This design comes from an exercise in tuning for small area and a short achievable clock period on the open sky130 flow, not from production work.
RTL that was checked went through simulation tests only; none was proved equivalent to the original.
Some runs may be left out. An edit can pass the tests and still lose a function that they never use.
No functional check of the RTL was part of run 2.

### constraint.sdc
create_clock -name core_clock -period 12.0 [get_ports {clk}]
set_input_delay 2.4000 -clock core_clock [delete_from_list [all_inputs] [get_ports {clk}]]
set_output_delay 2.4000 -clock core_clock [all_outputs]
set_load 0.01 [all_outputs]
### run.sh
#!/bin/bash
# synth_recipe.tcl (not shown) runs the flow's synth.tcl, then flattens the netlist and writes it again
# the make line also repeats each setting of config.mk as NAME=value (left out here)
make -C /OpenROAD-flow-scripts/flow DESIGN_CONFIG=/design/flow/config.mk WORK_HOME=/design/flow/orfs CLKGATE_MAP_FILE= SYNTH_SCRIPT=/design/flow/synth_recipe.tcl finish
### design.v
module fa_1bit(s,c_out,a,b,c_in);
	output c_out, s;
	input a,b,c_in;
	assign s=a^b^c_in;
	assign c_out=(a&b)|(a&c_in)|(b&c_in);
endmodule
module fa_8bit (sum,a,b);
input [7:0] a,b;
output [8:0] sum;
wire [7:0] c;
fa_1bit fa0(sum[0],c[0],a[0],b[0],1'b0);
fa_1bit fa1(sum[1],c[1],a[1],b[1],c[0]);
fa_1bit fa2(sum[2],c[2],a[2],b[2],c[1]);
fa_1bit fa3(sum[3],c[3],a[3],b[3],c[2]);
fa_1bit fa4(sum[4],c[4],a[4],b[4],c[3]);
fa_1bit fa5(sum[5],c[5],a[5],b[5],c[4]);
fa_1bit fa6(sum[6],c[6],a[6],b[6],c[5]);
fa_1bit fa7(sum[7],c[7],a[7],b[7],c[6]);
assign sum[8] = c[7];
endmodule
module fa_9bit (sum,a,b);
input [8:0] a,b;
output [9:0] sum;
wire [8:0] c;
fa_1bit fa0(sum[0],c[0],a[0],b[0],1'b0);
fa_1bit fa1(sum[1],c[1],a[1],b[1],c[0]);
fa_1bit fa2(sum[2],c[2],a[2],b[2],c[1]);
fa_1bit fa3(sum[3],c[3],a[3],b[3],c[2]);
fa_1bit fa4(sum[4],c[4],a[4],b[4],c[3]);
fa_1bit fa5(sum[5],c[5],a[5],b[5],c[4]);
fa_1bit fa6(sum[6],c[6],a[6],b[6],c[5]);
fa_1bit fa7(sum[7],c[7],a[7],b[7],c[6]);
fa_1bit fa8(sum[8],c[8],a[8],b[8],c[7]);
assign sum[9] = c[8];
endmodule
module fa_10bit (sum,a,b);
input [9:0] a,b;
output [10:0] sum;
wire [9:0] c;
fa_1bit fa0(sum[0],c[0],a[0],b[0],1'b0);
fa_1bit fa1(sum[1],c[1],a[1],b[1],c[0]);
fa_1bit fa2(sum[2],c[2],a[2],b[2],c[1]);
fa_1bit fa3(sum[3],c[3],a[3],b[3],c[2]);
fa_1bit fa4(sum[4],c[4],a[4],b[4],c[3]);
fa_1bit fa5(sum[5],c[5],a[5],b[5],c[4]);
fa_1bit fa6(sum[6],c[6],a[6],b[6],c[5]);
fa_1bit fa7(sum[7],c[7],a[7],b[7],c[6]);
fa_1bit fa8(sum[8],c[8],a[8],b[8],c[7]);
fa_1bit fa9(sum[9],c[9],a[9],b[9],c[8]);
assign sum[10] = c[9];
endmodule
module fa_11bit (sum,a,b);
input [10:0] a,b;
output [11:0] sum;
wire [10:0] c;
fa_1bit fa0(sum[0],c[0],a[0],b[0],1'b0);
fa_1bit fa1(sum[1],c[1],a[1],b[1],c[0]);
fa_1bit fa2(sum[2],c[2],a[2],b[2],c[1]);
fa_1bit fa3(sum[3],c[3],a[3],b[3],c[2]);
fa_1bit fa4(sum[4],c[4],a[4],b[4],c[3]);
fa_1bit fa5(sum[5],c[5],a[5],b[5],c[4]);
fa_1bit fa6(sum[6],c[6],a[6],b[6],c[5]);
fa_1bit fa7(sum[7],c[7],a[7],b[7],c[6]);
fa_1bit fa8(sum[8],c[8],a[8],b[8],c[7]);
fa_1bit fa9(sum[9],c[9],a[9],b[9],c[8]);
fa_1bit fa10(sum[10],c[10],a[10],b[10],c[9]);
assign sum[11] = c[10];
endmodule
module fa_16bit (sum,a,b);
input [15:0] a,b;
output [16:0] sum;
wire [15:0] c;
fa_1bit fa0(sum[0],c[0],a[0],b[0],1'b0);
fa_1bit fa1(sum[1],c[1],a[1],b[1],c[0]);
fa_1bit fa2(sum[2],c[2],a[2],b[2],c[1]);
fa_1bit fa3(sum[3],c[3],a[3],b[3],c[2]);
fa_1bit fa4(sum[4],c[4],a[4],b[4],c[3]);
fa_1bit fa5(sum[5],c[5],a[5],b[5],c[4]);
fa_1bit fa6(sum[6],c[6],a[6],b[6],c[5]);
fa_1bit fa7(sum[7],c[7],a[7],b[7],c[6]);
fa_1bit fa8(sum[8],c[8],a[8],b[8],c[7]);
fa_1bit fa9(sum[9],c[9],a[9],b[9],c[8]);
fa_1bit fa10(sum[10],c[10],a[10],b[10],c[9]);
fa_1bit fa11(sum[11],c[11],a[11],b[11],c[10]);
fa_1bit fa12(sum[12],c[12],a[12],b[12],c[11]);
fa_1bit fa13(sum[13],c[13],a[13],b[13],c[12]);
fa_1bit fa14(sum[14],c[14],a[14],b[14],c[13]);
fa_1bit fa15(sum[15],c[15],a[15],b[15],c[14]);
assign sum[16] = c[15];
endmodule
module fa_17bit (sum,a,b);
input [16:0] a,b;
output [17:0] sum;
wire [16:0] c;
fa_1bit fa0(sum[0],c[0],a[0],b[0],1'b0);
fa_1bit fa1(sum[1],c[1],a[1],b[1],c[0]);
fa_1bit fa2(sum[2],c[2],a[2],b[2],c[1]);
fa_1bit fa3(sum[3],c[3],a[3],b[3],c[2]);
fa_1bit fa4(sum[4],c[4],a[4],b[4],c[3]);
fa_1bit fa5(sum[5],c[5],a[5],b[5],c[4]);
fa_1bit fa6(sum[6],c[6],a[6],b[6],c[5]);
fa_1bit fa7(sum[7],c[7],a[7],b[7],c[6]);
fa_1bit fa8(sum[8],c[8],a[8],b[8],c[7]);
fa_1bit fa9(sum[9],c[9],a[9],b[9],c[8]);
fa_1bit fa10(sum[10],c[10],a[10],b[10],c[9]);
fa_1bit fa11(sum[11],c[11],a[11],b[11],c[10]);
fa_1bit fa12(sum[12],c[12],a[12],b[12],c[11]);
fa_1bit fa13(sum[13],c[13],a[13],b[13],c[12]);
fa_1bit fa14(sum[14],c[14],a[14],b[14],c[13]);
fa_1bit fa15(sum[15],c[15],a[15],b[15],c[14]);
fa_1bit fa16(sum[16],c[16],a[16],b[16],c[15]);
assign sum[17] = c[16];
endmodule
module fa_18bit (sum,a,b);
input [17:0] a,b;
output [18:0] sum;
wire [17:0] c;
fa_1bit fa0(sum[0],c[0],a[0],b[0],1'b0);
fa_1bit fa1(sum[1],c[1],a[1],b[1],c[0]);
fa_1bit fa2(sum[2],c[2],a[2],b[2],c[1]);
fa_1bit fa3(sum[3],c[3],a[3],b[3],c[2]);
fa_1bit fa4(sum[4],c[4],a[4],b[4],c[3]);
fa_1bit fa5(sum[5],c[5],a[5],b[5],c[4]);
fa_1bit fa6(sum[6],c[6],a[6],b[6],c[5]);
fa_1bit fa7(sum[7],c[7],a[7],b[7],c[6]);
fa_1bit fa8(sum[8],c[8],a[8],b[8],c[7]);
fa_1bit fa9(sum[9],c[9],a[9],b[9],c[8]);
fa_1bit fa10(sum[10],c[10],a[10],b[10],c[9]);
fa_1bit fa11(sum[11],c[11],a[11],b[11],c[10]);
fa_1bit fa12(sum[12],c[12],a[12],b[12],c[11]);
fa_1bit fa13(sum[13],c[13],a[13],b[13],c[12]);
fa_1bit fa14(sum[14],c[14],a[14],b[14],c[13]);
fa_1bit fa15(sum[15],c[15],a[15],b[15],c[14]);
fa_1bit fa16(sum[16],c[16],a[16],b[16],c[15]);
fa_1bit fa17(sum[17],c[17],a[17],b[17],c[16]);
assign sum[18] = c[17];
endmodule
module fa_19bit (sum,a,b);
input [18:0] a,b;
output [19:0] sum;
wire [18:0] c;
fa_1bit fa0(sum[0],c[0],a[0],b[0],1'b0);
fa_1bit fa1(sum[1],c[1],a[1],b[1],c[0]);
fa_1bit fa2(sum[2],c[2],a[2],b[2],c[1]);
fa_1bit fa3(sum[3],c[3],a[3],b[3],c[2]);
fa_1bit fa4(sum[4],c[4],a[4],b[4],c[3]);
fa_1bit fa5(sum[5],c[5],a[5],b[5],c[4]);
fa_1bit fa6(sum[6],c[6],a[6],b[6],c[5]);
fa_1bit fa7(sum[7],c[7],a[7],b[7],c[6]);
fa_1bit fa8(sum[8],c[8],a[8],b[8],c[7]);
fa_1bit fa9(sum[9],c[9],a[9],b[9],c[8]);
fa_1bit fa10(sum[10],c[10],a[10],b[10],c[9]);
fa_1bit fa11(sum[11],c[11],a[11],b[11],c[10]);
fa_1bit fa12(sum[12],c[12],a[12],b[12],c[11]);
fa_1bit fa13(sum[13],c[13],a[13],b[13],c[12]);
fa_1bit fa14(sum[14],c[14],a[14],b[14],c[13]);
fa_1bit fa15(sum[15],c[15],a[15],b[15],c[14]);
fa_1bit fa16(sum[16],c[16],a[16],b[16],c[15]);
fa_1bit fa17(sum[17],c[17],a[17],b[17],c[16]);
fa_1bit fa18(sum[18],c[18],a[18],b[18],c[17]);
assign sum[19] = c[18];
endmodule
module cas(T, rem, b, cin, rout, cout);  
  input  T;      
  input  rem;    
  input  b;    
  input  cin;    
  output rout;   
  output cout;   
  assign rout = (T^b)^rem^cin;
  assign cout = ((T^b)&rem)|((T^b)&cin)|(rem&cin);
endmodule  
module sub_8bit_abs(a, b,sub_abs);   
  input   [7:0] a;  
  input   [7:0] b;   
  output  [7:0] sub_abs;    
 wire [8:0] result_sub1; 
 wire [8:0] cout;
  cas bit03(1'b1,a[0],b[0],1'b1,result_sub1[0], cout[0]);
  cas bit04(1'b1,a[1],b[1],cout[0],result_sub1[1], cout[1]);
  cas bit05(1'b1,a[2],b[2],cout[1],result_sub1[2], cout[2]);
  cas bit06(1'b1,a[3],b[3],cout[2],result_sub1[3], cout[3]);
  cas bit07(1'b1,a[4],b[4],cout[3],result_sub1[4], cout[4]);
  cas bit08(1'b1,a[5],b[5],cout[4],result_sub1[5], cout[5]);
  cas bit09(1'b1,a[6],b[6],cout[5],result_sub1[6], cout[6]);
  cas bit00(1'b1,a[7],b[7],cout[6],result_sub1[7], cout[7]);
  cas bit01(1'b1,1'b0,1'b0,cout[7],result_sub1[8], cout[8]);
  assign sub_abs = (result_sub1[8]) ? (~result_sub1[7:0] + 1'b1) : result_sub1[7:0];
endmodule  
module sub_8bit(a, b,result_sub1);   
  input   [7:0] a;  
  input   [7:0] b;   
  output [8:0] result_sub1; 
  wire [8:0] cout;
  cas bit03(1'b1,a[0],b[0],1'b1,result_sub1[0], cout[0]);
  cas bit04(1'b1,a[1],b[1],cout[0],result_sub1[1], cout[1]);
  cas bit05(1'b1,a[2],b[2],cout[1],result_sub1[2], cout[2]);
  cas bit06(1'b1,a[3],b[3],cout[2],result_sub1[3], cout[3]);
  cas bit07(1'b1,a[4],b[4],cout[3],result_sub1[4], cout[4]);
  cas bit08(1'b1,a[5],b[5],cout[4],result_sub1[5], cout[5]);
  cas bit09(1'b1,a[6],b[6],cout[5],result_sub1[6], cout[6]);
  cas bit00(1'b1,a[7],b[7],cout[6],result_sub1[7], cout[7]);
  cas bit01(1'b1,1'b0,1'b0,cout[7],result_sub1[8], cout[8]);
endmodule  
module fulladd(s,c_out,a,b,c_in);
	output c_out, s;
	input a,b,c_in;
	assign s=a^b^c_in;
	assign c_out=(a&b)|(a&c_in)|(b&c_in);
endmodule
module arr_mul(a,b,x); 
	input [7:0] a,b;
	output [15:0] x;
	wire [63:0]c;
	wire [63:0]s;   
fulladd fa0 (s[0],c[0],a[0]&b[0],1'b0,1'b0);
fulladd fa1 (s[1],c[1],a[1]&b[0],1'b0,c[0]);
fulladd fa2 (s[2],c[2],a[2]&b[0],1'b0,c[1]);
fulladd fa3 (s[3],c[3],a[3]&b[0],1'b0,c[2]);
fulladd fa4 (s[4],c[4],a[4]&b[0],1'b0,c[3]);
fulladd fa5 (s[5],c[5],a[5]&b[0],1'b0,c[4]);
fulladd fa6 (s[6],c[6],a[6]&b[0],1'b0,c[5]);
fulladd fa7 (s[7],c[7],a[7]&b[0],1'b0,c[6]);
fulladd fa8 (s[8],c[8],a[0]&b[1],s[1],1'b0);
fulladd fa9 (s[9],c[9],a[1]&b[1],s[2],c[8]);
fulladd fa10(s[10],c[10],a[2]&b[1],s[3],c[9]);
fulladd fa11(s[11],c[11],a[3]&b[1],s[4],c[10]);
fulladd fa12(s[12],c[12],a[4]&b[1],s[5],c[11]);
fulladd fa13(s[13],c[13],a[5]&b[1],s[6],c[12]);
fulladd fa14(s[14],c[14],a[6]&b[1],s[7],c[13]);
fulladd fa15(s[15],c[15],a[7]&b[1],c[7],c[14]);
fulladd fa16 (s[16],c[16],a[0]&b[2],s[9],1'b0);
fulladd fa17 (s[17],c[17],a[1]&b[2],s[10],c[16]);
fulladd fa18(s[18],c[18],a[2]&b[2],s[11],c[17]);
fulladd fa19(s[19],c[19],a[3]&b[2],s[12],c[18]);
fulladd fa20(s[20],c[20],a[4]&b[2],s[13],c[19]);
fulladd fa21(s[21],c[21],a[5]&b[2],s[14],c[20]);
fulladd fa22(s[22],c[22],a[6]&b[2],s[15],c[21]);
fulladd fa23(s[23],c[23],a[7]&b[2],c[15],c[22]);
fulladd fa24 (s[24],c[24],a[0]&b[3],s[17],1'b0);
fulladd fa25 (s[25],c[25],a[1]&b[3],s[18],c[24]);
fulladd fa26(s[26],c[26],a[2]&b[3],s[19],c[25]);
fulladd fa27(s[27],c[27],a[3]&b[3],s[20],c[26]);
fulladd fa28(s[28],c[28],a[4]&b[3],s[21],c[27]);
fulladd fa29(s[29],c[29],a[5]&b[3],s[22],c[28]);
fulladd fa30(s[30],c[30],a[6]&b[3],s[23],c[29]);
fulladd fa31(s[31],c[31],a[7]&b[3],c[23],c[30]);
fulladd fa32 (s[32],c[32],a[0]&b[4],s[25],1'b0);
fulladd fa33 (s[33],c[33],a[1]&b[4],s[26],c[32]);
fulladd fa34(s[34],c[34],a[2]&b[4],s[27],c[33]);
fulladd fa35(s[35],c[35],a[3]&b[4],s[28],c[34]);
fulladd fa36(s[36],c[36],a[4]&b[4],s[29],c[35]);
fulladd fa37(s[37],c[37],a[5]&b[4],s[30],c[36]);
fulladd fa38(s[38],c[38],a[6]&b[4],s[31],c[37]);
fulladd fa39(s[39],c[39],a[7]&b[4],c[31],c[38]);
fulladd fa40 (s[40],c[40],a[0]&b[5],s[33],1'b0);
fulladd fa41 (s[41],c[41],a[1]&b[5],s[34],c[40]);
fulladd fa42(s[42],c[42],a[2]&b[5],s[35],c[41]);
fulladd fa43(s[43],c[43],a[3]&b[5],s[36],c[42]);
fulladd fa44(s[44],c[44],a[4]&b[5],s[37],c[43]);
fulladd fa45(s[45],c[45],a[5]&b[5],s[38],c[44]);
fulladd fa46(s[46],c[46],a[6]&b[5],s[39],c[45]);
fulladd fa47(s[47],c[47],a[7]&b[5],c[39],c[46]);
fulladd fa48 (s[48],c[48],a[0]&b[6],s[41],1'b0);
fulladd fa49 (s[49],c[49],a[1]&b[6],s[42],c[48]);
fulladd fa50(s[50],c[50],a[2]&b[6],s[43],c[49]);
fulladd fa51(s[51],c[51],a[3]&b[6],s[44],c[50]);
fulladd fa52(s[52],c[52],a[4]&b[6],s[45],c[51]);
fulladd fa53(s[53],c[53],a[5]&b[6],s[46],c[52]);
fulladd fa54(s[54],c[54],a[6]&b[6],s[47],c[53]);
fulladd fa55(s[55],c[55],a[7]&b[6],c[47],c[54]);
fulladd fa56 (s[56],c[56],a[0]&b[7],s[49],1'b0);
fulladd fa57 (s[57],c[57],a[1]&b[7],s[50],c[56]);
fulladd fa58(s[58],c[58],a[2]&b[7],s[51],c[57]);
fulladd fa59(s[59],c[59],a[3]&b[7],s[52],c[58]);
fulladd fa60(s[60],c[60],a[4]&b[7],s[53],c[59]);
fulladd fa61(s[61],c[61],a[5]&b[7],s[54],c[60]);
fulladd fa62(s[62],c[62],a[6]&b[7],s[55],c[61]);
fulladd fa63(s[63],c[63],a[7]&b[7],c[55],c[62]);
	assign x[0]=s[0];
	assign x[1]=s[8];
	assign x[2]=s[16];
	assign x[3]=s[24];
	assign x[4]=s[32];
	assign x[5]=s[40];
	assign x[6]=s[48];
	assign x[7]=s[56];
	assign x[8]=s[57];
	assign x[9]=s[58];
	assign x[10]=s[59];
	assign x[11]=s[60];
	assign x[12]=s[61];
	assign x[13]=s[62];
	assign x[14]=s[63];
	assign x[15]=c[63];
endmodule
module conv_mask (clk,rst_n,act,a,b,result,c_i);
 parameter N = 8;
 input  clk , rst_n , act;
 input wire [7:0] a , b;
 output  [15:0] result;
 output  [7:0] c_i;
wire [8:0] sub_total;
wire [7:0] sub_abs;
reg [15:0] r1,r2,r3,r4;
wire [15:0] result_mul1 , result_mul2 ,result_mul3 , result_mul4 ;
 sub_8bit_abs s_abs (a,b,sub_abs);
 sub_8bit sub (8'd255,sub_abs,sub_total);
always @(posedge clk , negedge rst_n)
 begin 
   if(!rst_n) 
     r1 <= 16'h0;
   else if(act)
     begin 
	   r1[7:0] <= sub_total[7:0]; 
       r1[15:8] <= a;
	 end 
 end 
 arr_mul mul1(r1[7:0],r1[7:0],result_mul1);
always @(posedge clk , negedge rst_n)
  begin 
    if(!rst_n) 
	   r2 <= 16'h0;
	else begin 
       r2[15:8] <= r1[15:8];
	   r2[7:0] <= result_mul1[15:8];
	end 
  end 
arr_mul mul2(r2[7:0],r2[7:0],result_mul2);
always @(posedge clk , negedge rst_n)
  begin 
    if(!rst_n) 
	   r3 <= 16'h0;
	else begin 
       r3[15:8] <= r2[15:8];
	   r3[7:0] <= result_mul2[15:8];
	end 
  end 
arr_mul mul3(r3[7:0],r3[7:0],result_mul3);
always @(posedge clk , negedge rst_n)
  begin 
    if(!rst_n) 
	   r4 <= 16'h0;
	else begin 
       r4[15:8] <= r3[15:8];
	   r4[7:0] <= result_mul3[15:8];
	end 
  end 
assign c_i = r4[7:0];
arr_mul mul4(r4[7:0],r4[15:8],result_mul4);
assign result = result_mul4;
endmodule
module add_pipeline_8bit (c1,c2,c3,c4,c5,c6,c7,c8,c9,clk,rst_n,sum);
	input [7:0] c1,c2,c3,c4,c5,c6,c7,c8,c9;
	input clk,rst_n;
	output [11:0] sum ;
	wire [8:0] sum8_1,sum8_2,sum8_3,sum8_4;
	wire [9:0] sum9_1,sum9_2;
	wire [10:0] sum10_1;
	wire [10:0] c9_1;
	reg [30:0] r5; 
fa_8bit fa1 (sum8_1,c1,c2); 
fa_8bit fa2 (sum8_2,c3,c4); 
fa_9bit fa3 (sum9_1,sum8_1,sum8_2); 
fa_8bit fa4(sum8_3,c5,c6);
fa_8bit fa5(sum8_4,c7,c8);
fa_9bit fa6(sum9_2,sum8_3,sum8_4);	    
assign c9_1={2'b00,c9};
always @(posedge clk or negedge rst_n)
    begin
	  if(!rst_n)
	    r5<=31'd0;
	  else
	  begin
	    r5[9:0]<=sum9_1;
		r5[19:10]<=sum9_2;
		r5[30:20]<=c9_1;
	  end
	end
fa_10bit fa7(sum10_1,r5[9:0],r5[19:10]); 
fa_11bit fa8(sum,sum10_1,r5[30:20]);
endmodule
module add_pipeline_16bit (c1,c2,c3,c4,c5,c6,c7,c8,c9,clk,rst_n,sum);
	input [15:0] c1,c2,c3,c4,c5,c6,c7,c8,c9;
	input clk,rst_n;
	output [19:0] sum ;
	wire [16:0] sum8_1,sum8_2,sum8_3,sum8_4;
	wire [17:0] sum9_1,sum9_2;
	wire [18:0] sum10_1;
	wire [18:0] c9_1;
	reg [54:0] r5;
fa_16bit fa1 (sum8_1,c1,c2); 
fa_16bit fa2 (sum8_2,c3,c4); 
fa_17bit fa3 (sum9_1,sum8_1,sum8_2); 
fa_16bit fa4(sum8_3,c5,c6);
fa_16bit fa5(sum8_4,c7,c8);
fa_17bit fa6(sum9_2,sum8_3,sum8_4);	    
assign c9_1={2'b00,c9};
always @(posedge clk or negedge rst_n)
    begin
	  if(!rst_n)
	    r5<=55'd0;
	  else
	  begin
	    r5[17:0]<=sum9_1; 
		r5[35:18]<=sum9_2;
		r5[54:36]<=c9_1;
	  end
	end
fa_18bit fa7(sum10_1,r5[17:0],r5[35:18]); 
fa_19bit fa8(sum,sum10_1,r5[54:36]);
endmodule
module cas_1bit(a,b,t,c_in,r,q);
input a,b;
input c_in;
input t;
output q;
output r;
wire b1;
assign b1 = b ^ t;
assign r  = a ^ b1 ^ c_in;
assign q = (a & b1) | (b1 & c_in) | (a & c_in);
endmodule
module div_16bit_8bit(a,b,clk,rst_n,q);
input [15:0] a;     
input [7:0] b;     
input clk,rst_n;
output [15:0] q;    
wire [7:0] rem15, rem14,rem13,rem12,rem11, rem10,rem9,rem8,rem7, rem6,rem5,rem4,rem3,rem2,rem1,rem0;
wire [6:0]c_t15,c_t14,c_t13,c_t12,c_t11,c_t10,c_t9,c_t8,c_t7,c_t6,c_t5,c_t4,c_t3,c_t2,c_t1,c_t0;
wire [15:0] a_r1,a_r2,a_r3;
wire [7:0] b_r1,b_r2,b_r3;
wire t_r1,t_r2,t_r3;
wire [6:0] rem_r1,rem_r2,rem_r3;
reg  [34:0] r1;
reg  [38:0]r2;
reg  [42:0]r3;
wire [15:0] q_tmp;
cas_1bit cas_15_0 (a[15],b[0],1'b1,1'b1,rem15[0],c_t15[0]);
cas_1bit cas_15_1 (1'b0,b[1],1'b1,c_t15[0],rem15[1],c_t15[1]);
cas_1bit cas_15_2 (1'b0,b[2],1'b1,c_t15[1],rem15[2],c_t15[2]);
cas_1bit cas_15_3 (1'b0,b[3],1'b1,c_t15[2],rem15[3],c_t15[3]);
cas_1bit cas_15_4 (1'b0,b[4],1'b1,c_t15[3],rem15[4],c_t15[4]);
cas_1bit cas_15_5 (1'b0,b[5],1'b1,c_t15[4],rem15[5],c_t15[5]);
cas_1bit cas_15_6 (1'b0,b[6],1'b1,c_t15[5],rem15[6],c_t15[6]);
cas_1bit cas_15_7 (1'b0,b[7],1'b1,c_t15[6],rem15[7],q_tmp[15]);
cas_1bit cas_14_0 (a[14],b[0],q_tmp[15],q_tmp[15],rem14[0],c_t14[0]);
cas_1bit cas_14_1 (rem15[0],b[1],q_tmp[15],c_t14[0],rem14[1],c_t14[1]);
cas_1bit cas_14_2 (rem15[1],b[2],q_tmp[15],c_t14[1],rem14[2],c_t14[2]);
cas_1bit cas_14_3 (rem15[2],b[3],q_tmp[15],c_t14[2],rem14[3],c_t14[3]);
cas_1bit cas_14_4 (rem15[3],b[4],q_tmp[15],c_t14[3],rem14[4],c_t14[4]);
cas_1bit cas_14_5 (rem15[4],b[5],q_tmp[15],c_t14[4],rem14[5],c_t14[5]);
cas_1bit cas_14_6 (rem15[5],b[6],q_tmp[15],c_t14[5],rem14[6],c_t14[6]);
cas_1bit cas_14_7 (rem15[6],b[7],q_tmp[15],c_t14[6],rem14[7],q_tmp[14]);
cas_1bit cas_13_0 (a[13],b[0],q_tmp[14],q_tmp[14],rem13[0],c_t13[0]);
cas_1bit cas_13_1 (rem14[0],b[1],q_tmp[14],c_t13[0],rem13[1],c_t13[1]);
cas_1bit cas_13_2 (rem14[1],b[2],q_tmp[14],c_t13[1],rem13[2],c_t13[2]);
cas_1bit cas_13_3 (rem14[2],b[3],q_tmp[14],c_t13[2],rem13[3],c_t13[3]);
cas_1bit cas_13_4 (rem14[3],b[4],q_tmp[14],c_t13[3],rem13[4],c_t13[4]);
cas_1bit cas_13_5 (rem14[4],b[5],q_tmp[14],c_t13[4],rem13[5],c_t13[5]);
cas_1bit cas_13_6 (rem14[5],b[6],q_tmp[14],c_t13[5],rem13[6],c_t13[6]);
cas_1bit cas_13_7 (rem14[6],b[7],q_tmp[14],c_t13[6],rem13[7],q_tmp[13]);
cas_1bit cas_12_0 (a[12],b[0],q_tmp[13],q_tmp[13],rem12[0],c_t12[0]);
cas_1bit cas_12_1 (rem13[0],b[1],q_tmp[13],c_t12[0],rem12[1],c_t12[1]);
cas_1bit cas_12_2 (rem13[1],b[2],q_tmp[13],c_t12[1],rem12[2],c_t12[2]);
cas_1bit cas_12_3 (rem13[2],b[3],q_tmp[13],c_t12[2],rem12[3],c_t12[3]);
cas_1bit cas_12_4 (rem13[3],b[4],q_tmp[13],c_t12[3],rem12[4],c_t12[4]);
cas_1bit cas_12_5 (rem13[4],b[5],q_tmp[13],c_t12[4],rem12[5],c_t12[5]);
cas_1bit cas_12_6 (rem13[5],b[6],q_tmp[13],c_t12[5],rem12[6],c_t12[6]);
cas_1bit cas_12_7 (rem13[6],b[7],q_tmp[13],c_t12[6],rem12[7],q_tmp[12]);
always @(posedge clk or negedge rst_n)
 begin
  if(!rst_n)
     r1 <= 0;
  else
     r1 <= {q_tmp[15:12],rem12[6:0],b[7:0],a[15:0]};   
 end                                                   
 assign t_r1 = r1[31];
 assign a_r1   = r1[15:0];
 assign b_r1   = r1[23:16];
 assign rem_r1 = r1[30:24];
cas_1bit cas_11_0 (a_r1[11],b_r1[0],t_r1,t_r1,rem11[0],c_t11[0]);
cas_1bit cas_11_1 (rem_r1[0],b_r1[1],t_r1,c_t11[0],rem11[1],c_t11[1]);
cas_1bit cas_11_2 (rem_r1[1],b_r1[2],t_r1,c_t11[1],rem11[2],c_t11[2]);
cas_1bit cas_11_3 (rem_r1[2],b_r1[3],t_r1,c_t11[2],rem11[3],c_t11[3]);
cas_1bit cas_11_4 (rem_r1[3],b_r1[4],t_r1,c_t11[3],rem11[4],c_t11[4]);
cas_1bit cas_11_5 (rem_r1[4],b_r1[5],t_r1,c_t11[4],rem11[5],c_t11[5]);
cas_1bit cas_11_6 (rem_r1[5],b_r1[6],t_r1,c_t11[5],rem11[6],c_t11[6]);
cas_1bit cas_11_7 (rem_r1[6],b_r1[7],t_r1,c_t11[6],rem11[7],q_tmp[11]);
cas_1bit cas_10_0 (a_r1[10],b_r1[0],q_tmp[11],q_tmp[11],rem10[0],c_t10[0]);
cas_1bit cas_10_1 (rem11[0],b_r1[1],q_tmp[11],c_t10[0],rem10[1],c_t10[1]);
cas_1bit cas_10_2 (rem11[1],b_r1[2],q_tmp[11],c_t10[1],rem10[2],c_t10[2]);
cas_1bit cas_10_3 (rem11[2],b_r1[3],q_tmp[11],c_t10[2],rem10[3],c_t10[3]);
cas_1bit cas_10_4 (rem11[3],b_r1[4],q_tmp[11],c_t10[3],rem10[4],c_t10[4]);
cas_1bit cas_10_5 (rem11[4],b_r1[5],q_tmp[11],c_t10[4],rem10[5],c_t10[5]);
cas_1bit cas_10_6 (rem11[5],b_r1[6],q_tmp[11],c_t10[5],rem10[6],c_t10[6]);
cas_1bit cas_10_7 (rem11[6],b_r1[7],q_tmp[11],c_t10[6],rem10[7],q_tmp[10]);
cas_1bit cas_9_0 (a_r1[9],b_r1[0],q_tmp[10],q_tmp[10],rem9[0],c_t9[0]);
cas_1bit cas_9_1 (rem10[0],b_r1[1],q_tmp[10],c_t9[0],rem9[1],c_t9[1]);
cas_1bit cas_9_2 (rem10[1],b_r1[2],q_tmp[10],c_t9[1],rem9[2],c_t9[2]);
cas_1bit cas_9_3 (rem10[2],b_r1[3],q_tmp[10],c_t9[2],rem9[3],c_t9[3]);
cas_1bit cas_9_4 (rem10[3],b_r1[4],q_tmp[10],c_t9[3],rem9[4],c_t9[4]);
cas_1bit cas_9_5 (rem10[4],b_r1[5],q_tmp[10],c_t9[4],rem9[5],c_t9[5]);
cas_1bit cas_9_6 (rem10[5],b_r1[6],q_tmp[10],c_t9[5],rem9[6],c_t9[6]);
cas_1bit cas_9_7 (rem10[6],b_r1[7],q_tmp[10],c_t9[6],rem9[7],q_tmp[9]);
cas_1bit cas_8_0 (a_r1[8],b_r1[0],q_tmp[9],q_tmp[9],rem8[0],c_t8[0]);
cas_1bit cas_8_1 (rem9[0],b_r1[1],q_tmp[9],c_t8[0],rem8[1],c_t8[1]);
cas_1bit cas_8_2 (rem9[1],b_r1[2],q_tmp[9],c_t8[1],rem8[2],c_t8[2]);
cas_1bit cas_8_3 (rem9[2],b_r1[3],q_tmp[9],c_t8[2],rem8[3],c_t8[3]);
cas_1bit cas_8_4 (rem9[3],b_r1[4],q_tmp[9],c_t8[3],rem8[4],c_t8[4]);
cas_1bit cas_8_5 (rem9[4],b_r1[5],q_tmp[9],c_t8[4],rem8[5],c_t8[5]);
cas_1bit cas_8_6 (rem9[5],b_r1[6],q_tmp[9],c_t8[5],rem8[6],c_t8[6]);
cas_1bit cas_8_7 (rem9[6],b_r1[7],q_tmp[9],c_t8[6],rem8[7],q_tmp[8]);
always @(posedge clk or negedge rst_n)
 begin
  if(!rst_n)
     r2 <= 38'd0;
  else
     r2 <= {r1[34:31],q_tmp[11:8],rem8[6:0],b_r1[7:0],a_r1[15:0]};  
 end
 assign t_r2 = r2[31];
 assign a_r2   = r2[15:0];
 assign b_r2   = r2[23:16];
 assign rem_r2 = r2[30:24];
cas_1bit cas_7_0 (a_r2[7],b_r2[0],t_r2,t_r2,rem7[0],c_t7[0]);
cas_1bit cas_7_1 (rem_r2[0],b_r2[1],t_r2,c_t7[0],rem7[1],c_t7[1]);
cas_1bit cas_7_2 (rem_r2[1],b_r2[2],t_r2,c_t7[1],rem7[2],c_t7[2]);
cas_1bit cas_7_3 (rem_r2[2],b_r2[3],t_r2,c_t7[2],rem7[3],c_t7[3]);
cas_1bit cas_7_4 (rem_r2[3],b_r2[4],t_r2,c_t7[3],rem7[4],c_t7[4]);
cas_1bit cas_7_5 (rem_r2[4],b_r2[5],t_r2,c_t7[4],rem7[5],c_t7[5]);
cas_1bit cas_7_6 (rem_r2[5],b_r2[6],t_r2,c_t7[5],rem7[6],c_t7[6]);
cas_1bit cas_7_7 (rem_r2[6],b_r2[7],t_r2,c_t7[6],rem7[7],q_tmp[7]);
cas_1bit cas_6_0 (a_r2[6],b_r2[0],q_tmp[7],q_tmp[7],rem6[0],c_t6[0]);
cas_1bit cas_6_1 (rem7[0],b_r2[1],q_tmp[7],c_t6[0],rem6[1],c_t6[1]);
cas_1bit cas_6_2 (rem7[1],b_r2[2],q_tmp[7],c_t6[1],rem6[2],c_t6[2]);
cas_1bit cas_6_3 (rem7[2],b_r2[3],q_tmp[7],c_t6[2],rem6[3],c_t6[3]);
cas_1bit cas_6_4 (rem7[3],b_r2[4],q_tmp[7],c_t6[3],rem6[4],c_t6[4]);
cas_1bit cas_6_5 (rem7[4],b_r2[5],q_tmp[7],c_t6[4],rem6[5],c_t6[5]);
cas_1bit cas_6_6 (rem7[5],b_r2[6],q_tmp[7],c_t6[5],rem6[6],c_t6[6]);
cas_1bit cas_6_7 (rem7[6],b_r2[7],q_tmp[7],c_t6[6],rem6[7],q_tmp[6]);
cas_1bit cas_5_0 (a_r2[5],b_r2[0],q_tmp[6],q_tmp[6],rem5[0],c_t5[0]);
cas_1bit cas_5_1 (rem6[0],b_r2[1],q_tmp[6],c_t5[0],rem5[1],c_t5[1]);
cas_1bit cas_5_2 (rem6[1],b_r2[2],q_tmp[6],c_t5[1],rem5[2],c_t5[2]);
cas_1bit cas_5_3 (rem6[2],b_r2[3],q_tmp[6],c_t5[2],rem5[3],c_t5[3]);
cas_1bit cas_5_4 (rem6[3],b_r2[4],q_tmp[6],c_t5[3],rem5[4],c_t5[4]);
cas_1bit cas_5_5 (rem6[4],b_r2[5],q_tmp[6],c_t5[4],rem5[5],c_t5[5]);
cas_1bit cas_5_6 (rem6[5],b_r2[6],q_tmp[6],c_t5[5],rem5[6],c_t5[6]);
cas_1bit cas_5_7 (rem6[6],b_r2[7],q_tmp[6],c_t5[6],rem5[7],q_tmp[5]);
cas_1bit cas_4_0 (a_r2[4],b_r2[0],q_tmp[5],q_tmp[5],rem4[0],c_t4[0]);
cas_1bit cas_4_1 (rem5[0],b_r2[1],q_tmp[5],c_t4[0],rem4[1],c_t4[1]);
cas_1bit cas_4_2 (rem5[1],b_r2[2],q_tmp[5],c_t4[1],rem4[2],c_t4[2]);
cas_1bit cas_4_3 (rem5[2],b_r2[3],q_tmp[5],c_t4[2],rem4[3],c_t4[3]);
cas_1bit cas_4_4 (rem5[3],b_r2[4],q_tmp[5],c_t4[3],rem4[4],c_t4[4]);
cas_1bit cas_4_5 (rem5[4],b_r2[5],q_tmp[5],c_t4[4],rem4[5],c_t4[5]);
cas_1bit cas_4_6 (rem5[5],b_r2[6],q_tmp[5],c_t4[5],rem4[6],c_t4[6]);
cas_1bit cas_4_7 (rem5[6],b_r2[7],q_tmp[5],c_t4[6],rem4[7],q_tmp[4]);
always @(posedge clk or negedge rst_n)
 begin
  if(!rst_n)
     r3 <= 0;
  else
     r3 <= {r2[38:31],q_tmp[7:4],rem4[6:0],b_r2[7:0],a_r2[15:0]};  
 end
 assign t_r3 = r3[31];
 assign a_r3   = r3[15:0];
 assign b_r3   = r3[23:16];
 assign rem_r3 = r3[30:24];
cas_1bit cas_3_0 (a_r3[3],b_r3[0],t_r3,t_r3,rem3[0],c_t3[0]);
cas_1bit cas_3_1 (rem_r3[0],b_r3[1],t_r3,c_t3[0],rem3[1],c_t3[1]);
cas_1bit cas_3_2 (rem_r3[1],b_r3[2],t_r3,c_t3[1],rem3[2],c_t3[2]);
cas_1bit cas_3_3 (rem_r3[2],b_r3[3],t_r3,c_t3[2],rem3[3],c_t3[3]);
cas_1bit cas_3_4 (rem_r3[3],b_r3[4],t_r3,c_t3[3],rem3[4],c_t3[4]);
cas_1bit cas_3_5 (rem_r3[4],b_r3[5],t_r3,c_t3[4],rem3[5],c_t3[5]);
cas_1bit cas_3_6 (rem_r3[5],b_r3[6],t_r3,c_t3[5],rem3[6],c_t3[6]);
cas_1bit cas_3_7 (rem_r3[6],b_r3[7],t_r3,c_t3[6],rem3[7],q_tmp[3]);
cas_1bit cas_2_0 (a_r3[2],b_r3[0],q_tmp[3],q_tmp[3],rem2[0],c_t2[0]);
cas_1bit cas_2_1 (rem3[0],b_r3[1],q_tmp[3],c_t2[0],rem2[1],c_t2[1]);
cas_1bit cas_2_2 (rem3[1],b_r3[2],q_tmp[3],c_t2[1],rem2[2],c_t2[2]);
cas_1bit cas_2_3 (rem3[2],b_r3[3],q_tmp[3],c_t2[2],rem2[3],c_t2[3]);
cas_1bit cas_2_4 (rem3[3],b_r3[4],q_tmp[3],c_t2[3],rem2[4],c_t2[4]);
cas_1bit cas_2_5 (rem3[4],b_r3[5],q_tmp[3],c_t2[4],rem2[5],c_t2[5]);
cas_1bit cas_2_6 (rem3[5],b_r3[6],q_tmp[3],c_t2[5],rem2[6],c_t2[6]);
cas_1bit cas_2_7 (rem3[6],b_r3[7],q_tmp[3],c_t2[6],rem2[7],q_tmp[2]);
cas_1bit cas_1_0 (a_r3[1],b_r3[0],q_tmp[2],q_tmp[2],rem1[0],c_t1[0]);
cas_1bit cas_1_1 (rem2[0],b_r3[1],q_tmp[2],c_t1[0],rem1[1],c_t1[1]);
cas_1bit cas_1_2 (rem2[1],b_r3[2],q_tmp[2],c_t1[1],rem1[2],c_t1[2]);
cas_1bit cas_1_3 (rem2[2],b_r3[3],q_tmp[2],c_t1[2],rem1[3],c_t1[3]);
cas_1bit cas_1_4 (rem2[3],b_r3[4],q_tmp[2],c_t1[3],rem1[4],c_t1[4]);
cas_1bit cas_1_5 (rem2[4],b_r3[5],q_tmp[2],c_t1[4],rem1[5],c_t1[5]);
cas_1bit cas_1_6 (rem2[5],b_r3[6],q_tmp[2],c_t1[5],rem1[6],c_t1[6]);
cas_1bit cas_1_7 (rem2[6],b_r3[7],q_tmp[2],c_t1[6],rem1[7],q_tmp[1]);
cas_1bit cas_0_0 (a_r3[0],b_r3[0],q_tmp[1],q_tmp[1],rem0[0],c_t0[0]);
cas_1bit cas_0_1 (rem1[0],b_r3[1],q_tmp[1],c_t0[0],rem0[1],c_t0[1]);
cas_1bit cas_0_2 (rem1[1],b_r3[2],q_tmp[1],c_t0[1],rem0[2],c_t0[2]);
cas_1bit cas_0_3 (rem1[2],b_r3[3],q_tmp[1],c_t0[2],rem0[3],c_t0[3]);
cas_1bit cas_0_4 (rem1[3],b_r3[4],q_tmp[1],c_t0[3],rem0[4],c_t0[4]);
cas_1bit cas_0_5 (rem1[4],b_r3[5],q_tmp[1],c_t0[4],rem0[5],c_t0[5]);
cas_1bit cas_0_6 (rem1[5],b_r3[6],q_tmp[1],c_t0[5],rem0[6],c_t0[6]);
cas_1bit cas_0_7 (rem1[6],b_r3[7],q_tmp[1],c_t0[6],rem0[7],q_tmp[0]);
assign q = { r3[42:31], q_tmp[3:0] };
endmodule
module filter (clk,rst_n,cl_pixel,act,wr,sw_pixel_1,sw_pixel_2,sw_pixel_3,sw_pixel_4,sw_pixel_5,sw_pixel_6,sw_pixel_7,sw_pixel_8,sw_pixel_9);
input  [7:0] sw_pixel_1,sw_pixel_2,sw_pixel_3,sw_pixel_4,sw_pixel_5,sw_pixel_6,sw_pixel_7,sw_pixel_8,sw_pixel_9;
input clk , rst_n , act;
output  [7:0] cl_pixel ;
output wr;  
reg [15:0]result_mul[8:0] ;
reg [7:0]result_c[8:0] ;
reg [15:0] r_div1; 
reg [7:0] r_div2; 
wire wr;
reg r1,r2,r3,r4,r5,r6,r7,r8,r9,r10,r11;
wire [7:0]sw_pixels[0:8];
wire [7:0] c_tmp[0:8] ;
wire [15:0] result_tmp[0:8] ;
wire [11:0] sum_c;
wire [19:0] sum_mul; 
wire [15:0] result_div;
reg [7:0] result_final;
assign sw_pixels[0]=sw_pixel_1;
assign sw_pixels[1]=sw_pixel_2;
assign sw_pixels[2]=sw_pixel_3;
assign sw_pixels[3]=sw_pixel_4;
assign sw_pixels[4]=sw_pixel_5;
assign sw_pixels[5]=sw_pixel_6;
assign sw_pixels[6]=sw_pixel_7;
assign sw_pixels[7]=sw_pixel_8;
assign sw_pixels[8]=sw_pixel_9;
conv_mask  conv_0(
	    .clk(clk),
        .rst_n(rst_n),
		.act(act),
        .a(sw_pixels[0]),
	    .b(sw_pixels[4]),
	    .result(result_tmp[0]),
        .c_i(c_tmp[0])
		 );
conv_mask  conv_1(
	    .clk(clk),
        .rst_n(rst_n),
		.act(act),
        .a(sw_pixels[1]),
	    .b(sw_pixels[4]),
	    .result(result_tmp[1]),
        .c_i(c_tmp[1])
		 );
conv_mask  conv_2(
	    .clk(clk),
        .rst_n(rst_n),
		.act(act),
        .a(sw_pixels[2]),
	    .b(sw_pixels[4]),
	    .result(result_tmp[2]),
        .c_i(c_tmp[2])
		 );
conv_mask  conv_3(
	    .clk(clk),
        .rst_n(rst_n),
		.act(act),
        .a(sw_pixels[3]),
	    .b(sw_pixels[4]),
	    .result(result_tmp[3]),
        .c_i(c_tmp[3])
		 );
conv_mask  conv_4(
	    .clk(clk),
        .rst_n(rst_n),
		.act(act),
        .a(sw_pixels[4]),
	    .b(sw_pixels[4]),
	    .result(result_tmp[4]),
        .c_i(c_tmp[4])
		 );
conv_mask  conv_5(
	    .clk(clk),
        .rst_n(rst_n),
		.act(act),
        .a(sw_pixels[5]),
	    .b(sw_pixels[4]),
	    .result(result_tmp[5]),
        .c_i(c_tmp[5])
		 );
conv_mask  conv_6(
	    .clk(clk),
        .rst_n(rst_n),
		.act(act),
        .a(sw_pixels[6]),
	    .b(sw_pixels[4]),
	    .result(result_tmp[6]),
        .c_i(c_tmp[6])
		 );
conv_mask  conv_7(
	    .clk(clk),
        .rst_n(rst_n),
		.act(act),
        .a(sw_pixels[7]),
	    .b(sw_pixels[4]),
	    .result(result_tmp[7]),
        .c_i(c_tmp[7])
		 );
conv_mask  conv_8(
	    .clk(clk),
        .rst_n(rst_n),
		.act(act),
        .a(sw_pixels[8]),
	    .b(sw_pixels[4]),
	    .result(result_tmp[8]),
        .c_i(c_tmp[8])
		 );		 
always @(posedge clk or negedge rst_n)
begin
    if(!rst_n)
	begin
	    result_c[0] <= 1'b0;
		result_c[1] <= 1'b0;
		result_c[2] <= 1'b0;
		result_c[3] <= 1'b0;
		result_c[4] <= 1'b0;
	    result_c[5] <= 1'b0;
	    result_c[6] <= 1'b0;
		result_c[7] <= 1'b0;
		result_c[8] <= 1'b0;
	    result_mul[0]<= 1'b0;
	    result_mul[1]<= 1'b0;
	    result_mul[2]<= 1'b0;
	    result_mul[3]<= 1'b0;
	    result_mul[4]<= 1'b0;
	    result_mul[5]<= 1'b0;
	    result_mul[6]<= 1'b0;
	    result_mul[7]<= 1'b0;
	    result_mul[8]<= 1'b0;
	end
	else 
	begin
		result_c[0]<=c_tmp[0];
		result_c[1]<=c_tmp[1];
		result_c[2]<=c_tmp[2];
		result_c[3]<=c_tmp[3];
		result_c[4]<=c_tmp[4];
		result_c[5]<=c_tmp[5];
		result_c[6]<=c_tmp[6];
		result_c[7]<=c_tmp[7];
		result_c[8]<=c_tmp[8];
		result_mul[0]<=result_tmp[0];
		result_mul[1]<=result_tmp[1];
		result_mul[2]<=result_tmp[2];
		result_mul[3]<=result_tmp[3];
		result_mul[4]<=result_tmp[4];
		result_mul[5]<=result_tmp[5];
		result_mul[6]<=result_tmp[6];
		result_mul[7]<=result_tmp[7];
		result_mul[8]<=result_tmp[8];
	end
end
add_pipeline_8bit sum_1(result_c[0],result_c[1],result_c[2],result_c[3],result_c[4],result_c[5],result_c[6],result_c[7],result_c[8],clk,rst_n,sum_c);
add_pipeline_16bit sum_2 (result_mul[0],result_mul[1],result_mul[2],result_mul[3],result_mul[4],result_mul[5],result_mul[6],result_mul[7],result_mul[8],clk,rst_n,sum_mul);
always @(posedge clk or negedge rst_n)
begin
     if(!rst_n)
	 begin
	 r_div1<=16'b0;
	 r_div2<=8'b0;
	 end
	 else
	 begin
	 r_div1<= sum_mul[19:4];
	 r_div2<= sum_c[11:4];
	 end
end
  div_16bit_8bit div ({1'b0,r_div1[15:1]},{1'b0,r_div2[7:1]},clk,rst_n,result_div);
always @(posedge clk,negedge rst_n)
begin
if(!rst_n)
begin
r1 <= 1'b0;
r2 <= 1'b0;
r3 <= 1'b0;
r4 <= 1'b0;
r5 <= 1'b0;
r6 <= 1'b0;
r7 <= 1'b0;
r8 <= 1'b0;
r9 <= 1'b0;
r10<= 1'b0;
r11<= 1'b0;
end
else
begin
r1 <= act;
r2 <= r1;
r3 <= r2;
r4 <= r3;
r5 <= r4;
r6 <= r5;
r7 <= r6;
r8 <= r7;
r9 <= r8;
r10 <= r9;
r11 <= r10;
end
end
assign wr = r11;
always @(posedge clk , negedge rst_n)
   begin 
     if(!rst_n) 
	    result_final <= 8'd0;
	 else result_final <= result_div[7:0];
   end 
assign cl_pixel = result_final;  
endmodule
### config.mk
export PLATFORM = sky130hd
export DESIGN_NAME = filter
export DESIGN_NICKNAME = filter
export VERILOG_FILES = /design/flow/design.v
export SDC_FILE = /design/flow/constraint.sdc
export NUM_CORES = 4
export LEC_CHECK = 0
export CAP_MARGIN = 20
export CORE_MARGIN = 2
export CORE_UTILIZATION = 40
export SLEW_MARGIN = 20
Figure 1. Metal 4 (run 1).
The bar under the picture is 100 microns long. Supply wires on this layer in grey.
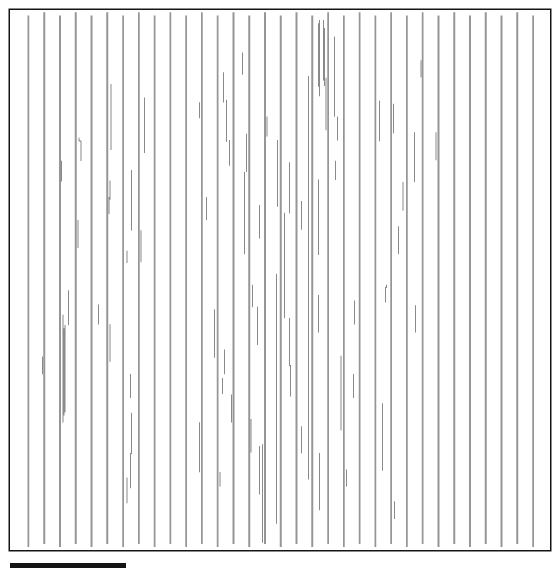
share of all routed wire	2.2%
nets with wire on the layer	33
Routed WL: 145,000 microns
Via Count: 44,300

Figure 2. Zoomed window (run 1).
Region (212, 212) to (252, 252) microns. Cells in grey, sequential cells in the stronger grey; small squares are vias.
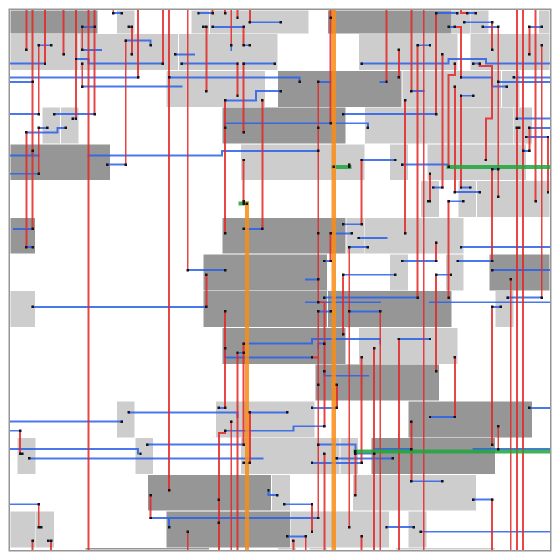
layer	colour
M1	blue
M2	red
M4	orange
M3	green
most frequent	inv_1 (21), fa_1 (15), dfrtp_1 (15)
cells with their middle in the window	55
sequential cells in the window	15
netlist names of flops here include	`sum_2.r5` (8), `sum_1.r5` (5), `result_mul` (2)

Figure 3. Cell classes on the final placement (run 1).
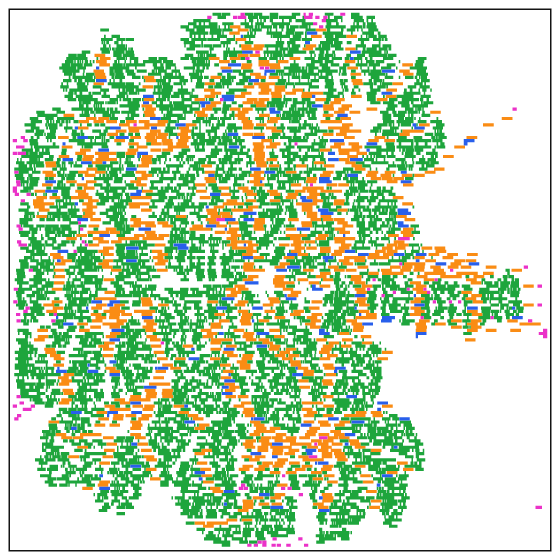
class	colour	cells	share of their area
clock drivers and dummy loads	blue	212	4.6%
remaining buffers and delay cells	magenta	115	1.3%
sequential cells	orange	978	27%
remaining logic cells	green	5,861	67%

==> flow_summary.toml, run 1 <==
[status]
status = "timing/DRC/antenna clean"

[timing]
rsz0062_at_grt = "true"
setup_slack_ns = 0.493
hold_ws_ns = 0.326

[detailed_routing]
top_layer = "met4"
met1Wirelength_microns = 64300
via_per_inst = 4.44
firstDrtPassIters = 5
ant_nets = 0
wl_met3_microns = 4250
drt_iter0_drc = 1790

[worst_setup_path]
worstSetupPathType = "flip-flop to flip-flop"
cp-end-kind = "flip-flop"
reg2reg_from = "div.r2[31]$_DFF_PN0_"
endpoint = "div.r3[31]$_DFF_PN0_"
reg2reg_slack_ns = 0.49
critPathLaunch = "div.r2[31]$_DFF_PN0_"
crit_slowest_cell = "dfrtp_2"
r2r-end = "div.r3[31]$_DFF_PN0_"

[global_routing]
grt_pass1_wl_microns = 260000
grt_max_degree = 169
grt_antenna_before_repair = 1
grt_usage_pct = 14.7

[floorplan]
fp.dieW_microns = 465
num_rows = 169
fp.dieArea_sq_um = 216000
start_util_pct = 40.1

[min_path]
min_path_type = "flip-flop to flip-flop"

[clock_network]
h-tree-depth = 3
clk_path_buf_depth = 3
postCtsHoldBufs = 0

[layout]
drive_gt1_share_pct = 7.19
post-route-util_pct = 44.2
n_fill_cell = 19500

[job]
maxCapViolCount = 0

[synthesis]
synth_area_sq_um = 84900
async_flop_share_pct = 100
run 1: sequential cells by signal, summed over array words and instances (netlist names), 22 cells and up:
register / cells
div.r1: 27
div.r2: 23
div.r3: 22
result_c: 72
result_mul: 144
sum_1.r5: 28
sum_2.r5: 52
run 1: routing by layer:
| metal | track usage [%] | vias up |
|---|---|---|
| li1 | - | 19900 |
| met1 | 20.1 | 23800 |
| met2 | 25.2 | 437 |
| met3 | 1.98 | 184 |
| met4 | 3.24 | 0 |
| met5 | 0 | - |
run 1: worst min-delay path by stage:
stage	from	end	cells after the start
3_3_place_gp	conv_5.r3[14]$_DFF_PN0_	conv_5.r4[14]$_DFF_PN0_	0
2_1_floorplan	conv_0.r2[10]$_DFF_PN0_	conv_0.r3[10]$_DFF_PN0_	0
4_1_cts	result_c[8][7]$_DFF_PN0_	sum_1.r5[27]$_DFF_PN0_	0
3_5_place_dp	conv_0.r2[12]$_DFF_PN0_	conv_0.r3[12]$_DFF_PN0_	0
6_report	result_c[8][7]$_DFF_PN0_	sum_1.r5[27]$_DFF_PN0_	0
5_1_grt	result_c[8][7]$_DFF_PN0_	sum_1.r5[27]$_DFF_PN0_	0
run 1: per-stage QoR:
stage | instances | setup TNS (ns) | instance area [sq um]
floorplan | 6895 | 0 | 84900
global placement | 9771 | 0 | 89300
detailed placement | 9771 | 0 | 89300
CTS | 9983 | 0 | 93400
global route | 9988 | -0.0349 | 93500
finish | 9988 | 0 | 93500
run 1: repair_timing:
item	in CTS	in global routing
gates resized for setup	0	6
endpoints found under the hold margin	0	0
endpoints found under the setup margin	0	3
buffers inserted	0	3
run 1: worst max-delay path: cells and delay by family, from the launching register on:
kind	cells	cell delay [ns]
XOR/XNOR	4	0.66
flip-flops	1	0.47
AO/OA/AOI/OAI	1	0.07
AND/OR/NAND/NOR	1	0.11
buffers and inverters	4	0.25
adder cells (fa/ha/maj)	27	9.81
run 1: cells in the final DEF (no fill, tap or decap), drive strengths merged, types with 3 or more instances in the layout:
master and instances:
a31oi 14, dfrtp 978, nand2 646, nor3 9, nor2b 3, a21oi 35
mux2i 18, xnor2 94, nand2b 5, clkinvlp 13, or2 136, and2 674
buf 35, maj3 15, inv 1791, clkinv 28, clkdlybuf4s50 80, clkbuf 142
ha 151, nor2 63, bufinv 17, mux2 134, fa 2010, o21ai 5
xor2 52
run 1: Yosys cell counts (all sizes together), types with 2 or more instances:
cell | n | area [sq um]
dfrtp | 978 | 24500
o211ai | 2 | 15.0
xnor2 | 94 | 823
nor2 | 63 | 236
a21oi | 35 | 175
buf | 4 | 38.8
clkbuf | 52 | 195
mux2i | 18 | 180
ha | 151 | 1890
or2 | 136 | 851
and3 | 2 | 12.5
a211oi | 2 | 15.0
nor3 | 9 | 45.0
o22ai | 2 | 12.5
maj3 | 15 | 153
fa | 2010 | 40200
o21ai | 5 | 36.3
xor2 | 52 | 455
nand2 | 646 | 2420
nand2b | 5 | 31.3
nor2b | 3 | 18.8
inv | 1779 | 6680
a31oi | 14 | 87.6
and2 | 674 | 4220
or3 | 2 | 12.5
mux2 | 134 | 1510
run 1: cell families (layout without fill, tap and decap cells):
kind of cell	count (synthesis)	after routing	share of synthesized area, %
adder cells (fa/ha/maj)	2176	2176	49.8
flip-flops	978	978	28.8
AO/OA/AOI/OAI	65	65	0.455
XOR/XNOR	146	146	1.51
other	0	1	0
buffers and inverters	1835	2106	8.14
multiplexers	152	152	1.99
AND/OR/NAND/NOR	1543	1543	9.27
run 1: final cells by class:
type                       instances  area (sq um)  share of cell area (%)
clock inverter                    70           993                    1.06
inverter                        1779          6680                    7.15
sequential                       978         24500                    26.2
antenna                            1          2.50                 0.00268
tap                             2821          3530                    3.78
clock buffer                     142          3120                    3.34
multi-input combinational       4082         53500                    57.3
timing repair buffer             115          1130                    1.21
==> run 2: a larger rewrite; changed files in full <==
==> design.v <==
module filter (clk,rst_n,cl_pixel,act,wr,sw_pixel_1,sw_pixel_2,sw_pixel_3,sw_pixel_4,sw_pixel_5,sw_pixel_6,sw_pixel_7,sw_pixel_8,sw_pixel_9);
input  [7:0] sw_pixel_1,sw_pixel_2,sw_pixel_3,sw_pixel_4,sw_pixel_5,sw_pixel_6,sw_pixel_7,sw_pixel_8,sw_pixel_9;
input clk, rst_n, act;
output [7:0] cl_pixel;
output wr;
function [7:0] wlut;
  input [6:0] d;
  begin
    case (d)
      7'd0: wlut = 8'd248;
      7'd1: wlut = 8'd240;
      7'd2: wlut = 8'd232;
      7'd3: wlut = 8'd225;
      7'd4: wlut = 8'd217;
      7'd5: wlut = 8'd210;
      7'd6: wlut = 8'd203;
      7'd7: wlut = 8'd197;
      7'd8: wlut = 8'd190;
      7'd9: wlut = 8'd183;
      7'd10: wlut = 8'd177;
      7'd11: wlut = 8'd172;
      7'd12: wlut = 8'd165;
      7'd13: wlut = 8'd160;
      7'd14: wlut = 8'd154;
      7'd15: wlut = 8'd151;
      7'd16: wlut = 8'd147;
      7'd17: wlut = 8'd141;
      7'd18: wlut = 8'd136;
      7'd19: wlut = 8'd130;
      7'd20: wlut = 8'd126;
      7'd21: wlut = 8'd122;
      7'd22: wlut = 8'd119;
      7'd23: wlut = 8'd115;
      7'd24: wlut = 8'd111;
      7'd25: wlut = 8'd106;
      7'd26: wlut = 8'd102;
      7'd27: wlut = 8'd100;
      7'd28: wlut = 8'd96;
      7'd29: wlut = 8'd92;
      7'd30: wlut = 8'd89;
      7'd31: wlut = 8'd87;
      7'd32: wlut = 8'd84;
      7'd33: wlut = 8'd81;
      7'd34: wlut = 8'd77;
      7'd35: wlut = 8'd75;
      7'd36: wlut = 8'd72;
      7'd37: wlut = 8'd69;
      7'd38: wlut = 8'd66;
      7'd39: wlut = 8'd65;
      7'd40: wlut = 8'd62;
      7'd41: wlut = 8'd59;
      7'd42: wlut = 8'd58;
      7'd43: wlut = 8'd55;
      7'd44: wlut = 8'd52;
      7'd45: wlut = 8'd51;
      7'd46: wlut = 8'd49;
      7'd47: wlut = 8'd48;
      7'd48: wlut = 8'd45;
      7'd49: wlut = 8'd43;
      7'd50: wlut = 8'd43;
      7'd51: wlut = 8'd40;
      7'd52: wlut = 8'd39;
      7'd53: wlut = 8'd37;
      7'd54: wlut = 8'd36;
      7'd55: wlut = 8'd35;
      7'd56: wlut = 8'd33;
      7'd57: wlut = 8'd32;
      7'd58: wlut = 8'd30;
      7'd59: wlut = 8'd29;
      7'd60: wlut = 8'd28;
      7'd61: wlut = 8'd27;
      7'd62: wlut = 8'd26;
      7'd63: wlut = 8'd25;
      7'd64: wlut = 8'd23;
      7'd65: wlut = 8'd23;
      7'd66: wlut = 8'd21;
      7'd67: wlut = 8'd21;
      7'd68: wlut = 8'd20;
      7'd69: wlut = 8'd19;
      7'd70: wlut = 8'd18;
      7'd71: wlut = 8'd18;
      7'd72: wlut = 8'd17;
      7'd73: wlut = 8'd16;
      7'd74: wlut = 8'd15;
      7'd75: wlut = 8'd15;
      7'd76: wlut = 8'd14;
      7'd77: wlut = 8'd13;
      7'd78: wlut = 8'd13;
      7'd79: wlut = 8'd12;
      7'd80: wlut = 8'd11;
      7'd81: wlut = 8'd11;
      7'd82: wlut = 8'd10;
      7'd83: wlut = 8'd10;
      7'd84: wlut = 8'd9;
      7'd85: wlut = 8'd9;
      7'd86: wlut = 8'd9;
      7'd87: wlut = 8'd8;
      7'd88: wlut = 8'd7;
      7'd89: wlut = 8'd7;
      7'd90: wlut = 8'd7;
      7'd91: wlut = 8'd7;
      7'd92: wlut = 8'd6;
      7'd93: wlut = 8'd6;
      7'd94: wlut = 8'd5;
      7'd95: wlut = 8'd5;
      7'd96: wlut = 8'd5;
      7'd97: wlut = 8'd5;
      7'd98: wlut = 8'd5;
      7'd99: wlut = 8'd4;
      7'd100: wlut = 8'd4;
      7'd101: wlut = 8'd4;
      7'd102: wlut = 8'd4;
      7'd103: wlut = 8'd3;
      7'd104: wlut = 8'd3;
      7'd105: wlut = 8'd3;
      7'd106: wlut = 8'd3;
      7'd107: wlut = 8'd3;
      7'd108: wlut = 8'd2;
      7'd109: wlut = 8'd2;
      7'd110: wlut = 8'd2;
      7'd111: wlut = 8'd2;
      7'd112: wlut = 8'd2;
      7'd113: wlut = 8'd2;
      7'd114: wlut = 8'd2;
      7'd115: wlut = 8'd1;
      7'd116: wlut = 8'd1;
      7'd117: wlut = 8'd1;
      7'd118: wlut = 8'd1;
      7'd119: wlut = 8'd1;
      7'd120: wlut = 8'd1;
      7'd121: wlut = 8'd1;
      7'd122: wlut = 8'd1;
      7'd123: wlut = 8'd1;
      7'd124: wlut = 8'd1;
      7'd125: wlut = 8'd1;
      7'd126: wlut = 8'd1;
      7'd127: wlut = 8'd1;
      default: wlut = 8'd0;
    endcase
  end
endfunction
function [7:0] wfun;
  input [7:0] p, c;
  reg [8:0] df;
  reg [7:0] d;
  begin
    df = {1'b0,p} - {1'b0,c};
    d = df[8] ? (8'd0 - df[7:0]) : df[7:0];
    wfun = d[7] ? 8'd0 : wlut(d[6:0]);
  end
endfunction
wire [7:0] pin [0:8];
assign pin[0] = sw_pixel_1;
assign pin[1] = sw_pixel_2;
assign pin[2] = sw_pixel_3;
assign pin[3] = sw_pixel_4;
assign pin[4] = sw_pixel_5;
assign pin[5] = sw_pixel_6;
assign pin[6] = sw_pixel_7;
assign pin[7] = sw_pixel_8;
assign pin[8] = sw_pixel_9;
wire v_in = act;
reg [7:0] p1 [0:8];
always @(posedge clk) begin
  p1[0] <= pin[0];
  p1[1] <= pin[1];
  p1[2] <= pin[2];
  p1[3] <= pin[3];
  p1[4] <= pin[4];
  p1[5] <= pin[5];
  p1[6] <= pin[6];
  p1[7] <= pin[7];
  p1[8] <= pin[8];
end
wire [7:0] wc [0:8];
assign wc[0] = wfun(p1[0], p1[4]);
assign wc[1] = wfun(p1[1], p1[4]);
assign wc[2] = wfun(p1[2], p1[4]);
assign wc[3] = wfun(p1[3], p1[4]);
assign wc[5] = wfun(p1[5], p1[4]);
assign wc[6] = wfun(p1[6], p1[4]);
assign wc[7] = wfun(p1[7], p1[4]);
assign wc[8] = wfun(p1[8], p1[4]);
reg [7:0] w2 [0:8];
reg [7:0] p2 [0:8];
always @(posedge clk) begin
  w2[0] <= wc[0];
  p2[0] <= p1[0];
  w2[1] <= wc[1];
  p2[1] <= p1[1];
  w2[2] <= wc[2];
  p2[2] <= p1[2];
  w2[3] <= wc[3];
  p2[3] <= p1[3];
  p2[4] <= p1[4];
  w2[5] <= wc[5];
  p2[5] <= p1[5];
  w2[6] <= wc[6];
  p2[6] <= p1[6];
  w2[7] <= wc[7];
  p2[7] <= p1[7];
  w2[8] <= wc[8];
  p2[8] <= p1[8];
end
wire [19:0] sp;
wire [11:0] sw;
assign sp = w2[0]*p2[0] + w2[1]*p2[1] + w2[2]*p2[2] + w2[3]*p2[3] + w2[5]*p2[5] + w2[6]*p2[6] + w2[7]*p2[7] + w2[8]*p2[8] + 20'd248*p2[4];
assign sw = w2[0] + w2[1] + w2[2] + w2[3] + w2[5] + w2[6] + w2[7] + w2[8] + 12'd248;
reg [14:0] ra;
reg [6:0]  rb;
always @(posedge clk) begin
  ra <= sp[19:5];
  rb <= sw[11:5];
end
wire [14:0] r9 = ra;
wire [8:0] t8 = {1'b0,r9[14:8]} - {2'b0,rb};
wire q8 = ~t8[8];
wire [14:0] r8;
assign r8[7:0] = r9[7:0];
assign r8[14:8] = q8 ? t8[6:0] : r9[14:8];
reg [14:0] dr1;
reg [6:0] db1;
reg [0:0] dq1;
always @(posedge clk) begin
  dr1 <= r8;
  db1 <= rb;
  dq1 <= q8;
end
wire [8:0] t7 = {1'b0,dr1[14:7]} - {2'b0,db1};
wire q7 = ~t7[8];
wire [14:0] r7;
assign r7[6:0] = dr1[6:0];
assign r7[13:7] = q7 ? t7[6:0] : dr1[13:7];
assign r7[14:14] = 0;
wire [8:0] t6 = {1'b0,r7[13:6]} - {2'b0,db1};
wire q6 = ~t6[8];
wire [14:0] r6;
assign r6[5:0] = r7[5:0];
assign r6[12:6] = q6 ? t6[6:0] : r7[12:6];
assign r6[14:13] = 0;
wire [8:0] t5 = {1'b0,r6[12:5]} - {2'b0,db1};
wire q5 = ~t5[8];
wire [14:0] r5;
assign r5[4:0] = r6[4:0];
assign r5[11:5] = q5 ? t5[6:0] : r6[11:5];
assign r5[14:12] = 0;
reg [14:0] dr2;
reg [6:0] db2;
reg [3:0] dq2;
always @(posedge clk) begin
  dr2 <= r5;
  db2 <= db1;
  dq2 <= {dq1, q7, q6, q5};
end
wire [8:0] t4 = {1'b0,dr2[11:4]} - {2'b0,db2};
wire q4 = ~t4[8];
wire [14:0] r4;
assign r4[3:0] = dr2[3:0];
assign r4[10:4] = q4 ? t4[6:0] : dr2[10:4];
assign r4[14:11] = 0;
wire [8:0] t3 = {1'b0,r4[10:3]} - {2'b0,db2};
wire q3 = ~t3[8];
wire [14:0] r3;
assign r3[2:0] = r4[2:0];
assign r3[9:3] = q3 ? t3[6:0] : r4[9:3];
assign r3[14:10] = 0;
wire [8:0] t2 = {1'b0,r3[9:2]} - {2'b0,db2};
wire q2 = ~t2[8];
wire [14:0] r2;
assign r2[1:0] = r3[1:0];
assign r2[8:2] = q2 ? t2[6:0] : r3[8:2];
assign r2[14:9] = 0;
reg [14:0] dr3;
reg [6:0] db3;
reg [6:0] dq3;
always @(posedge clk) begin
  dr3 <= r2;
  db3 <= db2;
  dq3 <= {dq2, q4, q3, q2};
end
wire [8:0] t1 = {1'b0,dr3[8:1]} - {2'b0,db3};
wire q1 = ~t1[8];
wire [14:0] r1;
assign r1[0:0] = dr3[0:0];
assign r1[7:1] = q1 ? t1[6:0] : dr3[7:1];
assign r1[14:8] = 0;
wire [8:0] t0 = {1'b0,r1[7:0]} - {2'b0,db3};
wire q0 = ~t0[8];
wire [14:0] r0;
assign r0[6:0] = q0 ? t0[6:0] : r1[6:0];
assign r0[14:7] = 0;
reg [7:0] res;
always @(posedge clk) begin
  res <= {dq3, q1, q0};
end
assign cl_pixel = res;
reg [6:0] vp;
always @(posedge clk or negedge rst_n) begin
  if (!rst_n) vp <= 0;
  else vp <= {vp[5:0], act};
end
assign wr = vp[6];
endmodule
Figure 4. Zoomed window (run 2).
Region (145, 145) to (185, 185) microns. Cells in grey, sequential cells in the stronger grey; small squares are vias.
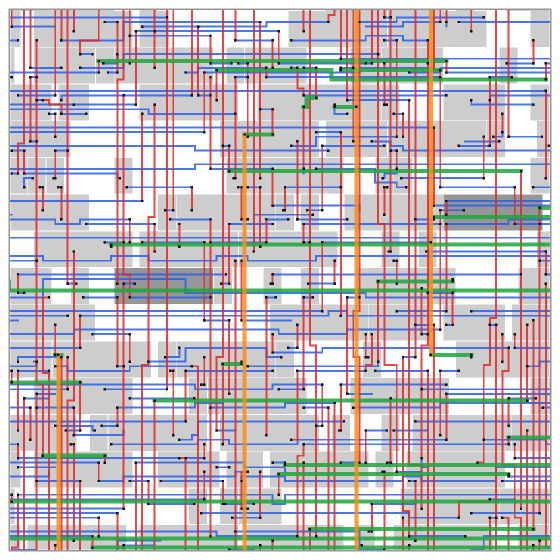
layer	colour
M4	orange
M2	red
M3	green
M1	blue
netlist names of flops here include	`w2` (2)
sequential cells in the window	2
cells with their middle in the window	88
most frequent	fa_1 (35), inv_1 (34), ha_1 (11)

Figure 5. Cell classes on the final placement (run 2).
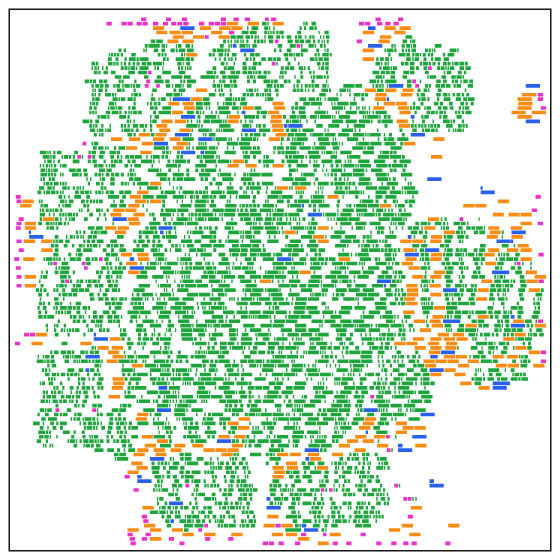
Final Util: 43.9%
row count: 119
Seq area share: 13.5%
core outline area: 106,000 sq um

Figure 6. Placement view (run 2).
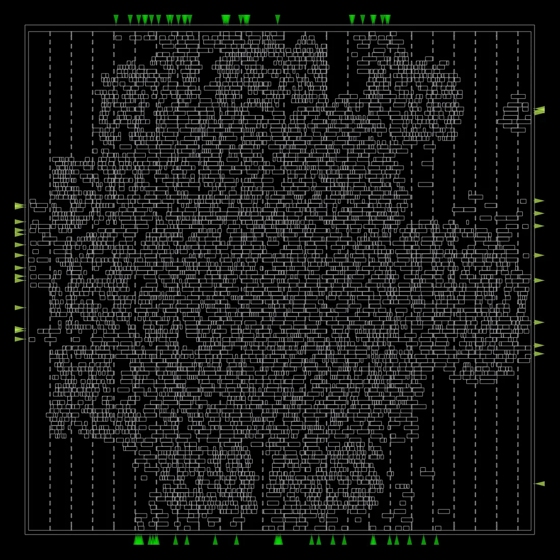
Tap Cells: 1,391
Non-Filler Instances: 6,238

==> run 2 against run 1 <==
Area after synthesis is 50% lower. Count of clock-buffer cells in the layout is 91 lower. Clock skew shrank 0.025 ns. Wire length fell by 17%. Sequential share of layout area is 13 points lower. Critical path type unchanged. Critical endpoint is now ra[14]$_DFF_P_.
==> flow_summary.toml, run 2 <==
[synthesis]
synth_most_common_cell = "inv_1"
synth.top_cell.area_share_pct = 26.7
async_flop_share_pct = 2.25
ys_top_cells_by_count = "inv_1 (802), fa_1 (569), ha_1 (450)"
synth_area_sq_um = 42700
synth.area.top_cells = "fa_1 (27%), dfxtp_1 (14%), ha_1 (13%)"
synth.largest_area_cell = "fa_1"

[layout]
final_cell_mix = "inv_1 (802), fa_1 (569), ha_1 (450), and2_1 (371), nand2_1 (343)"
final_common_cell = "inv_1"
diodes = 0
drive_gt1_share_pct = 4.83
n_fill_cell = 10200
design_area_sq_um = 46400
reg.largest.list = "p1: 72 flops, p2: 72 flops, w2: 64 flops"
seqCellArea_sq_um = 6260
multi_input_area_sq_um = 32700

[clock_network]
cts_resized = 0
h-tree-depth = 2
clk_path_buf_depth = 3
postCtsHoldBufs = 0

[job]
maxCapViolCount = 0

[worst_setup_path]
reg2reg_from = "w2[6][4]$_SDFF_PP0_"
r2r-end = "ra[14]$_DFF_P_"
reg2reg_slack_ns = 3.76
cp-end-kind = "flip-flop"

[place]
dp_hpwl_microns = 96400
place_area_sq_um = 44900

[global_routing]
grt_max_degree = 31
grt_antenna_before_repair = 4
grt_usage_pct = 22.2
grt_pass1_wl_microns = 191000

[detailed_routing]
drt_iter0_drc = 2706
ant_nets = 0
via_per_inst = 5.45
vias = 34000
wl_microns = 120000
firstDrtPassIters = 6

[timing]
setup_tns_ns = 0
rsz0062_at_grt = "false"

[min_path]
hold_depth = 0
min_path_type = "flip-flop to flip-flop"
hold_path_end = "res[2]$_DFF_P_"
min_from = "dq3[0]$_DFF_P_"

[floorplan]
fp.dieArea_sq_um = 109000

[status]
status = "timing/DRC/antenna clean"
run 2: cell types whose count changed after synthesis, moves of 123 or more:
cell     change
fa_1      -1441
o21ai_0    +179
nor2_1     +153
nand2_1    -303
or2_2      -123
ha_1       +299
dfxtp_1    +304
and2_1     -303
inv_1      -976
a21oi_1    +199
dfrtp_1    -971
run 2: stage by stage:
| stage | setup WS, ns | std cells | hold WS, ns | util [%] |
|---|---|---|---|---|
| after global placement | 3.82 | 6159 | 0.311 | 42.5 |
| after detailed placement | 3.71 | 6159 | 0.312 | 42.5 |
| after CTS | 3.74 | 6238 | 0.325 | 43.9 |
| after global routing | 3.15 | 6238 | 0.328 | 43.9 |
| after floorplan | 4.36 | 4800 | 0.310 | - |
| final | 3.76 | 6238 | 0.322 | 43.9 |
run 2: worst max-delay path by stage:
stage / start / endpoint / slack (ns) / depth (start not counted)
finish: w2[6][4]$_SDFF_PP0_ / ra[14]$_DFF_P_ / 3.76 / 27
global route: p2[4][1]$_DFF_P_ / ra[14]$_DFF_P_ / 3.15 / 31
CTS: p2[4][0]$_DFF_P_ / ra[14]$_DFF_P_ / 3.74 / 31
detailed placement: w2[6][4]$_SDFF_PP0_ / ra[14]$_DFF_P_ / 3.71 / 27
global placement: w2[3][4]$_SDFF_PP0_ / ra[14]$_DFF_P_ / 3.82 / 26
floorplan: p2[4][0]$_DFF_P_ / ra[14]$_DFF_P_ / 4.36 / 32
run 2: cell families after synthesis:
logic type               count (synthesis)  share of synthesized area, %
AO/OA/AOI/OAI                         1005                          16.4
XOR/XNOR                               168                          3.76
adder cells (fa/ha/maj)               1019                          39.9
buffers and inverters                  959                          8.70
flip-flops                             311                          14.7
multiplexers                            55                          1.40
AND/OR/NAND/NOR                       1283                          15.2
run 2: cell type report:
cell class	instances	area share [%]
Multi-Input combinational cell	3530	70.6
Tap cell	1391	3.75
Clock inverter	28	0.647
Sequential cell	311	13.5
Timing Repair Buffer	119	2.37
Clock buffer	51	2.61
Inverter	808	6.54
run 2: worst max-delay path: cells and delay by family, from the launching register on:
kind                       cells  cell delay (ns)
xor gates and xnor gates       1             0.13
DFF                            1             0.58
adders and majority gates     11             5.23
and+or+nand+nor                3             0.47
buffers and inverters          7             0.37
AOI/OAI and AO/OA              5             1.34
run 2: layer usage:
layer	GRT usage [%]	share of wire, %
met1	30.7	44
met3	2.85	5.7
met5	0	0.011
met4	7.65	3.8
met2	35.8	46
--- run 3: outline of the changes from run 2 ---
design.v: 303 -> 2370 lines; modules unchanged: 0
  filter: edited, 303 -> 2076 lines
  wgt: new, 140 lines
  absdist: new, 4 lines
  wlut: new, 136 lines
  divstep: new, 6 lines
  fa_cell: new, 4 lines
  ha_cell: new, 4 lines
==> module wlut as of run 3 <==
module wlut (input [7:0] d, output reg [7:0] w);
always @* begin
  case (d[6:0])
    7'd0: w = 8'd248;
    7'd1: w = 8'd240;
    7'd2: w = 8'd232;
    7'd3: w = 8'd225;
    7'd4: w = 8'd217;
    7'd5: w = 8'd210;
    7'd6: w = 8'd203;
    7'd7: w = 8'd197;
    7'd8: w = 8'd190;
    7'd9: w = 8'd183;
    7'd10: w = 8'd177;
    7'd11: w = 8'd172;
    7'd12: w = 8'd165;
    7'd13: w = 8'd160;
    7'd14: w = 8'd154;
    7'd15: w = 8'd151;
    7'd16: w = 8'd147;
    7'd17: w = 8'd141;
    7'd18: w = 8'd136;
    7'd19: w = 8'd130;
    7'd20: w = 8'd126;
    7'd21: w = 8'd122;
    7'd22: w = 8'd119;
    7'd23: w = 8'd115;
    7'd24: w = 8'd111;
    7'd25: w = 8'd106;
    7'd26: w = 8'd102;
    7'd27: w = 8'd100;
    7'd28: w = 8'd96;
    7'd29: w = 8'd92;
    7'd30: w = 8'd89;
    7'd31: w = 8'd87;
    7'd32: w = 8'd84;
    7'd33: w = 8'd81;
    7'd34: w = 8'd77;
    7'd35: w = 8'd75;
    7'd36: w = 8'd72;
    7'd37: w = 8'd69;
    7'd38: w = 8'd66;
    7'd39: w = 8'd65;
    7'd40: w = 8'd62;
    7'd41: w = 8'd59;
    7'd42: w = 8'd58;
    7'd43: w = 8'd55;
    7'd44: w = 8'd52;
    7'd45: w = 8'd51;
    7'd46: w = 8'd49;
    7'd47: w = 8'd48;
    7'd48: w = 8'd45;
    7'd49: w = 8'd43;
    7'd50: w = 8'd43;
    7'd51: w = 8'd40;
    7'd52: w = 8'd39;
    7'd53: w = 8'd37;
    7'd54: w = 8'd36;
    7'd55: w = 8'd35;
    7'd56: w = 8'd33;
    7'd57: w = 8'd32;
    7'd58: w = 8'd30;
    7'd59: w = 8'd29;
    7'd60: w = 8'd28;
    7'd61: w = 8'd27;
    7'd62: w = 8'd26;
    7'd63: w = 8'd25;
    7'd64: w = 8'd23;
    7'd65: w = 8'd23;
    7'd66: w = 8'd21;
    7'd67: w = 8'd21;
    7'd68: w = 8'd20;
    7'd69: w = 8'd19;
    7'd70: w = 8'd18;
    7'd71: w = 8'd18;
    7'd72: w = 8'd17;
    7'd73: w = 8'd16;
    7'd74: w = 8'd15;
    7'd75: w = 8'd15;
    7'd76: w = 8'd14;
    7'd77: w = 8'd13;
    7'd78: w = 8'd13;
    7'd79: w = 8'd12;
    7'd80: w = 8'd11;
    7'd81: w = 8'd11;
    7'd82: w = 8'd10;
    7'd83: w = 8'd10;
    7'd84: w = 8'd9;
    7'd85: w = 8'd9;
    7'd86: w = 8'd9;
    7'd87: w = 8'd8;
    7'd88: w = 8'd7;
    7'd89: w = 8'd7;
    7'd90: w = 8'd7;
    7'd91: w = 8'd7;
    7'd92: w = 8'd6;
    7'd93: w = 8'd6;
    7'd94: w = 8'd5;
    7'd95: w = 8'd5;
    7'd96: w = 8'd5;
    7'd97: w = 8'd5;
    7'd98: w = 8'd5;
    7'd99: w = 8'd4;
    7'd100: w = 8'd4;
    7'd101: w = 8'd4;
    7'd102: w = 8'd4;
    7'd103: w = 8'd3;
    7'd104: w = 8'd3;
    7'd105: w = 8'd3;
    7'd106: w = 8'd3;
    7'd107: w = 8'd3;
    7'd108: w = 8'd2;
    7'd109: w = 8'd2;
    7'd110: w = 8'd2;
    7'd111: w = 8'd2;
    7'd112: w = 8'd2;
    7'd113: w = 8'd2;
    7'd114: w = 8'd2;
    7'd115: w = 8'd1;
    7'd116: w = 8'd1;
    7'd117: w = 8'd1;
    7'd118: w = 8'd1;
    7'd119: w = 8'd1;
    7'd120: w = 8'd1;
    7'd121: w = 8'd1;
    7'd122: w = 8'd1;
    7'd123: w = 8'd1;
    7'd124: w = 8'd1;
    7'd125: w = 8'd1;
    7'd126: w = 8'd1;
    7'd127: w = 8'd1;
    default: w = 8'd0;
  endcase
  if (d[7]) w = 8'd0;
end
endmodule
==> module wgt as of run 3 <==
module wgt (input [7:0] p, input [7:0] c, output reg [7:0] w);
reg [8:0] df;
reg [7:0] d;
always @* begin
  df = {1'b0,p} - {1'b0,c};
  d = df[8] ? (8'd0 - df[7:0]) : df[7:0];
  case (d[6:0])
    7'd0: w = 8'd248;
    7'd1: w = 8'd240;
    7'd2: w = 8'd232;
    7'd3: w = 8'd225;
    7'd4: w = 8'd217;
    7'd5: w = 8'd210;
    7'd6: w = 8'd203;
    7'd7: w = 8'd197;
    7'd8: w = 8'd190;
    7'd9: w = 8'd183;
    7'd10: w = 8'd177;
    7'd11: w = 8'd172;
    7'd12: w = 8'd165;
    7'd13: w = 8'd160;
    7'd14: w = 8'd154;
    7'd15: w = 8'd151;
    7'd16: w = 8'd147;
    7'd17: w = 8'd141;
    7'd18: w = 8'd136;
    7'd19: w = 8'd130;
    7'd20: w = 8'd126;
    7'd21: w = 8'd122;
    7'd22: w = 8'd119;
    7'd23: w = 8'd115;
    7'd24: w = 8'd111;
    7'd25: w = 8'd106;
    7'd26: w = 8'd102;
    7'd27: w = 8'd100;
    7'd28: w = 8'd96;
    7'd29: w = 8'd92;
    7'd30: w = 8'd89;
    7'd31: w = 8'd87;
    7'd32: w = 8'd84;
    7'd33: w = 8'd81;
    7'd34: w = 8'd77;
    7'd35: w = 8'd75;
    7'd36: w = 8'd72;
    7'd37: w = 8'd69;
    7'd38: w = 8'd66;
    7'd39: w = 8'd65;
    7'd40: w = 8'd62;
    7'd41: w = 8'd59;
    7'd42: w = 8'd58;
    7'd43: w = 8'd55;
    7'd44: w = 8'd52;
    7'd45: w = 8'd51;
    7'd46: w = 8'd49;
    7'd47: w = 8'd48;
    7'd48: w = 8'd45;
    7'd49: w = 8'd43;
    7'd50: w = 8'd43;
    7'd51: w = 8'd40;
    7'd52: w = 8'd39;
    7'd53: w = 8'd37;
    7'd54: w = 8'd36;
    7'd55: w = 8'd35;
    7'd56: w = 8'd33;
    7'd57: w = 8'd32;
    7'd58: w = 8'd30;
    7'd59: w = 8'd29;
    7'd60: w = 8'd28;
    7'd61: w = 8'd27;
    7'd62: w = 8'd26;
    7'd63: w = 8'd25;
    7'd64: w = 8'd23;
    7'd65: w = 8'd23;
    7'd66: w = 8'd21;
    7'd67: w = 8'd21;
    7'd68: w = 8'd20;
    7'd69: w = 8'd19;
    7'd70: w = 8'd18;
    7'd71: w = 8'd18;
    7'd72: w = 8'd17;
    7'd73: w = 8'd16;
    7'd74: w = 8'd15;
    7'd75: w = 8'd15;
    7'd76: w = 8'd14;
    7'd77: w = 8'd13;
    7'd78: w = 8'd13;
    7'd79: w = 8'd12;
    7'd80: w = 8'd11;
    7'd81: w = 8'd11;
    7'd82: w = 8'd10;
    7'd83: w = 8'd10;
    7'd84: w = 8'd9;
    7'd85: w = 8'd9;
    7'd86: w = 8'd9;
    7'd87: w = 8'd8;
    7'd88: w = 8'd7;
    7'd89: w = 8'd7;
    7'd90: w = 8'd7;
    7'd91: w = 8'd7;
    7'd92: w = 8'd6;
    7'd93: w = 8'd6;
    7'd94: w = 8'd5;
    7'd95: w = 8'd5;
    7'd96: w = 8'd5;
    7'd97: w = 8'd5;
    7'd98: w = 8'd5;
    7'd99: w = 8'd4;
    7'd100: w = 8'd4;
    7'd101: w = 8'd4;
    7'd102: w = 8'd4;
    7'd103: w = 8'd3;
    7'd104: w = 8'd3;
    7'd105: w = 8'd3;
    7'd106: w = 8'd3;
    7'd107: w = 8'd3;
    7'd108: w = 8'd2;
    7'd109: w = 8'd2;
    7'd110: w = 8'd2;
    7'd111: w = 8'd2;
    7'd112: w = 8'd2;
    7'd113: w = 8'd2;
    7'd114: w = 8'd2;
    7'd115: w = 8'd1;
    7'd116: w = 8'd1;
    7'd117: w = 8'd1;
    7'd118: w = 8'd1;
    7'd119: w = 8'd1;
    7'd120: w = 8'd1;
    7'd121: w = 8'd1;
    7'd122: w = 8'd1;
    7'd123: w = 8'd1;
    7'd124: w = 8'd1;
    7'd125: w = 8'd1;
    7'd126: w = 8'd1;
    7'd127: w = 8'd1;
    default: w = 8'd0;
  endcase
  if (d[7]) w = 8'd0;
end
endmodule
==> module ha_cell as of run 3 <==
module ha_cell (input a, input b, output s, output co);
assign s = a ^ b;
assign co = a & b;
endmodule
==> module divstep as of run 3 <==
module divstep #(parameter W = 8) (input [W-1:0] r, input [6:0] b, output q, output [6:0] m);
wire [8:0] t = {{(9-W){1'b0}}, r} - {2'b0, b};
assign q = ~t[8];
wire [7:0] rr = r;
assign m = q ? t[6:0] : rr[6:0];
endmodule
==> module absdist as of run 3 <==
module absdist (input [7:0] p, input [7:0] c, output [7:0] d);
wire [8:0] df = {1'b0,p} - {1'b0,c};
assign d = df[8] ? (8'd0 - df[7:0]) : df[7:0];
endmodule
==> module fa_cell as of run 3 <==
module fa_cell (input a, input b, input ci, output s, output co);
assign s = a ^ b ^ ci;
assign co = (a & b) | (a & ci) | (b & ci);
endmodule
==> flow/run.sh (new file) <==
#!/bin/bash
# Standard ORFS layout (standard.sh), with the resizer's setup margin raised so that
# repair_timing keeps working on paths well inside the 12 ns clock. The SDC is unchanged.
set -euo pipefail
bash standard.sh SETUP_SLACK_MARGIN=7.8 finish > standard_make.log 2>&1
==> standard.sh (new file) <==
#!/bin/bash
# synth_recipe.tcl (not shown) runs the flow's synth.tcl, then flattens the netlist and writes it again
# the make line also repeats each setting of config.mk as NAME=value (left out here)
make -C /OpenROAD-flow-scripts/flow DESIGN_CONFIG=/design/flow/config.mk WORK_HOME=/design/flow/orfs CLKGATE_MAP_FILE= SYNTH_SCRIPT=/design/flow/synth_recipe.tcl "${@:-finish}"
--- a/config.mk
+++ b/config.mk
@@ -10,2 +10,4 @@
 export CORE_UTILIZATION = 40
 export SLEW_MARGIN = 20
+export SYNTH_HIERARCHICAL = 1
+export SYNTH_MINIMUM_KEEP_SIZE = 0
removed: run.sh
Figure 7. The metal 1 layer (run 3).
The bar under the picture is 100 microns long. Supply wires on this layer in grey.
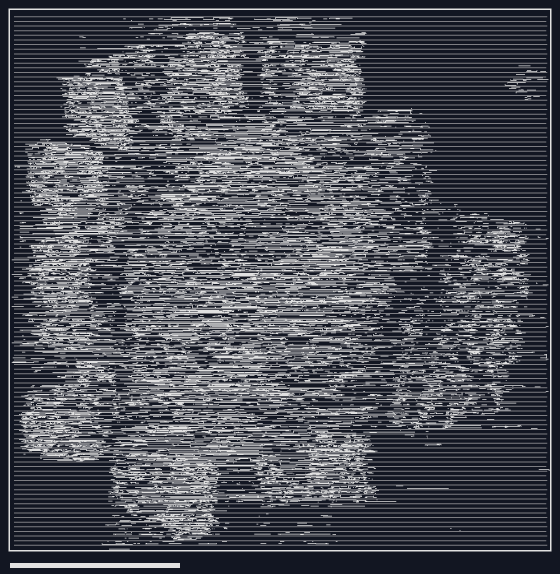
nets with wire on the layer	4,572
main direction	horizontal
longest straight run	92.5 microns
share of all routed wire	42%
wire length on this layer	50.3 mm

Figure 8. Placement view (run 3).
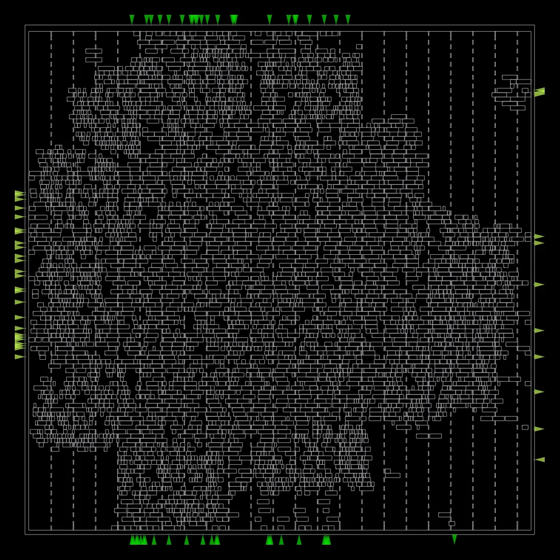
Seq area share: 17.9%
Final Util: 46.6%
core outline area: 96,900 sq um
Tap Cells: 1,276
fillers: 9,006

Figure 9. Metal 4 (run 3).
The bar under the picture is 100 microns long. Supply wires on this layer in grey.
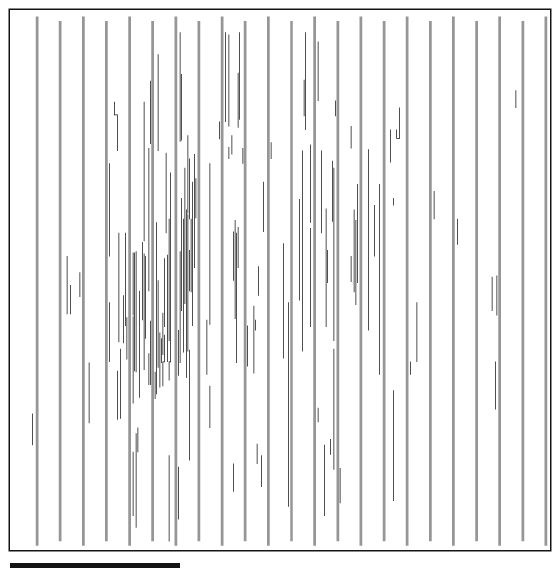
main direction	vertical
share of all routed wire	4.6%
wire length on this layer	5,470 microns

==> run 3 against run 2 <==
Critical path type unchanged. Highest routed layer is now met4. Design area down 2.7%. First-iteration DRC count up 1.1%. Non-clock buffer count up 118.
==> flow_summary.toml, run 3 <==
[status]
status = "timing/DRC/antenna clean"

[synthesis]
synth_area_sq_um = 39100

[detailed_routing]
ant_nets = 0
wl_microns = 120000
via_per_inst = 5.64
firstDrtPassIters = 22
drt_iter0_drc = 2736
vias = 30500

[floorplan]
fp.dieArea_sq_um = 100000
num_rows = 114

[min_path]
min_path_type = "flip-flop to flip-flop"
hold_depth = 0
hold_path_end = "rb[2]$_DFF_P_"
min_from = "rb0[2]$_DFF_P_"

[clock_network]
h-tree-depth = 2
postCtsHoldBufs = 0
clk_path_buf_depth = 3

[worst_setup_path]
crit_top_cell = "fa_2"
reg2reg_slack_ns = 7.69
cp-end-kind = "flip-flop"
reg2reg_from = "w2[0][1]$_SDFF_PP0_"
r2r-end = "tsp1[42]$_DFF_P_"

[place]
place_area_sq_um = 41400
dp_hpwl_microns = 91400
place_ws_ns = 6.97

[timing]
rsz0062_at_grt = "true"
setup_tns_ns = 0
setup_slack_ns = 7.69

[global_routing]
grt_max_degree = 37
grt_pass1_wl_microns = 183000
grt_util_met2_pct = 38.2
grt_busiest_layer = "met2"
grt_antenna_before_repair = 4
use_met3_pct = 3.98
grt_usage_pct = 23.8
use_met1_pct = 32.0

[layout]
design_area_sq_um = 45100
final_common_cell = "fa_1"
reg.largest.list = "tsp1: 100 flops, p1: 72 flops, p2: 72 flops"
drive_gt1_share_pct = 14.5

[job]
maxCapViolCount = 0
## run 3: cell types whose count changed in the layout (fill, tap and decap cells not counted), moves of 39 or more
cell	before	now
a21oi_1	234	184
and2_1	371	518
buf_4	36	135
dfxtp_2	0	56
fa_1	569	528
ha_1	450	255
inv_1	802	205
nand2_1	343	219
nand3_1	80	41
## run 3: worst max path at each step
stage                         from             endpoint  slack, ns
4_1_cts        w2[1][1]$_SDFF_PP0_       rb0[5]$_DFF_P_       7.54
3_5_place_dp      p1[4][0]$_DFF_P_  w2[3][2]$_SDFF_PP0_       6.97
2_1_floorplan  w2[0][1]$_SDFF_PP0_       rb0[5]$_DFF_P_       7.80
6_report       w2[0][1]$_SDFF_PP0_     tsp1[42]$_DFF_P_       7.69
5_1_grt             dr1[5]$_DFF_P_       dr2[8]$_DFF_P_       7.52
3_3_place_gp      p1[4][0]$_DFF_P_  w2[8][2]$_SDFF_PP0_       7.02
## run 3: critical path, delay by kind of cell, from the launching register on
family,cells,cell delay (ns)
flops,1,0.37
buf+inv,1,0.14
fa+ha+maj,7,3.53
simple gates,1,0.15
## run 3: layer usage
| metal | wire length (microns) | part of all wire, % |
|---|---|---|
| met5 | 0 | 0 |
| met4 | 5470 | 4.6 |
| met3 | 9050 | 7.5 |
| met2 | 55200 | 46 |
| met1 | 50300 | 42 |
## run 3: final cells by class
class / count / area, sq um
antenna: 2 / 5.00
clock buffer: 61 / 1360
clock inverter: 31 / 398
fill: 9006 / 51700
inverter: 227 / 893
multi-input combinational: 3177 / 30700
sequential: 396 / 8070
tap: 1276 / 1600
timing repair buffer: 237 / 2120
## run 3: per-stage QoR
step           hold slack [ns]  instances
3_3_place_gp             0.312       5207
2_1_floorplan            0.310       3920
3_5_place_dp             0.312       5207
5_1_grt                  0.328       5405
6_report                 0.318       5407
4_1_cts                  0.321       5350
## run 3: timing repair
item                                    4_1_cts  5_1_grt
resized for setup                           104      162
hold endpoints to repair                      0        0
buffers inserted                             51       54
endpoints found under the setup margin      103       81
cloned                                        0        1
pin swaps                                    36       68
==> run 4: changes to the inputs <==
==> run.sh (new file) <==
#!/bin/bash
# synth_recipe.tcl (not shown) runs the flow's synth.tcl, then flattens the netlist and writes it again
# the make line also repeats each setting of config.mk as NAME=value (left out here)
make -C /OpenROAD-flow-scripts/flow DESIGN_CONFIG=/design/flow/config.mk WORK_HOME=/design/flow/orfs CLKGATE_MAP_FILE= SYNTH_SCRIPT=/design/flow/synth_recipe.tcl finish
removed: flow/run.sh
removed: standard.sh
Figure 10. The metal 1 layer (run 4).
The bar under the picture is 100 microns long. Supply wires on this layer in grey.
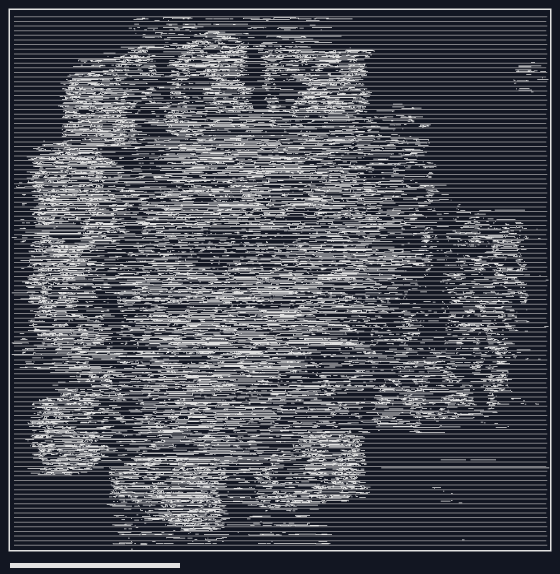
share of all routed wire	42%
nets with wire on the layer	4,478
longest straight run	98.4 microns
main direction	horizontal
Routed WL: 117,000 microns
met1 Use GR: 31.4%
Via Count: 29,900

Figure 11. Cell classes on the final placement (run 4).
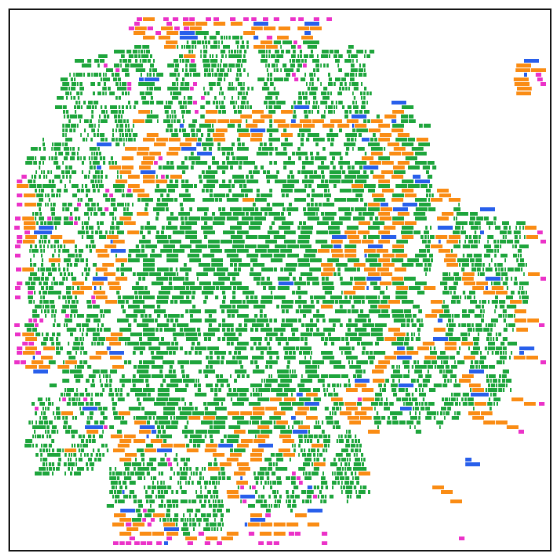
class	colour	cells	share of their area
sequential cells	orange	396	19%
remaining logic cells	green	3,403	74%
remaining buffers and delay cells	magenta	134	2.9%
clock drivers and dummy loads	blue	90	4.0%
row count: 114
Seq area share: 18.5%
post-route cell area: 43,100 sq um
Final Util: 44.5%

Figure 12. Zoomed window (run 4).
Region (138, 138) to (178, 178) microns. Cells in grey, sequential cells in the stronger grey; small squares are vias.
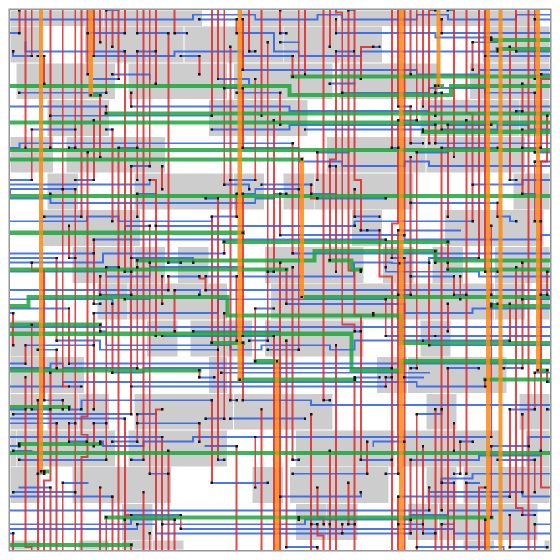
layer	colour
M2	red
M4	orange
M3	green
M1	blue
most frequent	fa_1 (35), and2_1 (25), ha_1 (3)
cells with their middle in the window	65
sequential cells in the window	0

==> run 4 against run 3 <==
Fmax fell by 16%. Wire length fell by 2.4%. Count of clock-buffer cells in the layout did not move. Register-to-register slack got worse by 0.85 ns. Non-clock buffer count fell by 103.
==> flow_summary.toml, run 4 <==
[worst_setup_path]
worstPathMaxFanout = 12
worstSetupPathType = "flip-flop to flip-flop"
worstSetupStartpointType = "flip-flop"
cp-end-kind = "flip-flop"

[layout]
reg.largest.list = "tsp1: 100 flops, p1: 72 flops, p2: 72 flops"
n_fill_cell = 9137
top_register = "tsp1"
multi_input_area_sq_um = 29800
seqCellArea_sq_um = 7960
drive_gt1_share_pct = 7.18
final_common_cell = "fa_1"

[clock_network]
clk_path_buf_depth = 3
cts_made_buffers = 49
h-tree-depth = 2
cts_tree = "built"
clock_latency_ns = 0.65
postCtsHoldBufs = 0
cts_resized = 0
cts_setup_buffers = 0

[place]
place_area_sq_um = 41400
dp_hpwl_microns = 91500

[job]
maxCapViolCount = 0

[floorplan]
coreArea_sq_um = 96900
fp.dieArea_sq_um = 100000

[detailed_routing]
firstDrtPassIters = 8
ant_nets = 0
via_per_inst = 5.64
drt_iter0_drc = 2981

[global_routing]
grt_max_degree = 37
grt_antenna_before_repair = 6
grt_pass1_wl_microns = 181000
grt_usage_pct = 23.5

[min_path]
min_path_type = "flip-flop to flip-flop"

[timing]
drv_slew = 0
rsz0062_at_grt = "false"
setup_tns_ns = 0
min_period_ns = 5.15

[status]
status = "timing/DRC/antenna clean"

[synthesis]
synth_area_sq_um = 39100
run 4: layer usage:
metal	vias up	share of wire (%)	global-route usage (%)
li1	13600	-	-
met4	4	4.3	9.37
met1	14800	42	31.4
met2	1196	46	37.9
met5	-	0.022	0
met3	257	7.2	4.26
run 4: per-stage QoR:
| step | setup WS, ns | util, % | hold slack [ns] | std cells |
|---|---|---|---|---|
| after detailed placement | 6.91 | 42.7 | 0.312 | 5209 |
| after global placement | 6.99 | 42.7 | 0.310 | 5209 |
| final | 6.85 | 44.5 | 0.314 | 5302 |
| after floorplan | 7.50 | - | 0.310 | 3920 |
| after global routing | 6.47 | 44.4 | 0.313 | 5299 |
| after CTS | 6.88 | 44.4 | 0.311 | 5299 |
run 4: path summary, 6_finish.rpt:
kind                                        from                  end  slack, ns  cells past startpoint
worst max-delay path            p1[4][0]$_DFF_P_  w2[3][2]$_SDFF_PP0_       6.85                     16
worst min-delay path               ra[2]$_DFF_P_       dr1[2]$_DFF_P_       0.31                      0
worst max register to register  p1[4][0]$_DFF_P_  w2[3][2]$_SDFF_PP0_       6.85                     16
worst min register to register     ra[2]$_DFF_P_       dr1[2]$_DFF_P_       0.31                      0
max in group asynchronous                  rst_n      vp[5]$_DFF_PN0_       9.76                      1
min in group asynchronous                  rst_n      vp[6]$_DFF_PN0_       2.03                      1
run 4: critical path, cell delays in order, from the launching register on:
cell and delay (ns):
dfxtp_1 1.01, ha_1 0.30, inv_1 0.06, fa_1 0.41
a211oi_2 0.31, o21ai_1 0.14, a211oi_2 0.46, nor2_1 0.14
mux2i_2 0.62, inv_1 0.29, ha_1 0.37, inv_1 0.13
a221oi_1 0.08, o31a_1 0.32, a41oi_1 0.16, o21ai_0 0.12
o21ai_1 0.14
run 4: layout make-up:
type / count / share of cell area, %
flip-flops and latches: 396 / 18.5
multi-input cells: 3176 / 69.1
inverters: 227 / 1.98
repair buffers: 134 / 2.82
clock buffers: 61 / 3.07
clock inverters: 29 / 0.770
diodes: 3 / 0.0174
well taps: 1276 / 3.71

afterwards: timing with drivers on the ports:
Ports are ideal in the flow. The routed layouts listed here were re-timed in OpenROAD.
Step 1 assumes that a clkbuf_16 drives the clock port and a buf_2 every other input.
Step 2 times the ports against the registers' clock, not the clock port: input delays grow and output delays shrink by t, the midpoint of the rising clock arrivals with the driver on.
a / b / c = ideal / step 1 / step 2; a / b = the first two.
| run | shift t [ns] | slack for setup (ns) | worst setup path at the end | clock arrival spread, ns | pins driven straight from the clock port |
|---|---|---|---|---|---|
| run 1 | 0.812 | 0.493 / 0.493 / 0.493 | register to register | 0.065 / 0.065 | 1 |
| run 2 | 0.695 | 3.763 / 3.763 / 3.763 | register to register | 0.037 / 0.036 | 1 |
| run 3 | 0.688 | 7.690 / 7.690 / 7.690 | register to register | 0.024 / 0.024 | 1 |
| run 4 | 0.695 | 6.845 / 6.845 / 6.845 | register to register | 0.033 / 0.034 | 1 |
After both steps setup and hold are still met in every run listed.
